From an optimization exercise on the open Yosys and OpenROAD flow, aimed at small area; shortcuts taken in it are not production practice. Function was checked by simulation only, so behaviour that the tests miss may differ from the original.

`config.mk`:
```
export PLATFORM = sky130hd
export DESIGN_NAME = tv80s
export DESIGN_NICKNAME = tv80s
export VERILOG_FILES = /design/flow/design.v
export SDC_FILE = /design/flow/constraint.sdc
export NUM_CORES = 4
export LEC_CHECK = 0
export CAP_MARGIN = 20
export CORE_MARGIN = 2
export CORE_UTILIZATION = 40
export PLACE_DENSITY = 0.6
export SLEW_MARGIN = 20
```
`constraint.sdc`:
```
create_clock -name core_clock -period 12.0 [get_ports {clk}]
set_input_delay 2.4000 -clock core_clock [delete_from_list [all_inputs] [get_ports {clk}]]
set_output_delay 2.4000 -clock core_clock [all_outputs]
set_load 0.01 [all_outputs]
```
`design.v`:
```
module tv80_reg ( 
  DOBH, DOAL, DOCL, DOBL, DOCH, DOAH, 
  AddrC, AddrA, AddrB, DIH, DIL, clk, CEN, WEH, WEL
  );
    input  [2:0] AddrC;
    output [7:0] DOBH;
    input  [2:0] AddrA;
    input  [2:0] AddrB;
    input  [7:0] DIH;
    output [7:0] DOAL;
    output [7:0] DOCL;
    input  [7:0] DIL;
    output [7:0] DOBL;
    output [7:0] DOCH;
    output [7:0] DOAH;
    input  clk, CEN, WEH, WEL;
  reg [7:0] RegsH [0:7];
  reg [7:0] RegsL [0:7];
  always @(posedge clk)
    begin
      if (CEN)
        begin
          if (WEH) RegsH[AddrA] <= DIH;
          if (WEL) RegsL[AddrA] <= DIL;
        end
    end
  assign DOAH = RegsH[AddrA];
  assign DOAL = RegsL[AddrA];
  assign DOBH = RegsH[AddrB];
  assign DOBL = RegsL[AddrB];
  assign DOCH = RegsH[AddrC];
  assign DOCL = RegsL[AddrC];
  wire [7:0] B = RegsH[0];
  wire [7:0] C = RegsL[0];
  wire [7:0] D = RegsH[1];
  wire [7:0] E = RegsL[1];
  wire [7:0] H = RegsH[2];
  wire [7:0] L = RegsL[2];
  wire [15:0] IX = { RegsH[3], RegsL[3] };
  wire [15:0] IY = { RegsH[7], RegsL[7] };
endmodule
module tv80_alu ( 
  Q, F_Out, 
  Arith16, Z16, ALU_Op, IR, ISet, BusA, BusB, F_In
  );
  parameter		Mode   = 0;
  parameter		Flag_C = 0;
  parameter		Flag_N = 1;
  parameter		Flag_P = 2;
  parameter		Flag_X = 3;
  parameter		Flag_H = 4;
  parameter		Flag_Y = 5;
  parameter		Flag_Z = 6;
  parameter		Flag_S = 7;
  input 		Arith16;
  input 		Z16;
  input [3:0]           ALU_Op ;
  input [5:0]           IR;
  input [1:0]           ISet;
  input [7:0]           BusA;
  input [7:0]           BusB;
  input [7:0]           F_In;
  output [7:0]          Q;
  output [7:0]          F_Out;
  reg [7:0]             Q;
  reg [7:0]             F_Out;
  function [4:0] AddSub4;
    input [3:0] A;
    input [3:0] B;
    input Sub;
    input Carry_In;
    begin
      AddSub4 = { 1'b0, A } + { 1'b0, (Sub)?~B:B } + {4'h0,Carry_In};
    end
  endfunction  
  function [3:0] AddSub3;
    input [2:0] A;
    input [2:0] B;
    input Sub;
    input Carry_In;
    begin
      AddSub3 = { 1'b0, A } + { 1'b0, (Sub)?~B:B } + {3'h0,Carry_In};
    end
  endfunction  
  function [1:0] AddSub1;
    input A;
    input B;
    input Sub;
    input Carry_In;
    begin
      AddSub1 = { 1'b0, A } + { 1'b0, (Sub)?~B:B } + {1'h0,Carry_In};
    end
  endfunction  
  reg UseCarry;
  reg Carry7_v;
  reg OverFlow_v;
  reg HalfCarry_v;
  reg Carry_v;
  reg [7:0] Q_v;
  reg [7:0] BitMask;
  always @( ALU_Op or BusA or BusB or F_In or IR)
    begin
      case (IR[5:3])
        3'b000 : BitMask = 8'b00000001;
        3'b001 : BitMask = 8'b00000010;
        3'b010 : BitMask = 8'b00000100; 
        3'b011 : BitMask = 8'b00001000; 
        3'b100 : BitMask = 8'b00010000; 
        3'b101 : BitMask = 8'b00100000; 
        3'b110 : BitMask = 8'b01000000; 
        default: BitMask = 8'b10000000; 
      endcase  
      UseCarry = ~ ALU_Op[2] && ALU_Op[0];
      { HalfCarry_v, Q_v[3:0] } = AddSub4(BusA[3:0], BusB[3:0], ALU_Op[1], ALU_Op[1] ^ (UseCarry && F_In[Flag_C]) );
      { Carry7_v, Q_v[6:4]  } = AddSub3(BusA[6:4], BusB[6:4], ALU_Op[1], HalfCarry_v);
      { Carry_v, Q_v[7] } = AddSub1(BusA[7], BusB[7], ALU_Op[1], Carry7_v);
      OverFlow_v = Carry_v ^ Carry7_v;
    end  
  reg [7:0] Q_t;
  reg [8:0] DAA_Q;
  always @ ( ALU_Op or Arith16 or BitMask or BusA or BusB
	    or Carry_v or F_In or HalfCarry_v or IR or ISet
	    or OverFlow_v or Q_v or Z16)
    begin
      Q_t = 8'hxx;
      DAA_Q = {9{1'bx}};
      F_Out = F_In;
      case (ALU_Op)
	4'b0000, 4'b0001,  4'b0010, 4'b0011, 4'b0100, 4'b0101, 4'b0110, 4'b0111 :
          begin
	    F_Out[Flag_N] = 1'b0;
	    F_Out[Flag_C] = 1'b0;
	    case (ALU_Op[2:0])
	      3'b000, 3'b001 :  
                begin
		  Q_t = Q_v;
		  F_Out[Flag_C] = Carry_v;
		  F_Out[Flag_H] = HalfCarry_v;
		  F_Out[Flag_P] = OverFlow_v;
                end
	      3'b010, 3'b011, 3'b111 :  
                begin
		  Q_t = Q_v;
		  F_Out[Flag_N] = 1'b1;
		  F_Out[Flag_C] = ~ Carry_v;
		  F_Out[Flag_H] = ~ HalfCarry_v;
		  F_Out[Flag_P] = OverFlow_v;
                end
	      3'b100 :  
                begin
		  Q_t[7:0] = BusA & BusB;
		  F_Out[Flag_H] = 1'b1;
                end
	      3'b101 :  
                begin
		  Q_t[7:0] = BusA ^ BusB;
		  F_Out[Flag_H] = 1'b0;
                end
	      default :  
                begin
		  Q_t[7:0] = BusA | BusB;
		  F_Out[Flag_H] = 1'b0;
                end
	    endcase  
	    if (ALU_Op[2:0] == 3'b111 ) 
              begin  
		F_Out[Flag_X] = BusB[3];
		F_Out[Flag_Y] = BusB[5];
	      end 
            else 
              begin
		F_Out[Flag_X] = Q_t[3];
		F_Out[Flag_Y] = Q_t[5];
	      end
	    if (Q_t[7:0] == 8'b00000000 ) 
              begin
		F_Out[Flag_Z] = 1'b1;
		if (Z16 == 1'b1 ) 
                  begin
		    F_Out[Flag_Z] = F_In[Flag_Z];	 
		  end
	      end 
            else 
              begin
		F_Out[Flag_Z] = 1'b0;
	      end  
	    F_Out[Flag_S] = Q_t[7];
	    case (ALU_Op[2:0])
	      3'b000, 3'b001, 3'b010, 3'b011, 3'b111 :  
                ;
	      default :
	        F_Out[Flag_P] = ~(^Q_t);                    
	    endcase  
	    if (Arith16 == 1'b1 ) 
              begin
		F_Out[Flag_S] = F_In[Flag_S];
		F_Out[Flag_Z] = F_In[Flag_Z];
		F_Out[Flag_P] = F_In[Flag_P];
	      end
          end  
	4'b1100 :
          begin
	    F_Out[Flag_H] = F_In[Flag_H];
	    F_Out[Flag_C] = F_In[Flag_C];
	    DAA_Q[7:0] = BusA;
	    DAA_Q[8] = 1'b0;
	    if (F_In[Flag_N] == 1'b0 ) 
              begin
		if (DAA_Q[3:0] > 9 || F_In[Flag_H] == 1'b1 ) 
                  begin
		    if ((DAA_Q[3:0] > 9) ) 
                      begin
			F_Out[Flag_H] = 1'b1;
		      end 
                    else 
                      begin
			F_Out[Flag_H] = 1'b0;
		      end
		    DAA_Q = DAA_Q + 6;
		  end  
		if (DAA_Q[8:4] > 9 || F_In[Flag_C] == 1'b1 ) 
                  begin
		    DAA_Q = DAA_Q + 96;  
		  end
	      end 
            else 
              begin
		if (DAA_Q[3:0] > 9 || F_In[Flag_H] == 1'b1 ) 
                  begin
		    if (DAA_Q[3:0] > 5 ) 
                      begin
			F_Out[Flag_H] = 1'b0;
		      end
		    DAA_Q[7:0] = DAA_Q[7:0] - 6;
		  end
		if (BusA > 153 || F_In[Flag_C] == 1'b1 ) 
                  begin
		    DAA_Q = DAA_Q - 352;  
		  end
	      end  
	    F_Out[Flag_X] = DAA_Q[3];
	    F_Out[Flag_Y] = DAA_Q[5];
	    F_Out[Flag_C] = F_In[Flag_C] || DAA_Q[8];
	    Q_t = DAA_Q[7:0];
	    if (DAA_Q[7:0] == 8'b00000000 ) 
              begin
		F_Out[Flag_Z] = 1'b1;
	      end 
            else 
              begin
		F_Out[Flag_Z] = 1'b0;
	      end
	    F_Out[Flag_S] = DAA_Q[7];
	    F_Out[Flag_P] = ~ (^DAA_Q);
          end  
	4'b1101, 4'b1110 :
          begin
	    Q_t[7:4] = BusA[7:4];
	    if (ALU_Op[0] == 1'b1 ) 
              begin
		Q_t[3:0] = BusB[7:4];
	      end 
            else 
              begin
		Q_t[3:0] = BusB[3:0];
	      end
	    F_Out[Flag_H] = 1'b0;
	    F_Out[Flag_N] = 1'b0;
	    F_Out[Flag_X] = Q_t[3];
	    F_Out[Flag_Y] = Q_t[5];
	    if (Q_t[7:0] == 8'b00000000 ) 
              begin
		F_Out[Flag_Z] = 1'b1;
	      end 
            else 
              begin
		F_Out[Flag_Z] = 1'b0;
	      end
	    F_Out[Flag_S] = Q_t[7];
            F_Out[Flag_P] = ~(^Q_t);
          end  
	4'b1001 :
          begin
	    Q_t[7:0] = BusB & BitMask;
	    F_Out[Flag_S] = Q_t[7];
	    if (Q_t[7:0] == 8'b00000000 ) 
              begin
		F_Out[Flag_Z] = 1'b1;
		F_Out[Flag_P] = 1'b1;
	      end 
            else 
              begin
		F_Out[Flag_Z] = 1'b0;
		F_Out[Flag_P] = 1'b0;
	      end
	    F_Out[Flag_H] = 1'b1;
	    F_Out[Flag_N] = 1'b0;
	    F_Out[Flag_X] = 1'b0;
	    F_Out[Flag_Y] = 1'b0;
	    if (IR[2:0] != 3'b110 ) 
              begin
		F_Out[Flag_X] = BusB[3];
		F_Out[Flag_Y] = BusB[5];
	      end
          end  
	4'b1010 :
	  Q_t[7:0] = BusB | BitMask;
	4'b1011 :
	  Q_t[7:0] = BusB & ~ BitMask;
	4'b1000 :
          begin
	    case (IR[5:3])
	      3'b000 :  
                begin
		  Q_t[7:1] = BusA[6:0];
		  Q_t[0] = BusA[7];
		  F_Out[Flag_C] = BusA[7];
                end
	      3'b010 :  
                begin
		  Q_t[7:1] = BusA[6:0];
		  Q_t[0] = F_In[Flag_C];
		  F_Out[Flag_C] = BusA[7];
                end
	      3'b001 :  
                begin
		  Q_t[6:0] = BusA[7:1];
		  Q_t[7] = BusA[0];
		  F_Out[Flag_C] = BusA[0];
                end
	      3'b011 :  
                begin                        
		  Q_t[6:0] = BusA[7:1];
		  Q_t[7] = F_In[Flag_C];
		  F_Out[Flag_C] = BusA[0];
                end
	      3'b100 :  
                begin
		  Q_t[7:1] = BusA[6:0];
		  Q_t[0] = 1'b0;
		  F_Out[Flag_C] = BusA[7];
                end
	      3'b110 :  
                begin
		  if (Mode == 3 ) 
                    begin
		      Q_t[7:4] = BusA[3:0];
		      Q_t[3:0] = BusA[7:4];
		      F_Out[Flag_C] = 1'b0;                            
		    end 
                  else 
                    begin
		      Q_t[7:1] = BusA[6:0];
		      Q_t[0] = 1'b1;
		      F_Out[Flag_C] = BusA[7];
		    end  
                end  
	      3'b101 :  
                begin
		  Q_t[6:0] = BusA[7:1];
		  Q_t[7] = BusA[7];
		  F_Out[Flag_C] = BusA[0];
                end
	      default :  
                begin
		  Q_t[6:0] = BusA[7:1];
		  Q_t[7] = 1'b0;
		  F_Out[Flag_C] = BusA[0];
                end
	    endcase  
	    F_Out[Flag_H] = 1'b0;
	    F_Out[Flag_N] = 1'b0;
	    F_Out[Flag_X] = Q_t[3];
	    F_Out[Flag_Y] = Q_t[5];
	    F_Out[Flag_S] = Q_t[7];
	    if (Q_t[7:0] == 8'b00000000 ) 
              begin
		F_Out[Flag_Z] = 1'b1;
	      end 
            else 
              begin
		F_Out[Flag_Z] = 1'b0;
	      end
            F_Out[Flag_P] = ~(^Q_t);
	    if (ISet == 2'b00 ) 
              begin
		F_Out[Flag_P] = F_In[Flag_P];
		F_Out[Flag_S] = F_In[Flag_S];
		F_Out[Flag_Z] = F_In[Flag_Z];
	      end
          end  
	default :
	  ;
      endcase  
      Q = Q_t;
    end  
endmodule  
module tv80_mcode 
  ( 
  MCycles, TStates, Prefix, Inc_PC, Inc_WZ, IncDec_16, Read_To_Reg, 
  Read_To_Acc, Set_BusA_To, Set_BusB_To, ALU_Op, Save_ALU, PreserveC, 
  Arith16, Set_Addr_To, IORQ, Jump, JumpE, JumpXY, Call, RstP, LDZ, 
  LDW, LDSPHL, Special_LD, ExchangeDH, ExchangeRp, ExchangeAF, 
  ExchangeRS, I_DJNZ, I_CPL, I_CCF, I_SCF, I_RETN, I_BT, I_BC, I_BTR, 
  I_RLD, I_RRD, I_INRC, SetDI, SetEI, IMode, Halt, NoRead, Write, 
  IR, ISet, MCycle, F, NMICycle, IntCycle
  );
  parameter             Mode   = 0;
  parameter             Flag_C = 0;
  parameter             Flag_N = 1;
  parameter             Flag_P = 2;
  parameter             Flag_X = 3;
  parameter             Flag_H = 4;
  parameter             Flag_Y = 5;
  parameter             Flag_Z = 6;
  parameter             Flag_S = 7;
  input [7:0]           IR;
  input [1:0]           ISet                    ;
  input [6:0]           MCycle                  ;
  input [7:0]           F                       ;
  input                 NMICycle                ;
  input                 IntCycle                ;
  output [2:0]          MCycles                 ;
  output [2:0]          TStates                 ;
  output [1:0]          Prefix                  ;  
  output                Inc_PC                  ;
  output                Inc_WZ                  ;
  output [3:0]          IncDec_16               ;  
  output                Read_To_Reg             ;
  output                Read_To_Acc             ;
  output [3:0]          Set_BusA_To     ;  
  output [3:0]          Set_BusB_To     ;  
  output [3:0]          ALU_Op                  ;
  output                Save_ALU                ;
  output                PreserveC               ;
  output                Arith16                 ;
  output [2:0]          Set_Addr_To             ;  
  output                IORQ                    ;
  output                Jump                    ;
  output                JumpE                   ;
  output                JumpXY                  ;
  output                Call                    ;
  output                RstP                    ;
  output                LDZ                     ;
  output                LDW                     ;
  output                LDSPHL                  ;
  output [2:0]          Special_LD              ;  
  output                ExchangeDH              ;
  output                ExchangeRp              ;
  output                ExchangeAF              ;
  output                ExchangeRS              ;
  output                I_DJNZ                  ;
  output                I_CPL                   ;
  output                I_CCF                   ;
  output                I_SCF                   ;
  output                I_RETN                  ;
  output                I_BT                    ;
  output                I_BC                    ;
  output                I_BTR                   ;
  output                I_RLD                   ;
  output                I_RRD                   ;
  output                I_INRC                  ;
  output                SetDI                   ;
  output                SetEI                   ;
  output [1:0]          IMode                   ;
  output                Halt                    ;
  output                NoRead                  ;
  output                Write   ;                
  reg [2:0]             MCycles                 ;
  reg [2:0]             TStates                 ;
  reg [1:0]             Prefix                  ;  
  reg                   Inc_PC                  ;
  reg                   Inc_WZ                  ;
  reg [3:0]             IncDec_16               ;  
  reg                   Read_To_Reg             ;
  reg                   Read_To_Acc             ;
  reg [3:0]             Set_BusA_To     ;  
  reg [3:0]             Set_BusB_To     ;  
  reg [3:0]             ALU_Op                  ;
  reg                   Save_ALU                ;
  reg                   PreserveC               ;
  reg                   Arith16                 ;
  reg [2:0]             Set_Addr_To             ;  
  reg                   IORQ                    ;
  reg                   Jump                    ;
  reg                   JumpE                   ;
  reg                   JumpXY                  ;
  reg                   Call                    ;
  reg                   RstP                    ;
  reg                   LDZ                     ;
  reg                   LDW                     ;
  reg                   LDSPHL                  ;
  reg [2:0]             Special_LD              ;  
  reg                   ExchangeDH              ;
  reg                   ExchangeRp              ;
  reg                   ExchangeAF              ;
  reg                   ExchangeRS              ;
  reg                   I_DJNZ                  ;
  reg                   I_CPL                   ;
  reg                   I_CCF                   ;
  reg                   I_SCF                   ;
  reg                   I_RETN                  ;
  reg                   I_BT                    ;
  reg                   I_BC                    ;
  reg                   I_BTR                   ;
  reg                   I_RLD                   ;
  reg                   I_RRD                   ;
  reg                   I_INRC                  ;
  reg                   SetDI                   ;
  reg                   SetEI                   ;
  reg [1:0]             IMode                   ;
  reg                   Halt                    ;
  reg                   NoRead                  ;
  reg                   Write   ;                
  parameter             aNone   = 3'b111;
  parameter             aBC     = 3'b000;
  parameter             aDE     = 3'b001;
  parameter             aXY     = 3'b010;
  parameter             aIOA    = 3'b100;
  parameter             aSP     = 3'b101;
  parameter             aZI     = 3'b110;
  function is_cc_true;
    input [7:0] FF;
    input [2:0] cc;
    begin
      if (Mode == 3 ) 
        begin
          case (cc)
            3'b000  : is_cc_true = FF[7] == 1'b0;  
            3'b001  : is_cc_true = FF[7] == 1'b1;  
            3'b010  : is_cc_true = FF[4] == 1'b0;  
            3'b011  : is_cc_true = FF[4] == 1'b1;  
            3'b100  : is_cc_true = 0;
            3'b101  : is_cc_true = 0;
            3'b110  : is_cc_true = 0;
            3'b111  : is_cc_true = 0;
          endcase
        end 
      else 
        begin
          case (cc)
            3'b000  : is_cc_true = FF[6] == 1'b0;  
            3'b001  : is_cc_true = FF[6] == 1'b1;  
            3'b010  : is_cc_true = FF[0] == 1'b0;  
            3'b011  : is_cc_true = FF[0] == 1'b1;  
            3'b100  : is_cc_true = FF[2] == 1'b0;  
            3'b101  : is_cc_true = FF[2] == 1'b1;  
            3'b110  : is_cc_true = FF[7] == 1'b0;  
            3'b111  : is_cc_true = FF[7] == 1'b1;  
          endcase
        end
    end
  endfunction  
  reg [2:0] DDD;
  reg [2:0] SSS;
  reg [1:0] DPAIR;
  always @ ( F or IR or ISet or IntCycle or MCycle
            or NMICycle)
    begin
      DDD = IR[5:3];
      SSS = IR[2:0];
      DPAIR = IR[5:4];
      MCycles = 3'b001;
      if (MCycle[0] ) 
        begin
          TStates = 3'b100;
        end 
      else 
        begin
          TStates = 3'b011;
        end
      Prefix = 2'b00;
      Inc_PC = 1'b0;
      Inc_WZ = 1'b0;
      IncDec_16 = 4'b0000;
      Read_To_Acc = 1'b0;
      Read_To_Reg = 1'b0;
      Set_BusB_To = 4'b0000;
      Set_BusA_To = 4'b0000;
      ALU_Op = { 1'b0, IR[5:3] };
      Save_ALU = 1'b0;
      PreserveC = 1'b0;
      Arith16 = 1'b0;
      IORQ = 1'b0;
      Set_Addr_To = aNone;
      Jump = 1'b0;
      JumpE = 1'b0;
      JumpXY = 1'b0;
      Call = 1'b0;
      RstP = 1'b0;
      LDZ = 1'b0;
      LDW = 1'b0;
      LDSPHL = 1'b0;
      Special_LD = 3'b000;
      ExchangeDH = 1'b0;
      ExchangeRp = 1'b0;
      ExchangeAF = 1'b0;
      ExchangeRS = 1'b0;
      I_DJNZ = 1'b0;
      I_CPL = 1'b0;
      I_CCF = 1'b0;
      I_SCF = 1'b0;
      I_RETN = 1'b0;
      I_BT = 1'b0;
      I_BC = 1'b0;
      I_BTR = 1'b0;
      I_RLD = 1'b0;
      I_RRD = 1'b0;
      I_INRC = 1'b0;
      SetDI = 1'b0;
      SetEI = 1'b0;
      IMode = 2'b11;
      Halt = 1'b0;
      NoRead = 1'b0;
      Write = 1'b0;
      case (ISet)
        2'b00  :
          begin
            casez (IR)
              8'b01zzzzzz :
                begin
                  if (IR[5:0] == 6'b110110)
                    Halt = 1'b1;
                  else if (IR[2:0] == 3'b110)
                    begin
                      MCycles = 3'b010;
                      if (MCycle[0])
                        Set_Addr_To = aXY;
                      if (MCycle[1])
                        begin
                          Set_BusA_To[2:0] = DDD;
                          Read_To_Reg = 1'b1;
                        end
                    end  
                  else if (IR[5:3] == 3'b110)
                    begin
                      MCycles = 3'b010;
                      if (MCycle[0])
                        begin
                          Set_Addr_To = aXY;
                          Set_BusB_To[2:0] = SSS;
                          Set_BusB_To[3] = 1'b0;
                        end
                      if (MCycle[1])
                        Write = 1'b1;
                    end  
                  else
                    begin
                      Set_BusB_To[2:0] = SSS;
                      ExchangeRp = 1'b1;
                      Set_BusA_To[2:0] = DDD;
                      Read_To_Reg = 1'b1;
                    end  
                end  
              8'b00zzz110 :
                begin
                  if (IR[5:3] == 3'b110)
                    begin
                      MCycles = 3'b011;
                      if (MCycle[1])
                        begin
                          Inc_PC = 1'b1;
                          Set_Addr_To = aXY;
                          Set_BusB_To[2:0] = SSS;
                          Set_BusB_To[3] = 1'b0;
                        end
                      if (MCycle[2])
                        Write = 1'b1;
                    end  
                  else
                    begin
                      MCycles = 3'b010;
                      if (MCycle[1])
                        begin
                          Inc_PC = 1'b1;
                          Set_BusA_To[2:0] = DDD;
                          Read_To_Reg = 1'b1;
                        end
                    end
                end
              8'b00001010  :
                begin
                  MCycles = 3'b010;
                  if (MCycle[0])
                    Set_Addr_To = aBC;
                  if (MCycle[1])
                    Read_To_Acc = 1'b1;
                end  
              8'b00011010  :
                begin
                  MCycles = 3'b010;
                  if (MCycle[0])
                    Set_Addr_To = aDE;
                  if (MCycle[1])
                    Read_To_Acc = 1'b1;
                end  
              8'b00111010  :
                begin
                  if (Mode == 3 ) 
                    begin
                      MCycles = 3'b010;
                      if (MCycle[0])
                        Set_Addr_To = aXY;
                      if (MCycle[1])
                        begin
                          Read_To_Acc = 1'b1;
                          IncDec_16 = 4'b1110;
                        end
                    end 
                  else 
                    begin
                      MCycles = 3'b100;
                      if (MCycle[1])
                        begin
                          Inc_PC = 1'b1;
                          LDZ = 1'b1;
                        end
                      if (MCycle[2])
                        begin
                          Set_Addr_To = aZI;
                          Inc_PC = 1'b1;
                        end
                      if (MCycle[3])
                        begin
                          Read_To_Acc = 1'b1;
                        end
                    end  
                end  
              8'b00000010  :
                begin
                  MCycles = 3'b010;
                  if (MCycle[0])
                    begin
                      Set_Addr_To = aBC;
                      Set_BusB_To = 4'b0111;
                    end
                  if (MCycle[1])
                    begin
                      Write = 1'b1;
                    end
                end  
              8'b00010010  :
                begin
                  MCycles = 3'b010;
                  case (1'b1)  
                    MCycle[0] :
                      begin
                        Set_Addr_To = aDE;
                        Set_BusB_To = 4'b0111;
                      end
                    MCycle[1] :
                      Write = 1'b1;
                    default :;
                  endcase  
                end  
              8'b00110010  :
                begin
                  if (Mode == 3 ) 
                    begin
                      MCycles = 3'b010;
                      case (1'b1)  
                        MCycle[0] :
                          begin
                            Set_Addr_To = aXY;
                            Set_BusB_To = 4'b0111;
                          end
                        MCycle[1] :
                          begin
                            Write = 1'b1;
                            IncDec_16 = 4'b1110;
                          end
                        default :;
                      endcase  
                    end 
                  else 
                    begin
                      MCycles = 3'b100;
                      case (1'b1)  
                        MCycle[1] :
                          begin
                            Inc_PC = 1'b1;
                            LDZ = 1'b1;
                          end
                        MCycle[2] :
                          begin
                            Set_Addr_To = aZI;
                            Inc_PC = 1'b1;
                            Set_BusB_To = 4'b0111;
                          end
                        MCycle[3] :
                          begin
                            Write = 1'b1;
                          end
                        default :;
                      endcase
                    end  
                end  
              8'b00000001,8'b00010001,8'b00100001,8'b00110001  :
                begin
                  MCycles = 3'b011;
                  case (1'b1)  
                    MCycle[1] :
                      begin
                        Inc_PC = 1'b1;
                        Read_To_Reg = 1'b1;
                        if (DPAIR == 2'b11 ) 
                          begin
                            Set_BusA_To[3:0] = 4'b1000;
                          end 
                        else 
                          begin
                            Set_BusA_To[2:1] = DPAIR;
                            Set_BusA_To[0] = 1'b1;
                          end
                      end  
                    MCycle[2] :
                      begin
                        Inc_PC = 1'b1;
                        Read_To_Reg = 1'b1;
                        if (DPAIR == 2'b11 ) 
                          begin
                            Set_BusA_To[3:0] = 4'b1001;
                          end 
                        else 
                          begin
                            Set_BusA_To[2:1] = DPAIR;
                            Set_BusA_To[0] = 1'b0;
                          end
                      end  
                    default :;
                  endcase  
                end  
              8'b00101010  :
                begin
                  if (Mode == 3 ) 
                    begin
                      MCycles = 3'b010;
                      case (1'b1)  
                        MCycle[0] :
                          Set_Addr_To = aXY;
                        MCycle[1] :
                          begin
                            Read_To_Acc = 1'b1;
                            IncDec_16 = 4'b0110;
                          end
                        default :;
                      endcase
                    end 
                  else 
                    begin
                      MCycles = 3'b101;
                      case (1'b1)  
                        MCycle[1] :
                          begin
                            Inc_PC = 1'b1;
                            LDZ = 1'b1;
                          end
                        MCycle[2] :
                          begin
                            Set_Addr_To = aZI;
                            Inc_PC = 1'b1;
                            LDW = 1'b1;
                          end
                        MCycle[3] :
                          begin
                            Set_BusA_To[2:0] = 3'b101;  
                            Read_To_Reg = 1'b1;
                            Inc_WZ = 1'b1;
                            Set_Addr_To = aZI;
                          end
                        MCycle[4] :
                          begin
                            Set_BusA_To[2:0] = 3'b100;  
                            Read_To_Reg = 1'b1;
                          end
                        default :;
                      endcase
                    end  
                end  
              8'b00100010  :
                begin
                  if (Mode == 3 ) 
                    begin
                      MCycles = 3'b010;
                      case (1'b1)  
                        MCycle[0] :
                          begin
                            Set_Addr_To = aXY;
                            Set_BusB_To = 4'b0111;
                          end
                        MCycle[1] :
                          begin
                            Write = 1'b1;
                            IncDec_16 = 4'b0110;
                          end
                        default :;
                      endcase
                    end 
                  else 
                    begin
                      MCycles = 3'b101;
                      case (1'b1)  
                        MCycle[1] :
                          begin
                            Inc_PC = 1'b1;
                            LDZ = 1'b1;
                          end
                        MCycle[2] :
                          begin
                            Set_Addr_To = aZI;
                            Inc_PC = 1'b1;
                            LDW = 1'b1;
                            Set_BusB_To = 4'b0101;  
                          end
                        MCycle[3] :
                          begin
                            Inc_WZ = 1'b1;
                            Set_Addr_To = aZI;
                            Write = 1'b1;
                            Set_BusB_To = 4'b0100;  
                          end
                        MCycle[4] :                          
                          Write = 1'b1;
                        default :;
                      endcase
                    end  
                end  
              8'b11111001  :
                begin
                  TStates = 3'b110;
                  LDSPHL = 1'b1;
                end
              8'b11zz0101 :
                begin
                  MCycles = 3'b011;
                  case (1'b1)  
                    MCycle[0] :
                      begin
                        TStates = 3'b101;
                        IncDec_16 = 4'b1111;
                        Set_Addr_To = aSP;
                        if (DPAIR == 2'b11 ) 
                          begin
                            Set_BusB_To = 4'b0111;
                          end 
                        else
                          begin
                            Set_BusB_To[2:1] = DPAIR;
                            Set_BusB_To[0] = 1'b0;
                            Set_BusB_To[3] = 1'b0;
                          end
                      end  
                    MCycle[1] :
                      begin
                        IncDec_16 = 4'b1111;
                        Set_Addr_To = aSP;
                        if (DPAIR == 2'b11 ) 
                          begin
                            Set_BusB_To = 4'b1011;
                          end 
                        else 
                          begin
                            Set_BusB_To[2:1] = DPAIR;
                            Set_BusB_To[0] = 1'b1;
                            Set_BusB_To[3] = 1'b0;
                          end
                        Write = 1'b1;
                      end  
                    MCycle[2] :
                      Write = 1'b1;
                    default :;
                  endcase  
                end  
              8'b11zz0001 :
                begin
                  MCycles = 3'b011;
                  case (1'b1)  
                    MCycle[0] :
                      Set_Addr_To = aSP;
                    MCycle[1] :
                      begin
                        IncDec_16 = 4'b0111;
                        Set_Addr_To = aSP;
                        Read_To_Reg = 1'b1;
                        if (DPAIR == 2'b11 ) 
                          begin
                            Set_BusA_To[3:0] = 4'b1011;
                          end 
                        else 
                          begin
                            Set_BusA_To[2:1] = DPAIR;
                            Set_BusA_To[0] = 1'b1;
                          end
                      end  
                    MCycle[2] :
                      begin
                        IncDec_16 = 4'b0111;
                        Read_To_Reg = 1'b1;
                        if (DPAIR == 2'b11 ) 
                          begin
                            Set_BusA_To[3:0] = 4'b0111;
                          end 
                        else 
                          begin
                            Set_BusA_To[2:1] = DPAIR;
                            Set_BusA_To[0] = 1'b0;
                          end
                      end  
                    default :;
                  endcase  
                end  
              8'b11101011  :
                begin
                  if (Mode != 3 ) 
                    begin
                      ExchangeDH = 1'b1;
                    end
                end
              8'b00001000  :
                begin
                  if (Mode == 3 ) 
                    begin
                      MCycles = 3'b101;
                      case (1'b1)  
                        MCycle[1] :
                          begin
                            Inc_PC = 1'b1;
                            LDZ = 1'b1;
                          end
                        MCycle[2] :
                          begin
                            Set_Addr_To = aZI;
                            Inc_PC = 1'b1;
                            LDW = 1'b1;
                            Set_BusB_To = 4'b1000;
                          end
                        MCycle[3] :
                          begin
                            Inc_WZ = 1'b1;
                            Set_Addr_To = aZI;
                            Write = 1'b1;
                            Set_BusB_To = 4'b1001;
                          end
                        MCycle[4] :
                          Write = 1'b1;
                        default :;
                      endcase
                    end 
                  else if (Mode < 2 ) 
                    begin
                      ExchangeAF = 1'b1;
                    end
                end  
              8'b11011001  :
                begin
                  if (Mode == 3 ) 
                    begin
                      MCycles = 3'b011;
                      case (1'b1)  
                        MCycle[0] :
                          Set_Addr_To = aSP;
                        MCycle[1] :
                          begin
                            IncDec_16 = 4'b0111;
                            Set_Addr_To = aSP;
                            LDZ = 1'b1;
                          end
                        MCycle[2] :
                          begin
                            Jump = 1'b1;
                            IncDec_16 = 4'b0111;
                            I_RETN = 1'b1;
                            SetEI = 1'b1;
                          end
                        default :;
                      endcase
                    end 
                  else if (Mode < 2 ) 
                    begin
                      ExchangeRS = 1'b1;
                    end
                end  
              8'b11100011  :
                begin
                  if (Mode != 3 ) 
                    begin
                      MCycles = 3'b101;
                      case (1'b1)  
                        MCycle[0] :
                          Set_Addr_To = aSP;
                        MCycle[1] :
                          begin
                            Read_To_Reg = 1'b1;
                            Set_BusA_To = 4'b0101;
                            Set_BusB_To = 4'b0101;
                            Set_Addr_To = aSP;
                          end
                        MCycle[2] :
                          begin
                            IncDec_16 = 4'b0111;
                            Set_Addr_To = aSP;
                            TStates = 3'b100;
                            Write = 1'b1;
                          end
                        MCycle[3] :
                          begin
                            Read_To_Reg = 1'b1;
                            Set_BusA_To = 4'b0100;
                            Set_BusB_To = 4'b0100;
                            Set_Addr_To = aSP;
                          end
                        MCycle[4] :
                          begin
                            IncDec_16 = 4'b1111;
                            TStates = 3'b101;
                            Write = 1'b1;
                          end
                        default :;
                      endcase
                    end  
                end  
              8'b10zzzzzz :
                begin
                  if (IR[2:0] == 3'b110)
                    begin
                      MCycles = 3'b010;
                      case (1'b1)  
                        MCycle[0] :
                          Set_Addr_To = aXY;
                        MCycle[1] :
                          begin
                            Read_To_Reg = 1'b1;
                            Save_ALU = 1'b1;
                            Set_BusB_To[2:0] = SSS;
                            Set_BusA_To[2:0] = 3'b111;
                          end
                        default :;
                      endcase  
                    end  
                  else
                    begin
                      Set_BusB_To[2:0] = SSS;
                      Set_BusA_To[2:0] = 3'b111;
                      Read_To_Reg = 1'b1;
                      Save_ALU = 1'b1;
                    end  
                end  
              8'b11zzz110 :
                begin
                  MCycles = 3'b010;
                  if (MCycle[1] ) 
                    begin
                      Inc_PC = 1'b1;
                      Read_To_Reg = 1'b1;
                      Save_ALU = 1'b1;
                      Set_BusB_To[2:0] = SSS;
                      Set_BusA_To[2:0] = 3'b111;
                    end
                end
              8'b00zzz100 :
                begin
                  if (IR[5:3] == 3'b110)
                    begin
                      MCycles = 3'b011;
                      case (1'b1)  
                        MCycle[0] :
                          Set_Addr_To = aXY;
                        MCycle[1] :
                          begin
                            TStates = 3'b100;
                            Set_Addr_To = aXY;
                            Read_To_Reg = 1'b1;
                            Save_ALU = 1'b1;
                            PreserveC = 1'b1;
                            ALU_Op = 4'b0000;
                            Set_BusB_To = 4'b1010;
                            Set_BusA_To[2:0] = DDD;
                          end  
                        MCycle[2] :
                          Write = 1'b1;
                        default :;
                      endcase  
                    end  
                  else
                    begin
                      Set_BusB_To = 4'b1010;
                      Set_BusA_To[2:0] = DDD;
                      Read_To_Reg = 1'b1;
                      Save_ALU = 1'b1;
                      PreserveC = 1'b1;
                      ALU_Op = 4'b0000;
                    end
                end
              8'b00zzz101 :
                begin               
                  if (IR[5:3] == 3'b110)
                    begin
                      MCycles = 3'b011;
                      case (1'b1)  
                        MCycle[0] :
                          Set_Addr_To = aXY;
                        MCycle[1] :
                          begin
                            TStates = 3'b100;
                            Set_Addr_To = aXY;
                            ALU_Op = 4'b0010;
                            Read_To_Reg = 1'b1;
                            Save_ALU = 1'b1;
                            PreserveC = 1'b1;
                            Set_BusB_To = 4'b1010;
                            Set_BusA_To[2:0] = DDD;
                          end  
                        MCycle[2] :
                          Write = 1'b1;
                        default :;
                      endcase  
                    end
                  else
                    begin
                      Set_BusB_To = 4'b1010;
                      Set_BusA_To[2:0] = DDD;
                      Read_To_Reg = 1'b1;
                      Save_ALU = 1'b1;
                      PreserveC = 1'b1;
                      ALU_Op = 4'b0010;
                    end
                end
              8'b00100111  :
                begin
                  Set_BusA_To[2:0] = 3'b111;
                  Read_To_Reg = 1'b1;
                  ALU_Op = 4'b1100;
                  Save_ALU = 1'b1;
                end
              8'b00101111  :
                I_CPL = 1'b1;
              8'b00111111  :
                I_CCF = 1'b1;
              8'b00110111  :
                I_SCF = 1'b1;
              8'b00000000  :
                begin
                  if (NMICycle == 1'b1 ) 
                    begin
                      MCycles = 3'b011;
                      case (1'b1)  
                        MCycle[0] :
                          begin
                            TStates = 3'b101;
                            IncDec_16 = 4'b1111;
                            Set_Addr_To = aSP;
                            Set_BusB_To = 4'b1101;
                          end
                        MCycle[1] :
                          begin
                            TStates = 3'b100;
                            Write = 1'b1;
                            IncDec_16 = 4'b1111;
                            Set_Addr_To = aSP;
                            Set_BusB_To = 4'b1100;
                          end
                        MCycle[2] :
                          begin
                            TStates = 3'b100;
                            Write = 1'b1;
                          end
                        default :;
                      endcase  
                    end 
                  else if (IntCycle == 1'b1 ) 
                    begin
                      MCycles = 3'b101;
                      case (1'b1)  
                        MCycle[0] :
                          begin
                            LDZ = 1'b1;
                            TStates = 3'b101;
                            IncDec_16 = 4'b1111;
                            Set_Addr_To = aSP;
                            Set_BusB_To = 4'b1101;
                          end
                        MCycle[1] :
                          begin
                            TStates = 3'b100;
                            Write = 1'b1;
                            IncDec_16 = 4'b1111;
                            Set_Addr_To = aSP;
                            Set_BusB_To = 4'b1100;
                          end
                        MCycle[2] :
                          begin
                            TStates = 3'b100;
                            Write = 1'b1;
                          end
                        MCycle[3] :
                          begin
                            Inc_PC = 1'b1;
                            LDZ = 1'b1;
                          end
                        MCycle[4] :
                          Jump = 1'b1;
                        default :;
                      endcase
                    end
                end  
              8'b11110011  :
                SetDI = 1'b1;
              8'b11111011  :
                SetEI = 1'b1;
              8'b00zz1001  :
                begin
                  MCycles = 3'b011;
                  case (1'b1)  
                    MCycle[1] :
                      begin
                        NoRead = 1'b1;
                        ALU_Op = 4'b0000;
                        Read_To_Reg = 1'b1;
                        Save_ALU = 1'b1;
                        Set_BusA_To[2:0] = 3'b101;
                        case (IR[5:4])
                          0,1,2  :
                            begin
                              Set_BusB_To[2:1] = IR[5:4];
                              Set_BusB_To[0] = 1'b1;
                            end
                          default :
                            Set_BusB_To = 4'b1000;
                        endcase  
                        TStates = 3'b100;
                        Arith16 = 1'b1;
                      end  
                    MCycle[2] :
                      begin
                        NoRead = 1'b1;
                        Read_To_Reg = 1'b1;
                        Save_ALU = 1'b1;
                        ALU_Op = 4'b0001;
                        Set_BusA_To[2:0] = 3'b100;
                        case (IR[5:4])
                          0,1,2  :
                            Set_BusB_To[2:1] = IR[5:4];
                          default :
                            Set_BusB_To = 4'b1001;
                        endcase
                        Arith16 = 1'b1;
                      end  
                    default :;
                  endcase  
                end  
              8'b00zz0011 :
                begin
                  TStates = 3'b110;
                  IncDec_16[3:2] = 2'b01;
                  IncDec_16[1:0] = DPAIR;
                end
              8'b00zz1011 :
                begin
                  TStates = 3'b110;
                  IncDec_16[3:2] = 2'b11;
                  IncDec_16[1:0] = DPAIR;
                end
              8'b00000111,
                  8'b00010111,
                  8'b00001111,
                  8'b00011111 :
                    begin
                      Set_BusA_To[2:0] = 3'b111;
                      ALU_Op = 4'b1000;
                      Read_To_Reg = 1'b1;
                      Save_ALU = 1'b1;
                    end  
              8'b11000011  :
                begin
                  MCycles = 3'b011;
                  if (MCycle[1])
                    begin
                      Inc_PC = 1'b1;
                      LDZ = 1'b1;
                    end
                  if (MCycle[2])
                    begin
                      Inc_PC = 1'b1;
                      Jump = 1'b1;
                    end
                end  
              8'b11zzz010  :
                begin
                  if (IR[5] == 1'b1 && Mode == 3 ) 
                    begin
                      case (IR[4:3])
                        2'b00  :
                          begin
                            MCycles = 3'b010;
                            case (1'b1)  
                              MCycle[0] :
                                begin
                                  Set_Addr_To = aBC;
                                  Set_BusB_To   = 4'b0111;
                                end
                              MCycle[1] :
                                begin
                                  Write = 1'b1;
                                  IORQ = 1'b1;
                                end
                              default :;
                            endcase  
                          end  
                        2'b01  :
                          begin
                            MCycles = 3'b100;
                            case (1'b1)  
                              MCycle[1] :
                                begin
                                  Inc_PC = 1'b1;
                                  LDZ = 1'b1;
                                end
                              MCycle[2] :
                                begin
                                  Set_Addr_To = aZI;
                                  Inc_PC = 1'b1;
                                  Set_BusB_To = 4'b0111;
                                end
                              MCycle[3] :
                                Write = 1'b1;
                              default :;
                            endcase  
                          end  
                        2'b10  :
                          begin
                            MCycles = 3'b010;
                            case (1'b1)  
                              MCycle[0] :
                                Set_Addr_To = aBC;
                              MCycle[1] :
                                begin
                                  Read_To_Acc = 1'b1;
                                  IORQ = 1'b1;
                                end
                              default :;
                            endcase  
                          end  
                        2'b11  :
                          begin
                            MCycles = 3'b100;
                            case (1'b1)  
                              MCycle[1] :
                                begin
                                  Inc_PC = 1'b1;
                                  LDZ = 1'b1;
                                end
                              MCycle[2] :
                                begin
                                  Set_Addr_To = aZI;
                                  Inc_PC = 1'b1;
                                end
                              MCycle[3] :
                                Read_To_Acc = 1'b1;
                              default :;
                            endcase  
                          end
                      endcase
                    end 
                  else 
                    begin
                      MCycles = 3'b011;
                      case (1'b1)  
                        MCycle[1] :
                          begin
                            Inc_PC = 1'b1;
                            LDZ = 1'b1;
                          end
                        MCycle[2] :
                          begin
                            Inc_PC = 1'b1;
                            if (is_cc_true(F, IR[5:3]) ) 
                              begin
                                Jump = 1'b1;
                              end
                          end
                        default :;
                      endcase
                    end  
                end  
              8'b00011000  :
                begin
                  if (Mode != 2 ) 
                    begin
                      MCycles = 3'b011;
                      case (1'b1)  
                        MCycle[1] :
                          Inc_PC = 1'b1;
                        MCycle[2] :
                          begin
                            NoRead = 1'b1;
                            JumpE = 1'b1;
                            TStates = 3'b101;
                          end
                        default :;
                      endcase
                    end  
                end  
              8'b001zz000  :
                begin
                  if (Mode != 2 ) 
                    begin
                      MCycles = 3'd3;
                      case (1'b1)  
                        MCycle[1] :
                          begin
                            Inc_PC = 1'b1;
                            case (IR[4:3])
                              0 : MCycles = (F[Flag_Z]) ? 3'd2 : 3'd3;
                              1 : MCycles = (!F[Flag_Z]) ? 3'd2 : 3'd3;
                              2 : MCycles = (F[Flag_C]) ? 3'd2 : 3'd3;
                              3 : MCycles = (!F[Flag_C]) ? 3'd2 : 3'd3;
                            endcase
                          end
                        MCycle[2] :
                          begin
                            NoRead = 1'b1;
                            JumpE = 1'b1;
                            TStates = 3'd5;
                          end
                        default :;
                      endcase
                    end  
                end  
              8'b11101001  :
                JumpXY = 1'b1;
              8'b00010000  :
                begin
                  if (Mode == 3 ) 
                    begin
                      I_DJNZ = 1'b1;
                    end 
                  else if (Mode < 2 ) 
                    begin
                      MCycles = 3'b011;
                      case (1'b1)  
                        MCycle[0] :
                          begin
                            TStates = 3'b101;
                            I_DJNZ = 1'b1;
                            Set_BusB_To = 4'b1010;
                            Set_BusA_To[2:0] = 3'b000;
                            Read_To_Reg = 1'b1;
                            Save_ALU = 1'b1;
                            ALU_Op = 4'b0010;
                          end
                        MCycle[1] :
                          begin
                            I_DJNZ = 1'b1;
                            Inc_PC = 1'b1;
                          end
                        MCycle[2] :
                          begin
                            NoRead = 1'b1;
                            JumpE = 1'b1;
                            TStates = 3'b101;
                          end
                        default :;
                      endcase
                    end  
                end  
              8'b11001101  :
                begin
                  MCycles = 3'b101;
                  case (1'b1)  
                    MCycle[1] :
                      begin
                        Inc_PC = 1'b1;
                        LDZ = 1'b1;
                      end
                    MCycle[2] :
                      begin
                        IncDec_16 = 4'b1111;
                        Inc_PC = 1'b1;
                        TStates = 3'b100;
                        Set_Addr_To = aSP;
                        LDW = 1'b1;
                        Set_BusB_To = 4'b1101;
                      end
                    MCycle[3] :
                      begin
                        Write = 1'b1;
                        IncDec_16 = 4'b1111;
                        Set_Addr_To = aSP;
                        Set_BusB_To = 4'b1100;
                      end
                    MCycle[4] :
                      begin
                        Write = 1'b1;
                        Call = 1'b1;
                      end
                    default :;
                  endcase  
                end  
              8'b11zzz100  :
                begin
                  if (IR[5] == 1'b0 || Mode != 3 ) 
                    begin
                      MCycles = 3'b101;
                      case (1'b1)  
                        MCycle[1] :
                          begin
                            Inc_PC = 1'b1;
                            LDZ = 1'b1;
                          end
                        MCycle[2] :
                          begin
                            Inc_PC = 1'b1;
                            LDW = 1'b1;
                            if (is_cc_true(F, IR[5:3]) ) 
                              begin
                                IncDec_16 = 4'b1111;
                                Set_Addr_To = aSP;
                                TStates = 3'b100;
                                Set_BusB_To = 4'b1101;
                              end 
                            else 
                              begin
                                MCycles = 3'b011;
                              end  
                          end  
                        MCycle[3] :
                          begin
                            Write = 1'b1;
                            IncDec_16 = 4'b1111;
                            Set_Addr_To = aSP;
                            Set_BusB_To = 4'b1100;
                          end
                        MCycle[4] :
                          begin
                            Write = 1'b1;
                            Call = 1'b1;
                          end
                        default :;
                      endcase
                    end  
                end  
              8'b11001001  :
                begin
                  MCycles = 3'b011;
                  case (1'b1)  
                    MCycle[0] :
                      begin
                        TStates = 3'b101;
                        Set_Addr_To = aSP;
                      end
                    MCycle[1] :
                      begin
                        IncDec_16 = 4'b0111;
                        Set_Addr_To = aSP;
                        LDZ = 1'b1;
                      end
                    MCycle[2] :
                      begin
                        Jump = 1'b1;
                        IncDec_16 = 4'b0111;
                      end
                    default :;
                  endcase  
                end  
              8'b11000000,8'b11001000,8'b11010000,8'b11011000,8'b11100000,8'b11101000,8'b11110000,8'b11111000  :
                begin                  
                  if (IR[5] == 1'b1 && Mode == 3 ) 
                    begin
                      case (IR[4:3])
                        2'b00  :
                          begin
                            MCycles = 3'b011;
                            case (1'b1)  
                              MCycle[1] :
                                begin
                                  Inc_PC = 1'b1;
                                  Set_Addr_To = aIOA;
                                  Set_BusB_To   = 4'b0111;
                                end
                              MCycle[2] :
                                Write = 1'b1;
                              default :;
                            endcase  
                          end  
                        2'b01  :
                          begin
                            MCycles = 3'b011;
                            case (1'b1)  
                              MCycle[1] :
                                begin
                                  ALU_Op = 4'b0000;
                                  Inc_PC = 1'b1;
                                  Read_To_Reg = 1'b1;
                                  Save_ALU = 1'b1;
                                  Set_BusA_To = 4'b1000;
                                  Set_BusB_To = 4'b0110;
                                end
                              MCycle[2] :
                                begin
                                  NoRead = 1'b1;
                                  Read_To_Reg = 1'b1;
                                  Save_ALU = 1'b1;
                                  ALU_Op = 4'b0001;
                                  Set_BusA_To = 4'b1001;
                                  Set_BusB_To = 4'b1110;         
                                end
                              default :;
                            endcase  
                          end  
                        2'b10  :
                          begin
                            MCycles = 3'b011;
                            case (1'b1)  
                              MCycle[1] :
                                begin
                                  Inc_PC = 1'b1;
                                  Set_Addr_To = aIOA;
                                end
                              MCycle[2] :
                                Read_To_Acc = 1'b1;
                              default :;
                            endcase  
                          end  
                        2'b11  :
                          begin
                            MCycles = 3'b101;
                            case (1'b1)  
                              MCycle[1] :
                                begin
                                  Inc_PC = 1'b1;
                                  LDZ = 1'b1;
                                end
                              MCycle[2] :
                                begin
                                  Set_Addr_To = aZI;
                                  Inc_PC = 1'b1;
                                  LDW = 1'b1;
                                end
                              MCycle[3] :
                                begin
                                  Set_BusA_To[2:0] = 3'b101;  
                                  Read_To_Reg = 1'b1;
                                  Inc_WZ = 1'b1;
                                  Set_Addr_To = aZI;
                                end
                              MCycle[4] :
                                begin
                                  Set_BusA_To[2:0] = 3'b100;  
                                  Read_To_Reg = 1'b1;
                                end
                              default :;
                            endcase  
                          end  
                      endcase  
                    end 
                  else 
                    begin
                      MCycles = 3'b011;
                      case (1'b1)  
                        MCycle[0] :
                          begin
                            if (is_cc_true(F, IR[5:3]) )                              
                              begin
                                Set_Addr_To = aSP;
                              end 
                            else 
                              begin
                                MCycles = 3'b001;
                              end
                            TStates = 3'b101;
                          end  
                        MCycle[1] :
                          begin
                            IncDec_16 = 4'b0111;
                            Set_Addr_To = aSP;
                            LDZ = 1'b1;
                          end
                        MCycle[2] :
                          begin
                            Jump = 1'b1;
                            IncDec_16 = 4'b0111;
                          end
                        default :;
                      endcase
                    end  
                end  
              8'b11000111,8'b11001111,8'b11010111,8'b11011111,8'b11100111,8'b11101111,8'b11110111,8'b11111111  :
                begin
                  MCycles = 3'b011;
                  case (1'b1)  
                    MCycle[0] :
                      begin
                        TStates = 3'b101;
                        IncDec_16 = 4'b1111;
                        Set_Addr_To = aSP;
                        Set_BusB_To = 4'b1101;
                      end
                    MCycle[1] :
                      begin
                        Write = 1'b1;
                        IncDec_16 = 4'b1111;
                        Set_Addr_To = aSP;
                        Set_BusB_To = 4'b1100;
                      end
                    MCycle[2] :
                      begin
                        Write = 1'b1;
                        RstP = 1'b1;
                      end
                    default :;
                  endcase  
                end  
              8'b11011011  :
                begin
                  if (Mode != 3 ) 
                    begin
                      MCycles = 3'b011;
                      case (1'b1)  
                        MCycle[1] :
                          begin
                            Inc_PC = 1'b1;
                            Set_Addr_To = aIOA;
                          end
                        MCycle[2] :
                          begin
                            Read_To_Acc = 1'b1;
                            IORQ = 1'b1;
                          end
                        default :;
                      endcase
                    end  
                end  
              8'b11010011  :
                begin
                  if (Mode != 3 ) 
                    begin
                      MCycles = 3'b011;
                      case (1'b1)  
                        MCycle[1] :
                          begin
                            Inc_PC = 1'b1;
                            Set_Addr_To = aIOA;
                            Set_BusB_To = 4'b0111;
                          end
                        MCycle[2] :
                          begin
                            Write = 1'b1;
                            IORQ = 1'b1;
                          end
                        default :;
                      endcase
                    end  
                end  
              8'b11001011  :
                begin
                  if (Mode != 2 ) 
                    begin
                      Prefix = 2'b01;
                    end
                end              
              8'b11101101  :
                begin
                  if (Mode < 2 ) 
                    begin
                      Prefix = 2'b10;
                    end
                end
              8'b11011101,8'b11111101  :
                begin
                  if (Mode < 2 ) 
                    begin
                      Prefix = 2'b11;
                    end
                end
            endcase  
          end  
        2'b01  :
          begin
            Set_BusA_To[2:0] = IR[2:0];
            Set_BusB_To[2:0] = IR[2:0];
            casez (IR)
              8'b00000000,8'b00000001,8'b00000010,8'b00000011,8'b00000100,8'b00000101,8'b00000111,
              8'b00010000,8'b00010001,8'b00010010,8'b00010011,8'b00010100,8'b00010101,8'b00010111,
              8'b00001000,8'b00001001,8'b00001010,8'b00001011,8'b00001100,8'b00001101,8'b00001111,
              8'b00011000,8'b00011001,8'b00011010,8'b00011011,8'b00011100,8'b00011101,8'b00011111,
              8'b00100000,8'b00100001,8'b00100010,8'b00100011,8'b00100100,8'b00100101,8'b00100111,
              8'b00101000,8'b00101001,8'b00101010,8'b00101011,8'b00101100,8'b00101101,8'b00101111,
              8'b00110000,8'b00110001,8'b00110010,8'b00110011,8'b00110100,8'b00110101,8'b00110111,
              8'b00111000,8'b00111001,8'b00111010,8'b00111011,8'b00111100,8'b00111101,8'b00111111 :
                begin
                  if (MCycle[0] ) begin
                    ALU_Op = 4'b1000;
                    Read_To_Reg = 1'b1;
                    Save_ALU = 1'b1;
                  end
                end  
              8'b00zzz110  :
                begin
                  MCycles = 3'b011;
                  case (1'b1)  
                    MCycle[0], MCycle[6] :
                      Set_Addr_To = aXY;
                    MCycle[1] :
                      begin
                        ALU_Op = 4'b1000;
                        Read_To_Reg = 1'b1;
                        Save_ALU = 1'b1;
                        Set_Addr_To = aXY;
                        TStates = 3'b100;
                      end
                    MCycle[2] :
                      Write = 1'b1;
                    default :;
                  endcase  
                end  
              8'b01000000,8'b01000001,8'b01000010,8'b01000011,8'b01000100,8'b01000101,8'b01000111,
                  8'b01001000,8'b01001001,8'b01001010,8'b01001011,8'b01001100,8'b01001101,8'b01001111,
                  8'b01010000,8'b01010001,8'b01010010,8'b01010011,8'b01010100,8'b01010101,8'b01010111,
                  8'b01011000,8'b01011001,8'b01011010,8'b01011011,8'b01011100,8'b01011101,8'b01011111,
                  8'b01100000,8'b01100001,8'b01100010,8'b01100011,8'b01100100,8'b01100101,8'b01100111,
                  8'b01101000,8'b01101001,8'b01101010,8'b01101011,8'b01101100,8'b01101101,8'b01101111,
                  8'b01110000,8'b01110001,8'b01110010,8'b01110011,8'b01110100,8'b01110101,8'b01110111,
                  8'b01111000,8'b01111001,8'b01111010,8'b01111011,8'b01111100,8'b01111101,8'b01111111 :
                    begin
                      if (MCycle[0] )
                        begin
                          Set_BusB_To[2:0] = IR[2:0];
                          ALU_Op = 4'b1001;
                        end
                    end  
              8'b01000110,8'b01001110,8'b01010110,8'b01011110,8'b01100110,8'b01101110,8'b01110110,8'b01111110  :
                begin
                  MCycles = 3'b010;
                  case (1'b1)  
                    MCycle[0], MCycle[6] :
                      Set_Addr_To = aXY;
                    MCycle[1] :
                      begin
                        ALU_Op = 4'b1001;
                        TStates = 3'b100;
                      end
                    default :;
                  endcase  
                end  
              8'b11000000,8'b11000001,8'b11000010,8'b11000011,8'b11000100,8'b11000101,8'b11000111,
                  8'b11001000,8'b11001001,8'b11001010,8'b11001011,8'b11001100,8'b11001101,8'b11001111,
                  8'b11010000,8'b11010001,8'b11010010,8'b11010011,8'b11010100,8'b11010101,8'b11010111,
                  8'b11011000,8'b11011001,8'b11011010,8'b11011011,8'b11011100,8'b11011101,8'b11011111,
                  8'b11100000,8'b11100001,8'b11100010,8'b11100011,8'b11100100,8'b11100101,8'b11100111,
                  8'b11101000,8'b11101001,8'b11101010,8'b11101011,8'b11101100,8'b11101101,8'b11101111,
                  8'b11110000,8'b11110001,8'b11110010,8'b11110011,8'b11110100,8'b11110101,8'b11110111,
                  8'b11111000,8'b11111001,8'b11111010,8'b11111011,8'b11111100,8'b11111101,8'b11111111 :
                    begin
                      if (MCycle[0] ) 
                        begin
                          ALU_Op = 4'b1010;
                          Read_To_Reg = 1'b1;
                          Save_ALU = 1'b1;
                        end
                    end  
              8'b11000110,8'b11001110,8'b11010110,8'b11011110,8'b11100110,8'b11101110,8'b11110110,8'b11111110  :
                begin
                  MCycles = 3'b011;
                  case (1'b1)  
                    MCycle[0], MCycle[6] :
                      Set_Addr_To = aXY;
                    MCycle[1] :
                      begin
                        ALU_Op = 4'b1010;
                        Read_To_Reg = 1'b1;
                        Save_ALU = 1'b1;
                        Set_Addr_To = aXY;
                        TStates = 3'b100;
                      end
                    MCycle[2] :
                      Write = 1'b1;
                    default :;
                  endcase  
                end  
              8'b10000000,8'b10000001,8'b10000010,8'b10000011,8'b10000100,8'b10000101,8'b10000111,
                  8'b10001000,8'b10001001,8'b10001010,8'b10001011,8'b10001100,8'b10001101,8'b10001111,
                  8'b10010000,8'b10010001,8'b10010010,8'b10010011,8'b10010100,8'b10010101,8'b10010111,
                  8'b10011000,8'b10011001,8'b10011010,8'b10011011,8'b10011100,8'b10011101,8'b10011111,
                  8'b10100000,8'b10100001,8'b10100010,8'b10100011,8'b10100100,8'b10100101,8'b10100111,
                  8'b10101000,8'b10101001,8'b10101010,8'b10101011,8'b10101100,8'b10101101,8'b10101111,
                  8'b10110000,8'b10110001,8'b10110010,8'b10110011,8'b10110100,8'b10110101,8'b10110111,
                  8'b10111000,8'b10111001,8'b10111010,8'b10111011,8'b10111100,8'b10111101,8'b10111111 :
                    begin
                      if (MCycle[0] ) 
                        begin
                          ALU_Op = 4'b1011;
                          Read_To_Reg = 1'b1;
                          Save_ALU = 1'b1;
                        end
                    end  
              8'b10000110,8'b10001110,8'b10010110,8'b10011110,8'b10100110,8'b10101110,8'b10110110,8'b10111110  :
                begin
                  MCycles = 3'b011;
                  case (1'b1)  
                    MCycle[0], MCycle[6] :
                      Set_Addr_To = aXY;
                    MCycle[1] :
                      begin
                        ALU_Op = 4'b1011;
                        Read_To_Reg = 1'b1;
                        Save_ALU = 1'b1;
                        Set_Addr_To = aXY;
                        TStates = 3'b100;
                      end
                    MCycle[2] :
                      Write = 1'b1;
                    default :;
                  endcase  
                end  
            endcase  
          end  
        default :
          begin : default_ed_block
            casez (IR)
              8'b01010111  :
                begin
                  Special_LD = 3'b100;
                  TStates = 3'b101;
                end
              8'b01011111  :
                begin
                  Special_LD = 3'b101;
                  TStates = 3'b101;
                end
              8'b01000111  :
                begin
                  Special_LD = 3'b110;
                  TStates = 3'b101;
                end
              8'b01001111  :
                begin
                  Special_LD = 3'b111;
                  TStates = 3'b101;
                end
              8'b01001011,8'b01011011,8'b01101011,8'b01111011  :
                begin
                  MCycles = 3'b101;
                  case (1'b1)  
                    MCycle[1] :
                      begin
                        Inc_PC = 1'b1;
                        LDZ = 1'b1;
                      end
                    MCycle[2] :
                      begin
                        Set_Addr_To = aZI;
                        Inc_PC = 1'b1;
                        LDW = 1'b1;
                      end
                    MCycle[3] :
                      begin
                        Read_To_Reg = 1'b1;
                        if (IR[5:4] == 2'b11 ) 
                          begin
                            Set_BusA_To = 4'b1000;
                          end 
                        else 
                          begin
                            Set_BusA_To[2:1] = IR[5:4];
                            Set_BusA_To[0] = 1'b1;
                          end
                        Inc_WZ = 1'b1;
                        Set_Addr_To = aZI;
                      end  
                    MCycle[4] :
                      begin
                        Read_To_Reg = 1'b1;
                        if (IR[5:4] == 2'b11 ) 
                          begin
                            Set_BusA_To = 4'b1001;
                          end 
                        else 
                          begin
                            Set_BusA_To[2:1] = IR[5:4];
                            Set_BusA_To[0] = 1'b0;
                          end
                      end  
                    default :;
                  endcase  
                end  
              8'b01000011,8'b01010011,8'b01100011,8'b01110011  :
                begin
                  MCycles = 3'b101;
                  case (1'b1)  
                    MCycle[1] :
                      begin
                        Inc_PC = 1'b1;
                        LDZ = 1'b1;
                      end
                    MCycle[2] :
                      begin
                        Set_Addr_To = aZI;
                        Inc_PC = 1'b1;
                        LDW = 1'b1;
                        if (IR[5:4] == 2'b11 ) 
                          begin
                            Set_BusB_To = 4'b1000;
                          end 
                        else 
                          begin
                            Set_BusB_To[2:1] = IR[5:4];
                            Set_BusB_To[0] = 1'b1;
                            Set_BusB_To[3] = 1'b0;
                          end
                      end  
                    MCycle[3] :
                      begin
                        Inc_WZ = 1'b1;
                        Set_Addr_To = aZI;
                        Write = 1'b1;
                        if (IR[5:4] == 2'b11 ) 
                          begin
                            Set_BusB_To = 4'b1001;
                          end 
                        else 
                          begin
                            Set_BusB_To[2:1] = IR[5:4];
                            Set_BusB_To[0] = 1'b0;
                            Set_BusB_To[3] = 1'b0;
                          end
                      end  
                    MCycle[4] :
                      begin
                        Write = 1'b1;
                      end
                    default :;
                  endcase  
                end  
              8'b10100000 , 8'b10101000 , 8'b10110000 , 8'b10111000  :
                begin
                  MCycles = 3'b100;
                  case (1'b1)  
                    MCycle[0] :
                      begin
                        Set_Addr_To = aXY;
                        IncDec_16 = 4'b1100;  
                      end
                    MCycle[1] :
                      begin
                        Set_BusB_To = 4'b0110;
                        Set_BusA_To[2:0] = 3'b111;
                        ALU_Op = 4'b0000;
                        Set_Addr_To = aDE;
                        if (IR[3] == 1'b0 ) 
                          begin
                            IncDec_16 = 4'b0110;  
                          end 
                        else 
                          begin
                            IncDec_16 = 4'b1110;
                          end
                      end  
                    MCycle[2] :
                      begin
                        I_BT = 1'b1;
                        TStates = 3'b101;
                        Write = 1'b1;
                        if (IR[3] == 1'b0 ) 
                          begin
                            IncDec_16 = 4'b0101;  
                          end 
                        else 
                          begin
                            IncDec_16 = 4'b1101;
                          end
                      end  
                    MCycle[3] :
                      begin
                        NoRead = 1'b1;
                        TStates = 3'b101;
                      end
                    default :;
                  endcase  
                end  
              8'b10100001 , 8'b10101001 , 8'b10110001 , 8'b10111001  :
                begin
                  MCycles = 3'b100;
                  case (1'b1)  
                    MCycle[0] :
                      begin
                        Set_Addr_To = aXY;
                        IncDec_16 = 4'b1100;  
                      end
                    MCycle[1] :
                      begin
                        Set_BusB_To = 4'b0110;
                        Set_BusA_To[2:0] = 3'b111;
                        ALU_Op = 4'b0111;
                        Save_ALU = 1'b1;
                        PreserveC = 1'b1;
                        if (IR[3] == 1'b0 ) 
                          begin
                            IncDec_16 = 4'b0110;
                          end 
                        else 
                          begin
                            IncDec_16 = 4'b1110;
                          end
                      end  
                    MCycle[2] :
                      begin
                        NoRead = 1'b1;
                        I_BC = 1'b1;
                        TStates = 3'b101;
                      end
                    MCycle[3] :
                      begin
                        NoRead = 1'b1;
                        TStates = 3'b101;
                      end
                    default :;
                  endcase  
                end  
              8'b01000100,8'b01001100,8'b01010100,8'b01011100,8'b01100100,8'b01101100,8'b01110100,8'b01111100  :
                begin
                  ALU_Op = 4'b0010;
                  Set_BusB_To = 4'b0111;
                  Set_BusA_To = 4'b1010;
                  Read_To_Acc = 1'b1;
                  Save_ALU = 1'b1;
                end
              8'b01000110,8'b01001110,8'b01100110,8'b01101110  :
                begin
                  IMode = 2'b00;
                end
              8'b01010110,8'b01110110  :
                IMode = 2'b01;
              8'b01011110,8'b01110111  :
                IMode = 2'b10;
              8'b01001010,8'b01011010,8'b01101010,8'b01111010  :
                begin
                  MCycles = 3'b011;
                  case (1'b1)  
                    MCycle[1] :
                      begin
                        NoRead = 1'b1;
                        ALU_Op = 4'b0001;
                        Read_To_Reg = 1'b1;
                        Save_ALU = 1'b1;
                        Set_BusA_To[2:0] = 3'b101;
                        case (IR[5:4])
                          0,1,2  :
                            begin
                              Set_BusB_To[2:1] = IR[5:4];
                              Set_BusB_To[0] = 1'b1;
                            end
                          default :
                            Set_BusB_To = 4'b1000;
                        endcase
                        TStates = 3'b100;
                      end  
                    MCycle[2] :
                      begin
                        NoRead = 1'b1;
                        Read_To_Reg = 1'b1;
                        Save_ALU = 1'b1;
                        ALU_Op = 4'b0001;
                        Set_BusA_To[2:0] = 3'b100;
                        case (IR[5:4])
                          0,1,2  :
                            begin
                              Set_BusB_To[2:1] = IR[5:4];
                              Set_BusB_To[0] = 1'b0;
                            end
                          default :
                            Set_BusB_To = 4'b1001;
                        endcase  
                      end  
                    default :;
                  endcase  
                end  
              8'b01000010,8'b01010010,8'b01100010,8'b01110010  :
                begin
                  MCycles = 3'b011;
                  case (1'b1)  
                    MCycle[1] :
                      begin
                        NoRead = 1'b1;
                        ALU_Op = 4'b0011;
                        Read_To_Reg = 1'b1;
                        Save_ALU = 1'b1;
                        Set_BusA_To[2:0] = 3'b101;
                        case (IR[5:4])
                          0,1,2  :
                            begin
                              Set_BusB_To[2:1] = IR[5:4];
                              Set_BusB_To[0] = 1'b1;
                            end
                          default :
                            Set_BusB_To = 4'b1000;
                        endcase
                        TStates = 3'b100;
                      end  
                    MCycle[2] :
                      begin
                        NoRead = 1'b1;
                        ALU_Op = 4'b0011;
                        Read_To_Reg = 1'b1;
                        Save_ALU = 1'b1;
                        Set_BusA_To[2:0] = 3'b100;
                        case (IR[5:4])
                          0,1,2  :
                            Set_BusB_To[2:1] = IR[5:4];
                          default :
                            Set_BusB_To = 4'b1001;
                        endcase
                      end  
                    default :;
                  endcase  
                end  
              8'b01101111  :
                begin
                  MCycles = 3'b100;
                  case (1'b1)  
                    MCycle[1] :
                      begin
                        NoRead = 1'b1;
                        Set_Addr_To = aXY;
                      end
                    MCycle[2] :
                      begin
                        Read_To_Reg = 1'b1;
                        Set_BusB_To[2:0] = 3'b110;
                        Set_BusA_To[2:0] = 3'b111;
                        ALU_Op = 4'b1101;
                        TStates = 3'b100;
                        Set_Addr_To = aXY;
                        Save_ALU = 1'b1;
                      end
                    MCycle[3] :
                      begin
                        I_RLD = 1'b1;
                        Write = 1'b1;
                      end
                    default :;
                  endcase  
                end  
              8'b01100111  :
                begin
                  MCycles = 3'b100;
                  case (1'b1)  
                    MCycle[1] :
                      Set_Addr_To = aXY;
                    MCycle[2] :
                      begin
                        Read_To_Reg = 1'b1;
                        Set_BusB_To[2:0] = 3'b110;
                        Set_BusA_To[2:0] = 3'b111;
                        ALU_Op = 4'b1110;
                        TStates = 3'b100;
                        Set_Addr_To = aXY;
                        Save_ALU = 1'b1;
                      end
                    MCycle[3] :
                      begin
                        I_RRD = 1'b1;
                        Write = 1'b1;
                      end
                    default :;
                  endcase  
                end  
              8'b01000101,8'b01001101,8'b01010101,8'b01011101,8'b01100101,8'b01101101,8'b01110101,8'b01111101  :
                begin
                  MCycles = 3'b011;
                  case (1'b1)  
                    MCycle[0] :
                      Set_Addr_To = aSP;
                    MCycle[1] :
                      begin
                        IncDec_16 = 4'b0111;
                        Set_Addr_To = aSP;
                        LDZ = 1'b1;
                      end
                    MCycle[2] :
                      begin
                        Jump = 1'b1;
                        IncDec_16 = 4'b0111;
                        I_RETN = 1'b1;
                      end
                    default :;
                  endcase  
                end  
              8'b01000000,8'b01001000,8'b01010000,8'b01011000,8'b01100000,8'b01101000,8'b01110000,8'b01111000  :
                begin
                  MCycles = 3'b010;
                  case (1'b1)  
                    MCycle[0] :
                      Set_Addr_To = aBC;
                    MCycle[1] :
                      begin
                        IORQ = 1'b1;
                        if (IR[5:3] != 3'b110 ) 
                          begin
                            Read_To_Reg = 1'b1;
                            Set_BusA_To[2:0] = IR[5:3];
                          end
                        I_INRC = 1'b1;
                      end
                    default :;
                  endcase  
                end  
              8'b01000001,8'b01001001,8'b01010001,8'b01011001,8'b01100001,8'b01101001,8'b01110001,8'b01111001  :
                begin
                  MCycles = 3'b010;
                  case (1'b1)  
                    MCycle[0] :
                      begin
                        Set_Addr_To = aBC;
                        Set_BusB_To[2:0]        = IR[5:3];
                        if (IR[5:3] == 3'b110 ) 
                          begin
                            Set_BusB_To[3] = 1'b1;
                          end
                      end
                    MCycle[1] :
                      begin
                        Write = 1'b1;
                        IORQ = 1'b1;
                      end
                    default :;
                  endcase  
                end  
              8'b10100010 , 8'b10101010 , 8'b10110010 , 8'b10111010  :
                begin
                  MCycles = 3'b100;
                  case (1'b1)  
                    MCycle[0] :
                      begin
                        Set_Addr_To = aBC;
                        Set_BusB_To = 4'b1010;
                        Set_BusA_To = 4'b0000;
                        Read_To_Reg = 1'b1;
                        Save_ALU = 1'b1;
                        ALU_Op = 4'b0010;
                      end
                    MCycle[1] :
                      begin
                        IORQ = 1'b1;
                        Set_BusB_To = 4'b0110;
                        Set_Addr_To = aXY;
                      end
                    MCycle[2] :
                      begin
                        if (IR[3] == 1'b0 ) 
                          begin
			    IncDec_16 = 4'b0110;
                          end 
                        else 
                          begin
			    IncDec_16 = 4'b1110;
                          end
                        TStates = 3'b100;
                        Write = 1'b1;
                        I_BTR = 1'b1;
                      end  
                    MCycle[3] :
                      begin
                        NoRead = 1'b1;
                        TStates = 3'b101;
                      end
                    default :;
                  endcase  
                end  
              8'b10100011 , 8'b10101011 , 8'b10110011 , 8'b10111011  :
                begin
                  MCycles = 3'b100;
                  case (1'b1)  
                    MCycle[0] :
                      begin
                        TStates = 3'b101;
                        Set_Addr_To = aXY;
                        Set_BusB_To = 4'b1010;
                        Set_BusA_To = 4'b0000;
                        Read_To_Reg = 1'b1;
                        Save_ALU = 1'b1;
                        ALU_Op = 4'b0010;
                      end
                    MCycle[1] :
                      begin
                        Set_BusB_To = 4'b0110;
                        Set_Addr_To = aBC;
                        if (IR[3] == 1'b0 ) 
                          begin
                            IncDec_16 = 4'b0110;
                          end 
                        else 
                          begin
                            IncDec_16 = 4'b1110;
                          end
                      end
                    MCycle[2] :
                      begin
                        if (IR[3] == 1'b0 ) 
                          begin
                            IncDec_16 = 4'b0010;
                          end 
                        else 
                          begin
                            IncDec_16 = 4'b1010;
                          end
                        IORQ = 1'b1;
                        Write = 1'b1;
                        I_BTR = 1'b1;
                      end  
                    MCycle[3] :
                      begin
                        NoRead = 1'b1;
                        TStates = 3'b101;
                      end
                    default :;
                  endcase  
                end  
              default : ;
            endcase  
          end  
      endcase  
      if (Mode == 1 ) 
        begin
          if (MCycle[0] ) 
            begin
            end 
          else 
            begin
              TStates = 3'b011;
            end
        end
      if (Mode == 3 ) 
        begin
          if (MCycle[0] ) 
            begin
            end 
          else 
            begin
              TStates = 3'b100;
            end
        end
      if (Mode < 2 ) 
        begin
          if (MCycle[5] ) 
            begin
              Inc_PC = 1'b1;
              if (Mode == 1 ) 
                begin
                  Set_Addr_To = aXY;
                  TStates = 3'b100;
                  Set_BusB_To[2:0] = SSS;
                  Set_BusB_To[3] = 1'b0;
                end
              if (IR == 8'b00110110 || IR == 8'b11001011 ) 
                begin
                  Set_Addr_To = aNone;
                end
            end
          if (MCycle[6] ) 
            begin
              if (Mode == 0 ) 
                begin
                  TStates = 3'b101;
                end
              if (ISet != 2'b01 ) 
                begin
                  Set_Addr_To = aXY;
                end
              Set_BusB_To[2:0] = SSS;
              Set_BusB_To[3] = 1'b0;
              if (IR == 8'b00110110 || ISet == 2'b01 ) 
                begin
                  Inc_PC = 1'b1;
                end 
              else 
                begin
                  NoRead = 1'b1;
                end
            end
        end  
    end  
endmodule  
module tv80_core ( 
  m1_n, iorq, no_read, write, rfsh_n, halt_n, busak_n, A, dout, mc,
  ts, intcycle_n, IntE, stop,
  reset_n, clk, cen, wait_n, int_n, nmi_n, busrq_n, dinst, di
  );
  parameter Mode = 1;    
  parameter IOWait = 1;  
  parameter Flag_C = 0;
  parameter Flag_N = 1;
  parameter Flag_P = 2;
  parameter Flag_X = 3;
  parameter Flag_H = 4;
  parameter Flag_Y = 5;
  parameter Flag_Z = 6;
  parameter Flag_S = 7;
  input     reset_n;            
  input     clk;                
  input     cen;                
  input     wait_n;             
  input     int_n;              
  input     nmi_n;              
  input     busrq_n;            
  output    m1_n;               
  output    iorq;               
  output    no_read;            
  output    write;              
  output    rfsh_n;             
  output    halt_n;             
  output    busak_n;            
  output [15:0] A; 
  input [7:0]   dinst;  
  input [7:0]   di;     
  output [7:0]  dout;     
  output [6:0]  mc;     
  output [6:0]  ts;     
  output        intcycle_n;     
  output        IntE;           
  output        stop;           
  reg    m1_n;          
  reg    iorq; 
  reg    halt_n;                
  reg    busak_n;               
  reg [15:0] A; 
  reg [7:0]  dout;        
  reg [6:0]  mc;        
  reg [6:0]  ts;        
  reg   intcycle_n;     
  reg   IntE;           
  reg   stop;           
  parameter     aNone    = 3'b111;
  parameter     aBC      = 3'b000;
  parameter     aDE      = 3'b001;
  parameter     aXY      = 3'b010;
  parameter     aIOA     = 3'b100;
  parameter     aSP      = 3'b101;
  parameter     aZI      = 3'b110;
  reg [7:0]     ACC, F;
  reg [7:0]     Ap, Fp;
  reg [7:0]     I;
  reg [15:0]    SP, PC;
  reg [7:0]     RegDIH;
  reg [7:0]     RegDIL;
  wire [15:0]   RegBusA;
  wire [15:0]   RegBusB;
  wire [15:0]   RegBusC;
  reg [2:0]     RegAddrA_r;
  reg [2:0]     RegAddrA;
  reg [2:0]     RegAddrB_r;
  reg [2:0]     RegAddrB;
  reg [2:0]     RegAddrC;
  reg           RegWEH;
  reg           RegWEL;
  reg           Alternate;
  reg [15:0]    TmpAddr;         
  reg [7:0]     IR;              
  reg [1:0]     ISet;            
  reg [15:0]    RegBusA_r;
  reg [15:0]    ID16;
  reg [7:0]     Save_Mux;
  reg [6:0]     tstate;
  reg [6:0]     mcycle;
  reg           last_mcycle, last_tstate;
  reg           IntE_FF1;
  reg           IntE_FF2;
  reg           Halt_FF;
  reg           BusReq_s;
  reg           BusAck;
  reg           ClkEn;
  reg           NMI_s;
  reg           INT_s;
  reg [1:0]     IStatus;
  reg [7:0]     DI_Reg;
  reg           T_Res;
  reg [1:0]     XY_State;
  reg [2:0]     Pre_XY_F_M;
  reg           NextIs_XY_Fetch;
  reg           XY_Ind;
  reg           No_BTR;
  reg           BTR_r;
  reg           Auto_Wait;
  reg           Auto_Wait_t1;
  reg           Auto_Wait_t2;
  reg           IncDecZ;
  reg [7:0]     BusB;
  reg [7:0]     BusA;
  wire [7:0]    ALU_Q;
  wire [7:0]    F_Out;
  reg [4:0]     Read_To_Reg_r;
  reg           Arith16_r;
  reg           Z16_r;
  reg [3:0]     ALU_Op_r;
  reg           Save_ALU_r;
  reg           PreserveC_r;
  reg [2:0]     mcycles;
  wire [2:0]    mcycles_d;
  wire [2:0]    tstates;
  reg           IntCycle;
  reg           NMICycle;
  wire          Inc_PC;
  wire          Inc_WZ;
  wire [3:0]    IncDec_16;
  wire [1:0]    Prefix;
  wire          Read_To_Acc;
  wire          Read_To_Reg;
  wire [3:0]     Set_BusB_To;
  wire [3:0]     Set_BusA_To;
  wire [3:0]     ALU_Op;
  wire           Save_ALU;
  wire           PreserveC;
  wire           Arith16;
  wire [2:0]     Set_Addr_To;
  wire           Jump;
  wire           JumpE;
  wire           JumpXY;
  wire           Call;
  wire           RstP;
  wire           LDZ;
  wire           LDW;
  wire           LDSPHL;
  wire           iorq_i;
  wire [2:0]     Special_LD;
  wire           ExchangeDH;
  wire           ExchangeRp;
  wire           ExchangeAF;
  wire           ExchangeRS;
  wire           I_DJNZ;
  wire           I_CPL;
  wire           I_CCF;
  wire           I_SCF;
  wire           I_RETN;
  wire           I_BT;
  wire           I_BC;
  wire           I_BTR;
  wire           I_RLD;
  wire           I_RRD;
  wire           I_INRC;
  wire           SetDI;
  wire           SetEI;
  wire [1:0]     IMode;
  wire           Halt;
  reg [15:0]     PC16;
  reg [15:0]     PC16_B;
  reg [15:0]     SP16, SP16_A, SP16_B;
  reg [15:0]     ID16_B;
  reg            Oldnmi_n;
  tv80_mcode #(Mode, Flag_C, Flag_N, Flag_P, Flag_X, Flag_H, Flag_Y, Flag_Z, Flag_S) i_mcode
    (
     .IR                   (IR),
     .ISet                 (ISet),
     .MCycle               (mcycle),
     .F                    (F),
     .NMICycle             (NMICycle),
     .IntCycle             (IntCycle),
     .MCycles              (mcycles_d),
     .TStates              (tstates),
     .Prefix               (Prefix),
     .Inc_PC               (Inc_PC),
     .Inc_WZ               (Inc_WZ),
     .IncDec_16            (IncDec_16),
     .Read_To_Acc          (Read_To_Acc),
     .Read_To_Reg          (Read_To_Reg),
     .Set_BusB_To          (Set_BusB_To),
     .Set_BusA_To          (Set_BusA_To),
     .ALU_Op               (ALU_Op),
     .Save_ALU             (Save_ALU),
     .PreserveC            (PreserveC),
     .Arith16              (Arith16),
     .Set_Addr_To          (Set_Addr_To),
     .IORQ                 (iorq_i),
     .Jump                 (Jump),
     .JumpE                (JumpE),
     .JumpXY               (JumpXY),
     .Call                 (Call),
     .RstP                 (RstP),
     .LDZ                  (LDZ),
     .LDW                  (LDW),
     .LDSPHL               (LDSPHL),
     .Special_LD           (Special_LD),
     .ExchangeDH           (ExchangeDH),
     .ExchangeRp           (ExchangeRp),
     .ExchangeAF           (ExchangeAF),
     .ExchangeRS           (ExchangeRS),
     .I_DJNZ               (I_DJNZ),
     .I_CPL                (I_CPL),
     .I_CCF                (I_CCF),
     .I_SCF                (I_SCF),
     .I_RETN               (I_RETN),
     .I_BT                 (I_BT),
     .I_BC                 (I_BC),
     .I_BTR                (I_BTR),
     .I_RLD                (I_RLD),
     .I_RRD                (I_RRD),
     .I_INRC               (I_INRC),
     .SetDI                (SetDI),
     .SetEI                (SetEI),
     .IMode                (IMode),
     .Halt                 (Halt),
     .NoRead               (no_read),
     .Write                (write)
     );
  tv80_alu #(Mode, Flag_C, Flag_N, Flag_P, Flag_X, Flag_H, Flag_Y, Flag_Z, Flag_S) i_alu
    (
     .Arith16              (Arith16_r),
     .Z16                  (Z16_r),
     .ALU_Op               (ALU_Op_r),
     .IR                   (IR[5:0]),
     .ISet                 (ISet),
     .BusA                 (BusA),
     .BusB                 (BusB),
     .F_In                 (F),
     .Q                    (ALU_Q),
     .F_Out                (F_Out)
     );
  function [6:0] number_to_bitvec;
    input [2:0] num;
    begin
      case (num)
        1 : number_to_bitvec = 7'b0000001;
        2 : number_to_bitvec = 7'b0000010;
        3 : number_to_bitvec = 7'b0000100;
        4 : number_to_bitvec = 7'b0001000;
        5 : number_to_bitvec = 7'b0010000;
        6 : number_to_bitvec = 7'b0100000;
        7 : number_to_bitvec = 7'b1000000;
        default : number_to_bitvec = 7'bx;
      endcase  
    end
  endfunction  
  function [2:0] mcyc_to_number;
    input [6:0] mcyc;
    begin
      casez (mcyc)
        7'b1zzzzzz : mcyc_to_number = 3'h7;
        7'b01zzzzz : mcyc_to_number = 3'h6;
        7'b001zzzz : mcyc_to_number = 3'h5;
        7'b0001zzz : mcyc_to_number = 3'h4;
        7'b00001zz : mcyc_to_number = 3'h3;
        7'b000001z : mcyc_to_number = 3'h2;
        7'b0000001 : mcyc_to_number = 3'h1;
        default : mcyc_to_number = 3'h1;
      endcase
    end
  endfunction
  always @( mcycle or mcycles or tstate or tstates)
    begin
      case (mcycles)
        1 : last_mcycle = mcycle[0];
        2 : last_mcycle = mcycle[1];
        3 : last_mcycle = mcycle[2];
        4 : last_mcycle = mcycle[3];
        5 : last_mcycle = mcycle[4];
        6 : last_mcycle = mcycle[5];
        7 : last_mcycle = mcycle[6];
        default : last_mcycle = 1'bx;
      endcase  
      case (tstates)
        0 : last_tstate = tstate[0];
        1 : last_tstate = tstate[1];
        2 : last_tstate = tstate[2];
        3 : last_tstate = tstate[3];
        4 : last_tstate = tstate[4];
        5 : last_tstate = tstate[5];
        6 : last_tstate = tstate[6];
        default : last_tstate = 1'bx;
      endcase
    end  
  always @( ALU_Q or BusAck or BusB or DI_Reg
	   or ExchangeRp or IR or Save_ALU_r or Set_Addr_To or XY_Ind
	   or XY_State or cen or last_tstate or mcycle)
    begin
      ClkEn = cen && ~ BusAck;
      if (last_tstate)
        T_Res = 1'b1;
      else T_Res = 1'b0;
      if (XY_State != 2'b00 && XY_Ind == 1'b0 &&
          ((Set_Addr_To == aXY) ||
           (mcycle[0] && IR == 8'b11001011) ||
           (mcycle[0] && IR == 8'b00110110)))
        NextIs_XY_Fetch = 1'b1;
      else 
        NextIs_XY_Fetch = 1'b0;
      if (ExchangeRp)
        Save_Mux = BusB;
      else if (!Save_ALU_r)
        Save_Mux = DI_Reg;
      else
        Save_Mux = ALU_Q;
    end  
  always @ (posedge clk or negedge reset_n)
    begin
      if (reset_n == 1'b0 ) 
        begin
          PC <= 0;   
          A <= 0;
          TmpAddr <= 0;
          IR <= 8'b00000000;
          ISet <= 2'b00;
          XY_State <= 2'b00;
          IStatus <= 2'b00;
          mcycles <= 3'b000;
          dout <= 8'b00000000;
          ACC <= 8'hFF;
          F <= 8'hFF;
          Ap <= 8'hFF;
          Fp <= 8'hFF;
          I <= 0;
          SP <= 16'hFFFF;
          Alternate <= 1'b0;
          Read_To_Reg_r <= 5'b00000;
          Arith16_r <= 1'b0;
          BTR_r <= 1'b0;
          Z16_r <= 1'b0;
          ALU_Op_r <= 4'b0000;
          Save_ALU_r <= 1'b0;
          PreserveC_r <= 1'b0;
          XY_Ind <= 1'b0;
        end 
      else 
        begin
          if (ClkEn == 1'b1 ) 
            begin
              ALU_Op_r <= 4'b0000;
              Save_ALU_r <= 1'b0;
              Read_To_Reg_r <= 5'b00000;
              mcycles <= mcycles_d;
              if (IMode != 2'b11 ) 
                begin
                  IStatus <= IMode;
                end
              Arith16_r <= Arith16;
              PreserveC_r <= PreserveC;
              if (ISet == 2'b10 && ALU_Op[2] == 1'b0 && ALU_Op[0] == 1'b1 && mcycle[2] ) 
                begin
                  Z16_r <= 1'b1;
                end 
              else 
                begin
                  Z16_r <= 1'b0;
                end
              if (mcycle[0] && (tstate[1] | tstate[2] | tstate[3] )) 
                begin
                  if (tstate[2] && wait_n == 1'b1 ) 
                    begin
                      if (Jump == 1'b0 && Call == 1'b0 && NMICycle == 1'b0 && IntCycle == 1'b0 && ~ (Halt_FF == 1'b1 || Halt == 1'b1) ) 
                        begin
                          PC <= PC16;
                        end
                      if (IntCycle == 1'b1 && IStatus == 2'b01 ) 
                        begin
                          IR <= 8'b11111111;
                        end 
                      else if (Halt_FF == 1'b1 || (IntCycle == 1'b1 && IStatus == 2'b10) || NMICycle == 1'b1 ) 
                        begin
                          IR <= 8'b00000000;
			  TmpAddr[7:0] <= dinst;  
                        end 
                      else 
                        begin
                          IR <= dinst;
                        end
                      ISet <= 2'b00;
                      if (Prefix != 2'b00 ) 
                        begin
                          if (Prefix == 2'b11 ) 
                            begin
                              if (IR[5] == 1'b1 ) 
                                begin
                                  XY_State <= 2'b10;
                                end 
                              else 
                                begin
                                  XY_State <= 2'b01;
                                end
                            end 
                          else 
                            begin
                              if (Prefix == 2'b10 ) 
                                begin
                                  XY_State <= 2'b00;
                                  XY_Ind <= 1'b0;
                                end
                              ISet <= Prefix;
                            end
                        end 
                      else 
                        begin
                          XY_State <= 2'b00;
                          XY_Ind <= 1'b0;
                        end
                    end  
                end 
              else 
                begin
                  if (mcycle[5] ) 
                    begin
                      XY_Ind <= 1'b1;
                      if (Prefix == 2'b01 ) 
                        begin
                          ISet <= 2'b01;
                        end
                    end
                  if (T_Res == 1'b1 ) 
                    begin
                      BTR_r <= (I_BT || I_BC || I_BTR) && ~ No_BTR;
                      if (Jump == 1'b1 ) 
                        begin
                          A[15:8] <= DI_Reg;
                          A[7:0] <= TmpAddr[7:0];
                          PC[15:8] <= DI_Reg;
                          PC[7:0] <= TmpAddr[7:0];
                        end 
                      else if (JumpXY == 1'b1 ) 
                        begin
                          A <= RegBusC;
                          PC <= RegBusC;
                        end else if (Call == 1'b1 || RstP == 1'b1 ) 
                          begin
                            A <= TmpAddr;
                            PC <= TmpAddr;
                          end 
                        else if (last_mcycle && NMICycle == 1'b1 ) 
                          begin
                            A <= 16'b0000000001100110;
                            PC <= 16'b0000000001100110;
                          end 
                        else if (mcycle[2] && IntCycle == 1'b1 && IStatus == 2'b10 ) 
                          begin
                            A[15:8] <= I;
                            A[7:0] <= TmpAddr[7:0];
                            PC[15:8] <= I;
                            PC[7:0] <= TmpAddr[7:0];
                          end 
                        else 
                          begin
                            case (Set_Addr_To)
                              aXY :
                                begin
                                  if (XY_State == 2'b00 ) 
                                    begin
                                      A <= RegBusC;
                                    end 
                                  else 
                                    begin
                                      if (NextIs_XY_Fetch == 1'b1 )
                                        begin
                                          A <= PC;
                                        end 
                                      else 
                                        begin
                                          A <= TmpAddr;
                                        end
                                    end  
                                end  
                              aIOA :
                                begin
                                  if (Mode == 3 ) 
                                    begin
                                      A[15:8] <= 8'hFF;
                                    end 
                                  else if (Mode == 2 ) 
                                    begin
                                      A[15:8] <= DI_Reg;
                                    end 
                                  else 
                                    begin
                                      A[15:8] <= ACC;
                                    end
                                  A[7:0] <= DI_Reg;
                                end  
                              aSP :
                                begin
                                  A <= SP;
                                end
                              aBC :
                                begin
                                  if (Mode == 3 && iorq_i == 1'b1 ) 
                                    begin
                                      A[15:8] <= 8'hFF;
                                      A[7:0] <= RegBusC[7:0];
                                    end 
                                  else 
                                    begin
                                      A <= RegBusC;
                                    end
                                end  
                              aDE :
                                begin
                                  A <= RegBusC;
                                end
                              aZI :
                                begin                                  
                                  if (Inc_WZ == 1'b1 ) 
                                    begin
                                      A <= TmpAddr + 1;
                                    end 
                                  else 
                                    begin
                                      A[15:8] <= DI_Reg;
                                      A[7:0] <= TmpAddr[7:0];
                                    end
                                end  
                              default   :
                                begin                                    
                                  A <= PC;
                                end
                            endcase  
                          end  
                      Save_ALU_r <= Save_ALU;
                      ALU_Op_r <= ALU_Op;
                      if (I_CPL == 1'b1 ) 
                        begin
                          ACC <= ~ ACC;
                          F[Flag_Y] <= ~ ACC[5];
                          F[Flag_H] <= 1'b1;
                          F[Flag_X] <= ~ ACC[3];
                          F[Flag_N] <= 1'b1;
                        end
                      if (I_CCF == 1'b1 ) 
                        begin
                          F[Flag_C] <= ~ F[Flag_C];
                          F[Flag_Y] <= ACC[5];
                          F[Flag_H] <= F[Flag_C];
                          F[Flag_X] <= ACC[3];
                          F[Flag_N] <= 1'b0;
                        end
                      if (I_SCF == 1'b1 ) 
                        begin
                          F[Flag_C] <= 1'b1;
                          F[Flag_Y] <= ACC[5];
                          F[Flag_H] <= 1'b0;
                          F[Flag_X] <= ACC[3];
                          F[Flag_N] <= 1'b0;
                        end
                    end  
                  if (tstate[2] && wait_n == 1'b1 ) 
                    begin
                      if (ISet == 2'b01 && mcycle[6] ) 
                        begin
                          IR <= dinst;
                        end
                      if (JumpE == 1'b1 ) 
                        begin
                          PC <= PC16;
                        end 
                      else if (Inc_PC == 1'b1 ) 
                        begin
                          PC <= PC16;
                        end
                      if (BTR_r == 1'b1 ) 
                        begin
                          PC <= PC16;
                        end
                      if (RstP == 1'b1 ) 
                        begin
                          TmpAddr <= { 10'h0, IR[5:3], 3'h0 };
                        end
                    end
                  if (tstate[3] && mcycle[5] ) 
                    begin
                      TmpAddr <= SP16;
                    end
                  if ((tstate[2] && wait_n == 1'b1) || (tstate[4] && mcycle[0]) ) 
                    begin
                      if (IncDec_16[2:0] == 3'b111 ) 
                        begin
                          SP <= SP16;
                        end
                    end
                  if (LDSPHL == 1'b1 ) 
                    begin
                      SP <= RegBusC;
                    end
                  if (ExchangeAF == 1'b1 ) 
                    begin
                      Ap <= ACC;
                      ACC <= Ap;
                      Fp <= F;
                      F <= Fp;
                    end
                  if (ExchangeRS == 1'b1 ) 
                    begin
                      Alternate <= ~ Alternate;
                    end
                end  
              if (tstate[3] ) 
                begin
                  if (LDZ == 1'b1 ) 
                    begin
                      TmpAddr[7:0] <= DI_Reg;
                    end
                  if (LDW == 1'b1 ) 
                    begin
                      TmpAddr[15:8] <= DI_Reg;
                    end
                  if (Special_LD[2] == 1'b1 ) 
                    begin
                      case (Special_LD[1:0])
                        2'b00 :
                          begin
                            ACC <= I;
                            F[Flag_P] <= IntE_FF2;
			    F[Flag_Z] <= (I == 0);
			    F[Flag_S] <= I[7];
			    F[Flag_H] <= 0;
			    F[Flag_N] <= 0; 
                          end
                        2'b01 :
                          begin
                            ACC <= 0;
                            F[Flag_P] <= IntE_FF2;
			    F[Flag_Z] <= (I == 0);
			    F[Flag_S] <= I[7];
			    F[Flag_H] <= 0;
			    F[Flag_N] <= 0; 
                          end
                        2'b10 :
                          I <= ACC;
                        default : ;
                      endcase
                    end
                end  
              if ((I_DJNZ == 1'b0 && Save_ALU_r == 1'b1) || ALU_Op_r == 4'b1001 ) 
                begin
                  if (Mode == 3 ) 
                    begin
                      F[6] <= F_Out[6];
                      F[5] <= F_Out[5];
                      F[7] <= F_Out[7];
                      if (PreserveC_r == 1'b0 ) 
                        begin
                          F[4] <= F_Out[4];
                        end
                    end 
                  else 
                    begin
                      F[7:1] <= F_Out[7:1];
                      if (PreserveC_r == 1'b0 ) 
                        begin
                          F[Flag_C] <= F_Out[0];
                        end
                    end
                end  
              if (T_Res == 1'b1 && I_INRC == 1'b1 ) 
                begin
                  F[Flag_H] <= 1'b0;
                  F[Flag_N] <= 1'b0;
                  if (DI_Reg[7:0] == 8'b00000000 ) 
                    begin
                      F[Flag_Z] <= 1'b1;
                    end 
                  else 
                    begin
                      F[Flag_Z] <= 1'b0;
                    end
                  F[Flag_S] <= DI_Reg[7];
                  F[Flag_P] <= ~ (^DI_Reg[7:0]);
                end  
              if (tstate[1] && Auto_Wait_t1 == 1'b0 ) 
                begin
                  dout <= BusB;
                  if (I_RLD == 1'b1 ) 
                    begin
                      dout[3:0] <= BusA[3:0];
                      dout[7:4] <= BusB[3:0];
                    end
                  if (I_RRD == 1'b1 ) 
                    begin
                      dout[3:0] <= BusB[7:4];
                      dout[7:4] <= BusA[3:0];
                    end
                end
              if (T_Res == 1'b1 ) 
                begin
                  Read_To_Reg_r[3:0] <= Set_BusA_To;
                  Read_To_Reg_r[4] <= Read_To_Reg;
                  if (Read_To_Acc == 1'b1 ) 
                    begin
                      Read_To_Reg_r[3:0] <= 4'b0111;
                      Read_To_Reg_r[4] <= 1'b1;
                    end
                end
              if (tstate[1] && I_BT == 1'b1 ) 
                begin
                  F[Flag_X] <= ALU_Q[3];
                  F[Flag_Y] <= ALU_Q[1];
                  F[Flag_H] <= 1'b0;
                  F[Flag_N] <= 1'b0;
                end
              if (I_BC == 1'b1 || I_BT == 1'b1 ) 
                begin
                  F[Flag_P] <= IncDecZ;
                end
              if ((tstate[1] && Save_ALU_r == 1'b0 && Auto_Wait_t1 == 1'b0) ||
                  (Save_ALU_r == 1'b1 && ALU_Op_r != 4'b0111) ) 
                begin
                  case (Read_To_Reg_r)
                    5'b10111 :
                      ACC <= Save_Mux;
                    5'b10110 :
                      dout <= Save_Mux;
                    5'b11000 :
                      SP[7:0] <= Save_Mux;
                    5'b11001 :
                      SP[15:8] <= Save_Mux;
                    5'b11011 :
                      F <= Save_Mux;
                    default : ;
                  endcase
                end  
            end  
        end  
    end
  always @ (posedge clk)
    begin
      if (ClkEn == 1'b1 ) 
        begin
          RegAddrA_r <= { Alternate, Set_BusA_To[2:1] };
          if (XY_Ind == 1'b0 && XY_State != 2'b00 && Set_BusA_To[2:1] == 2'b10 ) 
            begin
              RegAddrA_r <= { XY_State[1],  2'b11 };
            end
          RegAddrB_r <= { Alternate, Set_BusB_To[2:1] };
          if (XY_Ind == 1'b0 && XY_State != 2'b00 && Set_BusB_To[2:1] == 2'b10 ) 
            begin
              RegAddrB_r <= { XY_State[1],  2'b11 };
            end
          RegAddrC <= { Alternate,  Set_Addr_To[1:0] };
          if ((JumpXY == 1'b1 || LDSPHL == 1'b1) ) 
            begin
              RegAddrC <= { Alternate, 2'b10 };
            end
          if (((JumpXY == 1'b1 || LDSPHL == 1'b1) && XY_State != 2'b00) || (mcycle[5]) ) 
            begin
              RegAddrC <= { XY_State[1],  2'b11 };
            end
          if (I_DJNZ == 1'b1 && Save_ALU_r == 1'b1 && Mode < 2 ) 
            begin
              IncDecZ <= F_Out[Flag_Z];
            end
          if ((tstate[2] || (tstate[3] && mcycle[0])) && IncDec_16[2:0] == 3'b100 ) 
            begin
              if (ID16 == 0 ) 
                begin
                  IncDecZ <= 1'b0;
                end 
              else 
                begin
                  IncDecZ <= 1'b1;
                end
            end
          RegBusA_r <= RegBusA;
        end
    end  
  always @( Alternate or ExchangeDH or IncDec_16
	   or RegAddrA_r or RegAddrB_r or XY_State or mcycle or tstate)
    begin
      if ((tstate[2] || (tstate[3] && mcycle[0] && IncDec_16[2] == 1'b1)) && XY_State == 2'b00)
        RegAddrA = { Alternate, IncDec_16[1:0] };
      else if ((tstate[2] || (tstate[3] && mcycle[0] && IncDec_16[2] == 1'b1)) && IncDec_16[1:0] == 2'b10)
        RegAddrA = { XY_State[1], 2'b11 };
      else if (ExchangeDH == 1'b1 && tstate[3])
        RegAddrA = { Alternate, 2'b10 };
      else if (ExchangeDH == 1'b1 && tstate[4])
        RegAddrA = { Alternate, 2'b01 };
      else
        RegAddrA = RegAddrA_r;
      if (ExchangeDH == 1'b1 && tstate[3])
        RegAddrB = { Alternate, 2'b01 };
      else
        RegAddrB = RegAddrB_r;
    end  
  always @( ALU_Op_r or Auto_Wait_t1 or ExchangeDH
	   or IncDec_16 or Read_To_Reg_r or Save_ALU_r or mcycle
	   or tstate or wait_n)
    begin
      RegWEH = 1'b0;
      RegWEL = 1'b0;
      if ((tstate[1] && ~Save_ALU_r && ~Auto_Wait_t1) ||
          (Save_ALU_r && (ALU_Op_r != 4'b0111)) ) 
        begin
          case (Read_To_Reg_r)
            5'b10000 , 5'b10001 , 5'b10010 , 5'b10011 , 5'b10100 , 5'b10101 :
              begin
                RegWEH = ~ Read_To_Reg_r[0];
                RegWEL = Read_To_Reg_r[0];
              end  
            default : ;
          endcase  
        end  
      if (ExchangeDH && (tstate[3] || tstate[4]) ) 
        begin
          RegWEH = 1'b1;
          RegWEL = 1'b1;
        end
      if (IncDec_16[2] && ((tstate[2] && wait_n && ~mcycle[0]) || (tstate[3] && mcycle[0])) ) 
        begin
          case (IncDec_16[1:0])
            2'b00 , 2'b01 , 2'b10 :
              begin
                RegWEH = 1'b1;
                RegWEL = 1'b1;
              end  
            default : ;
          endcase
        end
    end  
  always @( ExchangeDH or ID16 or IncDec_16 or RegBusA_r
	   or RegBusB or Save_Mux or mcycle or tstate)
    begin
      RegDIH = Save_Mux;
      RegDIL = Save_Mux;
      if (ExchangeDH == 1'b1 && tstate[3] ) 
        begin
          RegDIH = RegBusB[15:8];
          RegDIL = RegBusB[7:0];
        end
      else if (ExchangeDH == 1'b1 && tstate[4] ) 
        begin
          RegDIH = RegBusA_r[15:8];
          RegDIL = RegBusA_r[7:0];
        end
      else if (IncDec_16[2] == 1'b1 && ((tstate[2] && ~mcycle[0]) || (tstate[3] && mcycle[0])) ) 
        begin
          RegDIH = ID16[15:8];
          RegDIL = ID16[7:0];
        end
    end
  tv80_reg i_reg
    (
     .clk                  (clk),
     .CEN                  (ClkEn),
     .WEH                  (RegWEH),
     .WEL                  (RegWEL),
     .AddrA                (RegAddrA),
     .AddrB                (RegAddrB),
     .AddrC                (RegAddrC),
     .DIH                  (RegDIH),
     .DIL                  (RegDIL),
     .DOAH                 (RegBusA[15:8]),
     .DOAL                 (RegBusA[7:0]),
     .DOBH                 (RegBusB[15:8]),
     .DOBL                 (RegBusB[7:0]),
     .DOCH                 (RegBusC[15:8]),
     .DOCL                 (RegBusC[7:0])
     );
  always @ (posedge clk)
    begin
      if (ClkEn == 1'b1 ) 
        begin
          case (Set_BusB_To)
            4'b0111 :
              BusB <= ACC;
            4'b0000 , 4'b0001 , 4'b0010 , 4'b0011 , 4'b0100 , 4'b0101 :
              begin
                if (Set_BusB_To[0] == 1'b1 ) 
                  begin
                    BusB <= RegBusB[7:0];
                  end 
                else 
                  begin
                    BusB <= RegBusB[15:8];
                  end
              end
            4'b0110 :
              BusB <= DI_Reg;
            4'b1000 :
              BusB <= SP[7:0];
            4'b1001 :
              BusB <= SP[15:8];
            4'b1010 :
              BusB <= 8'b00000001;
            4'b1011 :
              BusB <= F;
            4'b1100 :
              BusB <= PC[7:0];
            4'b1101 :
              BusB <= PC[15:8];
            4'b1110 :
              BusB <= 8'b00000000;
            default :
              BusB <= 8'h0;
          endcase
          case (Set_BusA_To)
            4'b0111 :
              BusA <= ACC;
            4'b0000 , 4'b0001 , 4'b0010 , 4'b0011 , 4'b0100 , 4'b0101 :
              begin
                if (Set_BusA_To[0] == 1'b1 )
                  begin
                    BusA <= RegBusA[7:0];
                  end 
                else 
                  begin
                    BusA <= RegBusA[15:8];
                  end
              end
            4'b0110 :
              BusA <= DI_Reg;
            4'b1000 :
              BusA <= SP[7:0];
            4'b1001 :
              BusA <= SP[15:8];
            4'b1010 :
              BusA <= 8'b00000000;
            default :
              BusA <= 8'h0;
          endcase
        end
    end
  assign rfsh_n = 1'b1;
  always @( BusAck or Halt_FF or I_DJNZ or IntCycle
	   or IntE_FF1 or di or iorq_i or mcycle or tstate)
    begin
      mc = mcycle;
      ts = tstate;
      DI_Reg = di;
      halt_n = ~ Halt_FF;
      busak_n = ~ BusAck;
      intcycle_n = ~ IntCycle;
      IntE = IntE_FF1;
      iorq = iorq_i;
      stop = I_DJNZ;
    end
  always @ (posedge clk or negedge reset_n)
    begin : sync_inputs
      if (~reset_n) 
        begin
          BusReq_s <= 1'b0;
          INT_s <= 1'b0;
          NMI_s <= 1'b0;
          Oldnmi_n <= 1'b0;
        end 
      else
        begin
          if (cen == 1'b1 ) 
            begin
              BusReq_s <= ~ busrq_n;
              INT_s <= ~ int_n;
              if (NMICycle == 1'b1 ) 
                begin
                  NMI_s <= 1'b0;
                end 
              else if (nmi_n == 1'b0 && Oldnmi_n == 1'b1 ) 
                begin
                  NMI_s <= 1'b1;
                end
              Oldnmi_n <= nmi_n;
            end
        end
    end
  always @ (posedge clk or negedge reset_n)
    begin
      if (reset_n == 1'b0 ) 
        begin
          mcycle <= 7'b0000001;
          tstate <= 7'b0000001;
          Pre_XY_F_M <= 3'b000;
          Halt_FF <= 1'b0;
          BusAck <= 1'b0;
          NMICycle <= 1'b0;
          IntCycle <= 1'b0;
          IntE_FF1 <= 1'b0;
          IntE_FF2 <= 1'b0;
          No_BTR <= 1'b0;
          Auto_Wait_t1 <= 1'b0;
          Auto_Wait_t2 <= 1'b0;
          m1_n <= 1'b1;
        end 
      else
        begin
          if (cen == 1'b1 ) 
            begin
              if (T_Res == 1'b1 ) 
                begin
                  Auto_Wait_t1 <= 1'b0;
                end 
              else 
                begin
		  Auto_Wait_t1 <= Auto_Wait || (iorq_i & ~Auto_Wait_t2);
                end
              Auto_Wait_t2 <= Auto_Wait_t1 & !T_Res;
              No_BTR <= (I_BT && (~ IR[4] || ~ F[Flag_P])) ||
                        (I_BC && (~ IR[4] || F[Flag_Z] || ~ F[Flag_P])) ||
                        (I_BTR && (~ IR[4] || F[Flag_Z]));
              if (tstate[2] ) 
                begin
                  if (SetEI == 1'b1 ) 
                    begin
                      if (!NMICycle)
                        IntE_FF1 <= 1'b1;
                      IntE_FF2 <= 1'b1;
                    end
                  if (I_RETN == 1'b1 ) 
                    begin
                      IntE_FF1 <= IntE_FF2;
                    end
                end
              if (tstate[3] ) 
                begin
                  if (SetDI == 1'b1 ) 
                    begin
                      IntE_FF1 <= 1'b0;
                      IntE_FF2 <= 1'b0;
                    end
                end
              if (IntCycle == 1'b1 || NMICycle == 1'b1 ) 
                begin
                  Halt_FF <= 1'b0;
                end
              if (mcycle[0] && tstate[2] && wait_n == 1'b1 ) 
                begin
                  m1_n <= 1'b1;
                end
              if (BusReq_s == 1'b1 && BusAck == 1'b1 ) 
                begin
                end 
              else 
                begin
                  BusAck <= 1'b0;
                  if (tstate[2] && wait_n == 1'b0 ) 
                    begin
                    end 
                  else if (T_Res == 1'b1 ) 
                    begin
                      if (Halt == 1'b1 ) 
                        begin
                          Halt_FF <= 1'b1;
                        end
                      if (BusReq_s == 1'b1 ) 
                        begin
                          BusAck <= 1'b1;
                        end 
                      else 
                        begin
                          tstate <= 7'b0000010;
                          if (NextIs_XY_Fetch == 1'b1 ) 
                            begin
                              mcycle <= 7'b0100000;
                              Pre_XY_F_M <= mcyc_to_number(mcycle);
                              if (IR == 8'b00110110 && Mode == 0 ) 
                                begin
                                  Pre_XY_F_M <= 3'b010;
                                end
                            end 
                          else if ((mcycle[6]) || (mcycle[5] && Mode == 1 && ISet != 2'b01) ) 
                            begin
                              mcycle <= number_to_bitvec(Pre_XY_F_M + 1);
                            end 
                          else if ((last_mcycle) ||
                                   No_BTR == 1'b1 ||
                                   (mcycle[1] && I_DJNZ == 1'b1 && IncDecZ == 1'b1) ) 
                            begin
                              m1_n <= 1'b0;
                              mcycle <= 7'b0000001;
                              IntCycle <= 1'b0;
                              NMICycle <= 1'b0;
                              if (NMI_s == 1'b1 && Prefix == 2'b00 ) 
                                begin
                                  NMICycle <= 1'b1;
                                  IntE_FF1 <= 1'b0;
                                end 
                              else if ((IntE_FF1 == 1'b1 && INT_s == 1'b1) && Prefix == 2'b00 && SetEI == 1'b0 ) 
                                begin
                                  IntCycle <= 1'b1;
                                  IntE_FF1 <= 1'b0;
                                  IntE_FF2 <= 1'b0;
                                end
                            end 
                          else 
                            begin
                              mcycle <= { mcycle[5:0], mcycle[6] };
                            end
                        end
                    end 
                  else 
                    begin    
                      if ( ~(Auto_Wait == 1'b1 && Auto_Wait_t2 == 1'b0) &&
                           ~(IOWait == 1 && iorq_i == 1'b1 && Auto_Wait_t1 == 1'b0) ) 
                        begin
                          tstate <= { tstate[5:0], tstate[6] };
                        end
                    end
                end
              if (tstate[0]) 
                begin
                  m1_n <= 1'b0;
                end
            end
        end
    end
  always @( BTR_r or DI_Reg or IncDec_16 or JumpE or PC
	   or RegBusA or RegBusC or SP or tstate)
    begin
      if (JumpE == 1'b1 ) 
        begin
          PC16_B = { {8{DI_Reg[7]}}, DI_Reg };
        end 
      else if (BTR_r == 1'b1 ) 
        begin
          PC16_B = -2;
        end
      else
        begin
          PC16_B = 1;
        end
      if (tstate[3])
        begin
          SP16_A = RegBusC;
          SP16_B = { {8{DI_Reg[7]}}, DI_Reg };
        end
      else
        begin
          SP16_A = SP;
          if (IncDec_16[3] == 1'b1)
            SP16_B = -1;
          else
            SP16_B = 1;
        end
      if (IncDec_16[3])  
        ID16_B = -1;
      else
        ID16_B = 1;
      ID16 = RegBusA + ID16_B;
      PC16 = PC + PC16_B;
      SP16 = SP16_A + SP16_B;
    end  
  always @( IntCycle or NMICycle or mcycle)
    begin
      Auto_Wait = 1'b0;
      if (IntCycle == 1'b1 || NMICycle == 1'b1 ) 
        begin
          if (mcycle[0] ) 
            begin
              Auto_Wait = 1'b1;
            end
        end
    end  
endmodule  
module tv80s ( 
  m1_n, mreq_n, iorq_n, rd_n, wr_n, rfsh_n, halt_n, busak_n, A, dout, 
  reset_n, clk, wait_n, int_n, nmi_n, busrq_n, di
  );
  parameter Mode = 0;     
  parameter T2Write = 1;  
  parameter IOWait  = 1;  
  input         reset_n; 
  input         clk; 
  input         wait_n; 
  input         int_n; 
  input         nmi_n; 
  input         busrq_n; 
  output        m1_n; 
  output        mreq_n; 
  output        iorq_n; 
  output        rd_n; 
  output        wr_n; 
  output        rfsh_n; 
  output        halt_n; 
  output        busak_n; 
  output [15:0] A;
  input [7:0]   di;
  output [7:0]  dout;
  reg           mreq_n; 
  reg           iorq_n; 
  reg           rd_n; 
  reg           wr_n; 
  wire          cen;
  wire          intcycle_n;
  wire          no_read;
  wire          write;
  wire          iorq;
  reg [7:0]     di_reg;
  wire [6:0]    mcycle;
  wire [6:0]    tstate;
  assign    cen = 1;
  tv80_core #(Mode, IOWait) i_tv80_core
    (
     .cen (cen),
     .m1_n (m1_n),
     .iorq (iorq),
     .no_read (no_read),
     .write (write),
     .rfsh_n (rfsh_n),
     .halt_n (halt_n),
     .wait_n (wait_n),
     .int_n (int_n),
     .nmi_n (nmi_n),
     .reset_n (reset_n),
     .busrq_n (busrq_n),
     .busak_n (busak_n),
     .clk (clk),
     .IntE (),
     .stop (),
     .A (A),
     .dinst (di),
     .di (di_reg),
     .dout (dout),
     .mc (mcycle),
     .ts (tstate),
     .intcycle_n (intcycle_n)
     );  
  always @(posedge clk or negedge reset_n)
    begin
      if (!reset_n)
        begin
          rd_n   <= 1'b1;
          wr_n   <= 1'b1;
          iorq_n <= 1'b1;
          mreq_n <= 1'b1;
          di_reg <= 0;
        end
      else
        begin
          rd_n <= 1'b1;
          wr_n <= 1'b1;
          iorq_n <= 1'b1;
          mreq_n <= 1'b1;
          if (mcycle[0])
            begin
              if (tstate[1] || (tstate[2] && wait_n == 1'b0))
                begin
                  rd_n <= ~ intcycle_n;
                  mreq_n <= ~ intcycle_n;
                  iorq_n <= intcycle_n;
                end
            end  
          else
            begin
              if ((tstate[1] || (tstate[2] && wait_n == 1'b0)) && no_read == 1'b0 && write == 1'b0)
                begin
                  rd_n <= 1'b0;
                  iorq_n <= ~ iorq;
                  mreq_n <= iorq;
                end
              if (T2Write == 0)
                begin                          
                  if (tstate[2] && write == 1'b1)
                    begin
                      wr_n <= 1'b0;
                      iorq_n <= ~ iorq;
                      mreq_n <= iorq;
                    end
                end
              else
                begin
                  if ((tstate[1] || (tstate[2] && wait_n == 1'b0)) && write == 1'b1)
                    begin
                      wr_n <= 1'b0;
                      iorq_n <= ~ iorq;
                      mreq_n <= iorq;
                  end
                end  
            end  
          if (tstate[2] && wait_n == 1'b1)
            di_reg <= di;
        end  
    end  
endmodule  
```
`run.sh`:
```
#!/bin/bash
# synth_recipe.tcl (not shown) runs the flow's synth.tcl, then flattens the netlist and writes it again
# the make line also repeats each setting of config.mk as NAME=value (left out here)
make -C /OpenROAD-flow-scripts/flow DESIGN_CONFIG=/design/flow/config.mk WORK_HOME=/design/flow/orfs CLKGATE_MAP_FILE= SYNTH_SCRIPT=/design/flow/synth_recipe.tcl finish
```
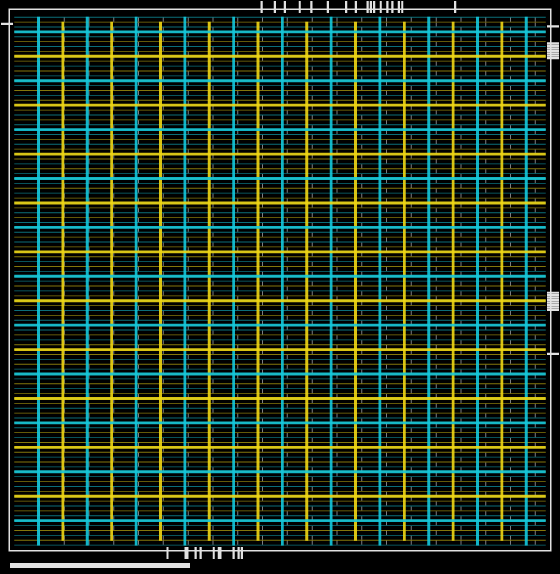
*Supply network*
The bar under the picture is 100 um long. Pins as bars on the die edge. Tap cells in grey.
legend:
  yellow:
    net: VDD
  cyan:
    net: VSS
rows: 108
met5 straps: 21
tap cells: 1155
signal pins: 46
Die Y: 300.5 um
Core ar.: 86890 um^2
Die W: 300.5 um

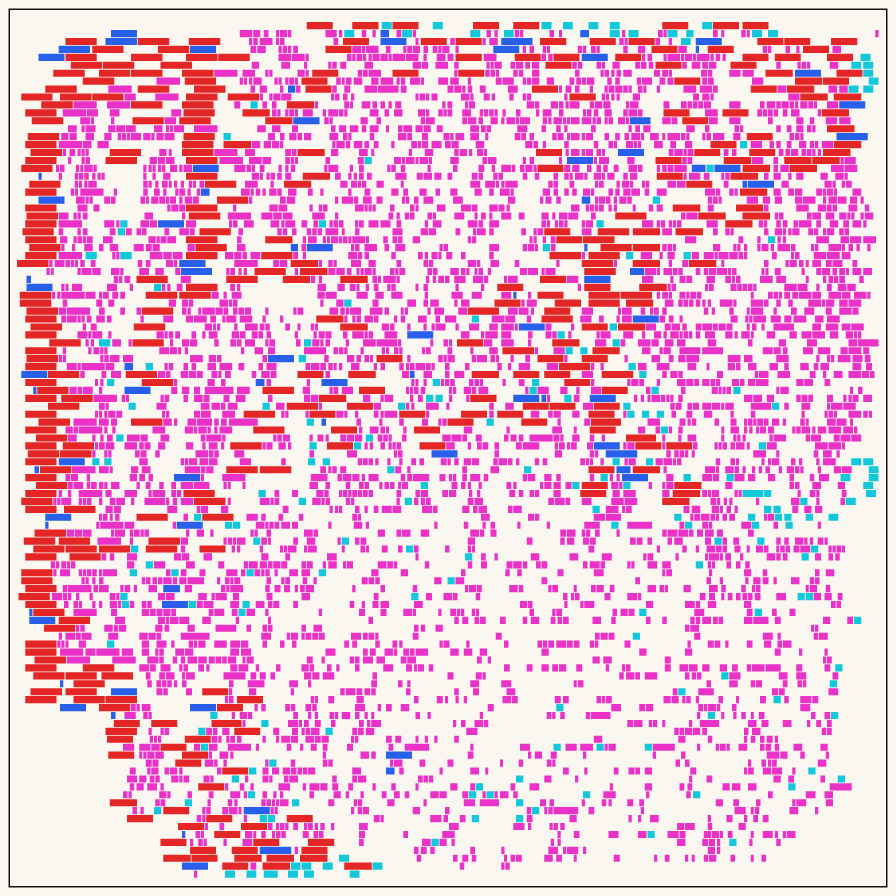
*Cells coloured by class*
legend:
  cyan:
    class: other buffers and delay cells
    cells: 205
    share_of_their_area: 4.5%
  magenta:
    class: all other logic
    cells: 3787
    share_of_their_area: 65%
  red:
    class: flops
    cells: 358
    share_of_their_area: 27%
  blue:
    class: clock drivers and dummy loads
    cells: 82
    share_of_their_area: 4.2%

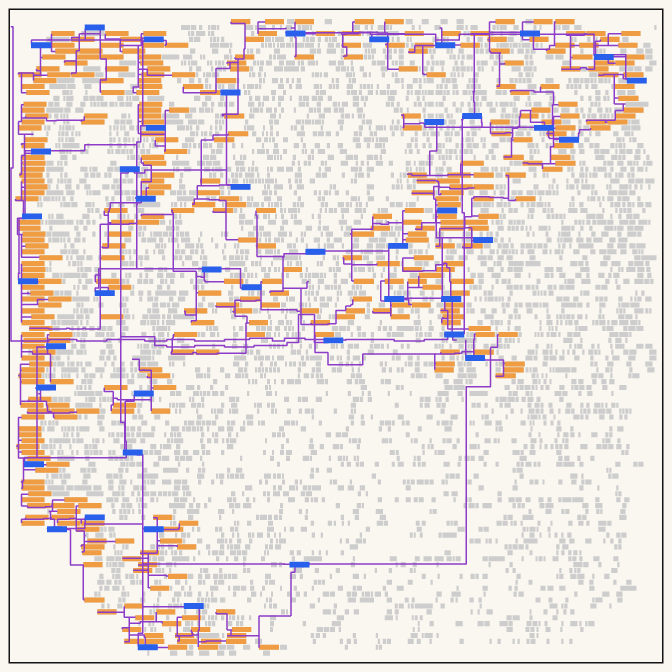
*Routed clock nets over the placement*
legend:
  blue:
    item: cells driving clock nets
    count: 44
  purple:
    item: clock wires
    length: 5680 um
  orange:
    item: flip-flops
    count: 358
flops lie: all over the die
routed clock nets: 45

==> impl_metrics.tcl <==
set metrics [dict create \
    cts-root-buf "clkbuf_16" \
    ys_async_sr_fraction_pct 52.51 \
    endpoint_kind "register" \
    cts_sinks 358 \
    setup_tns_ns 0 \
    cp_data_required_time_ns 12.36 \
    cp.buffers_inverters 3 \
    yosysMostFrequentCell "nand2_1" \
    critPathSlowestCell "nor3b_2" \
    cts_resized 0 \
    dp_hpwl_um 151700 \
    place_area_um2 36950 \
    crit_path_max_fanout 21 \
    hold_buffers 0 \
    drv_cap 0 \
    worst_slack_ns 2.336 \
    drive_above_1_share_pct 11.57 \
    cts_tree "done" \
    syn_area_um2 35160 \
    max-slew-margin-rel_pct 16.56 \
    hold_path_class "register to register" \
    synth-edff-count 170 \
    io_pins 46 \
    gp_congestion 1.084 \
    clk_latency_ns 0.66 \
    grt_max_degree 81 \
    yosysSeqAreaShare_pct 28.09 \
    io_buffer_count 44 \
    r2r_setup_slack_ns 2.34 \
    cp_top_family "compound AO/OA/AOI/OAI gates" \
    r2r_cells 27 \
    cp.arrival_ns 10.03 \
    ys_dominant_reg_cell "edfxtp_1" \
    clockBufferDepth 3 \
    synth_cell_type_count 128 \
    finalCriticalPeriod_ns 9.664 \
    clkTransAtPathRegs_ns 0.07 \
    initial_core_util_pct 40.47 \
    grt_overflow 0 \
    finish.net_count 4520 \
    area_growth_pct 9.594 \
    synth_cells 4512 \
    vias 40224 \
    viasPerCell 7.191 \
    slew_violations 0 \
    synth_commonest_cells "nand2_1 (579), nor2_1 (412), o21ai_0 (381)" \
    first_pass_iters 9 \
    fin_area_um2 38530 \
    cts_htree_levels 2 \
    met3_usage_pct 12.68 \
    start_kind "register" \
    yosys.area.top_type "edfxtp_1" \
    avgSynthCellArea_um2 7.793 \
    fp.dieArea_um2 90290 \
    hold_end "i_tv80_core.A[3]" \
    biggestRegsByFlops "i_tv80_core.i_reg.RegsH x64, i_tv80_core.i_reg.RegsL x64" \
    drt_wl_total_um 200100 \
    drt_iter0_markers 6656 \
    dp_slack_ns 2.746 \
    grt_usage_pct 42.95 \
    max_freq_ghz 0.1035 \
    ant_nets 0 \
    antenna_found_initial 8 \
    clock_skew_ns 0.06792 \
    drc 0 \
    cts_buffers 44 \
    path_class "register to register" \
    cts_setup_buffers 0 \
    critical_path.max_stage_delay_ns 0.83 \
    wl_per_cell_um 35.78 \
    hold_depth 2 \
    first_global_vias 36575 \
    use_met2_pct 62.21 \
    rsz0062_at_grt "no" \
    top_usage_layer "met2" \
    grt.met1_usage_pct 57.10 \
    synth_top_area_share_pct 14.52 \
    endpoint "i_tv80_core.i_reg.RegsH[6][5]" \
    syn_nets 4636 \
    num_rows 108 \
    timing.rr.end "i_tv80_core.i_reg.RegsH[6][5]" \
    hold_viol_final 0 \
    worstHoldStart "i_tv80_core.A[3]" \
    synth_area_leaders "edfxtp_1 (15%), dfrtp_1 (9.5%), nand2_1 (6.2%)" \
    finalCritPeriodShare_pct 80.53 \
    synth_warnings 5 \
    startpoint "i_tv80_core.IR[6]" \
    r2r_start "i_tv80_core.IR[6]" \
    setup_viol 0 \
    cp.depth 27 \
    ys_ff_latch 358 \
    worst_pin_slew_ns 1.238 \
    grt_pass1_wl_um 280100 \
    status "finished clean" \
]
cell type report:
cell class	instances	area (um^2)
Clock inverter	26	361.6
Inverter	136	510.5
Multi-Input combinational cell	3651	23430
Tap cell	1155	1445
Clock buffer	56	1197
Antenna cell	7	17.52
Timing Repair Buffer	205	1677
Fill cell	8784	48350
Sequential cell	358	9894
worst register-to-register path, delay by kind of cell, from the launching register on:
family / cells / cell delay (ns)
AOI/OAI and AO/OA: 13 / 3.94
buffers and inverters: 3 / 0.79
adders and majority gates: 2 / 0.88
and+or+nand+nor: 8 / 2.72
muxes: 1 / 0.54
DFF: 1 / 0.55
stage by stage:
stage	std cells	util, %	hold slack [ns]
3_5_place_dp	5505	42.53	0.4706
5_1_grt	5587	44.33	0.5005
4_1_cts	5587	44.32	0.4851
2_1_floorplan	4512	-	0.4500
6_report	5594	44.35	0.4803
3_3_place_gp	5502	42.48	0.4633
cells by family (layout without fill, tap and decap cells):
group           after synthesis  count (layout)  synth area share [%]
simple gates               1667            1667                 22.78
mux                         215             215                 7.562
buf+inv                     503             423                 5.793
xor+xnor                     98              98                 2.516
compound gates             1560            1560                 29.16
other cells                   1               8               0.01067
flops                       358             358                 28.09
fa+ha+maj                   110             110                 4.085
layout by cell type, fill, tap and decap left out, types with 35 or more instances in the layout:
master / n
a22oi_1: 87
nor4_1: 38
mux2i_1: 117
nand3_1: 174
mux2_2: 61
nand2_1: 579
a21oi_1: 375
ha_1: 100
o22ai_1: 81
o21ai_0: 376
a31oi_1: 51
nand2b_1: 46
nand4_1: 48
a211oi_1: 53
nor3_1: 87
o211ai_1: 64
clkbuf_16: 45
clkdlybuf4s50_1: 43
inv_1: 127
dfrtp_1: 126
xnor2_1: 66
nor2b_1: 39
nor2_1: 409
edfxtp_1: 170
a221oi_1: 35
buf_4: 157
dfstp_2: 55
layer usage:
layer | wire [um] | vias to the layer above
met4 | 13630 | 8
met3 | 26450 | 736
met5 | 67 | -
met1 | 77710 | 19605
li1 | - | 16747
met2 | 82290 | 3128

re-timing with driven ports:
The flow's constraints put no driver on any port. The routed layout listed below was extracted and timed again, unchanged, in two steps. Step 1, drivers: a clkbuf_16 drives clk and a buf_2 each remaining input, both assumed. Step 2 moves the port delays by t, midway between the first and last clock arrival at a register: inputs arrive t later, outputs are due t later. That takes back most of the time a late clock gives input paths. a / b / c = ideal / step 1 / step 2; a / b = the first two.
t, ns: 0.694
setup slack, ns: 2.336 / 2.336 / 2.336
worst setup path after step 2: register to register
clock arrival spread, ns: 0.068 / 0.068
After both steps setup and hold are still met in this run. The setup slack of this run moves by 0.000 ns with the drivers and by 0.000 ns with both steps.
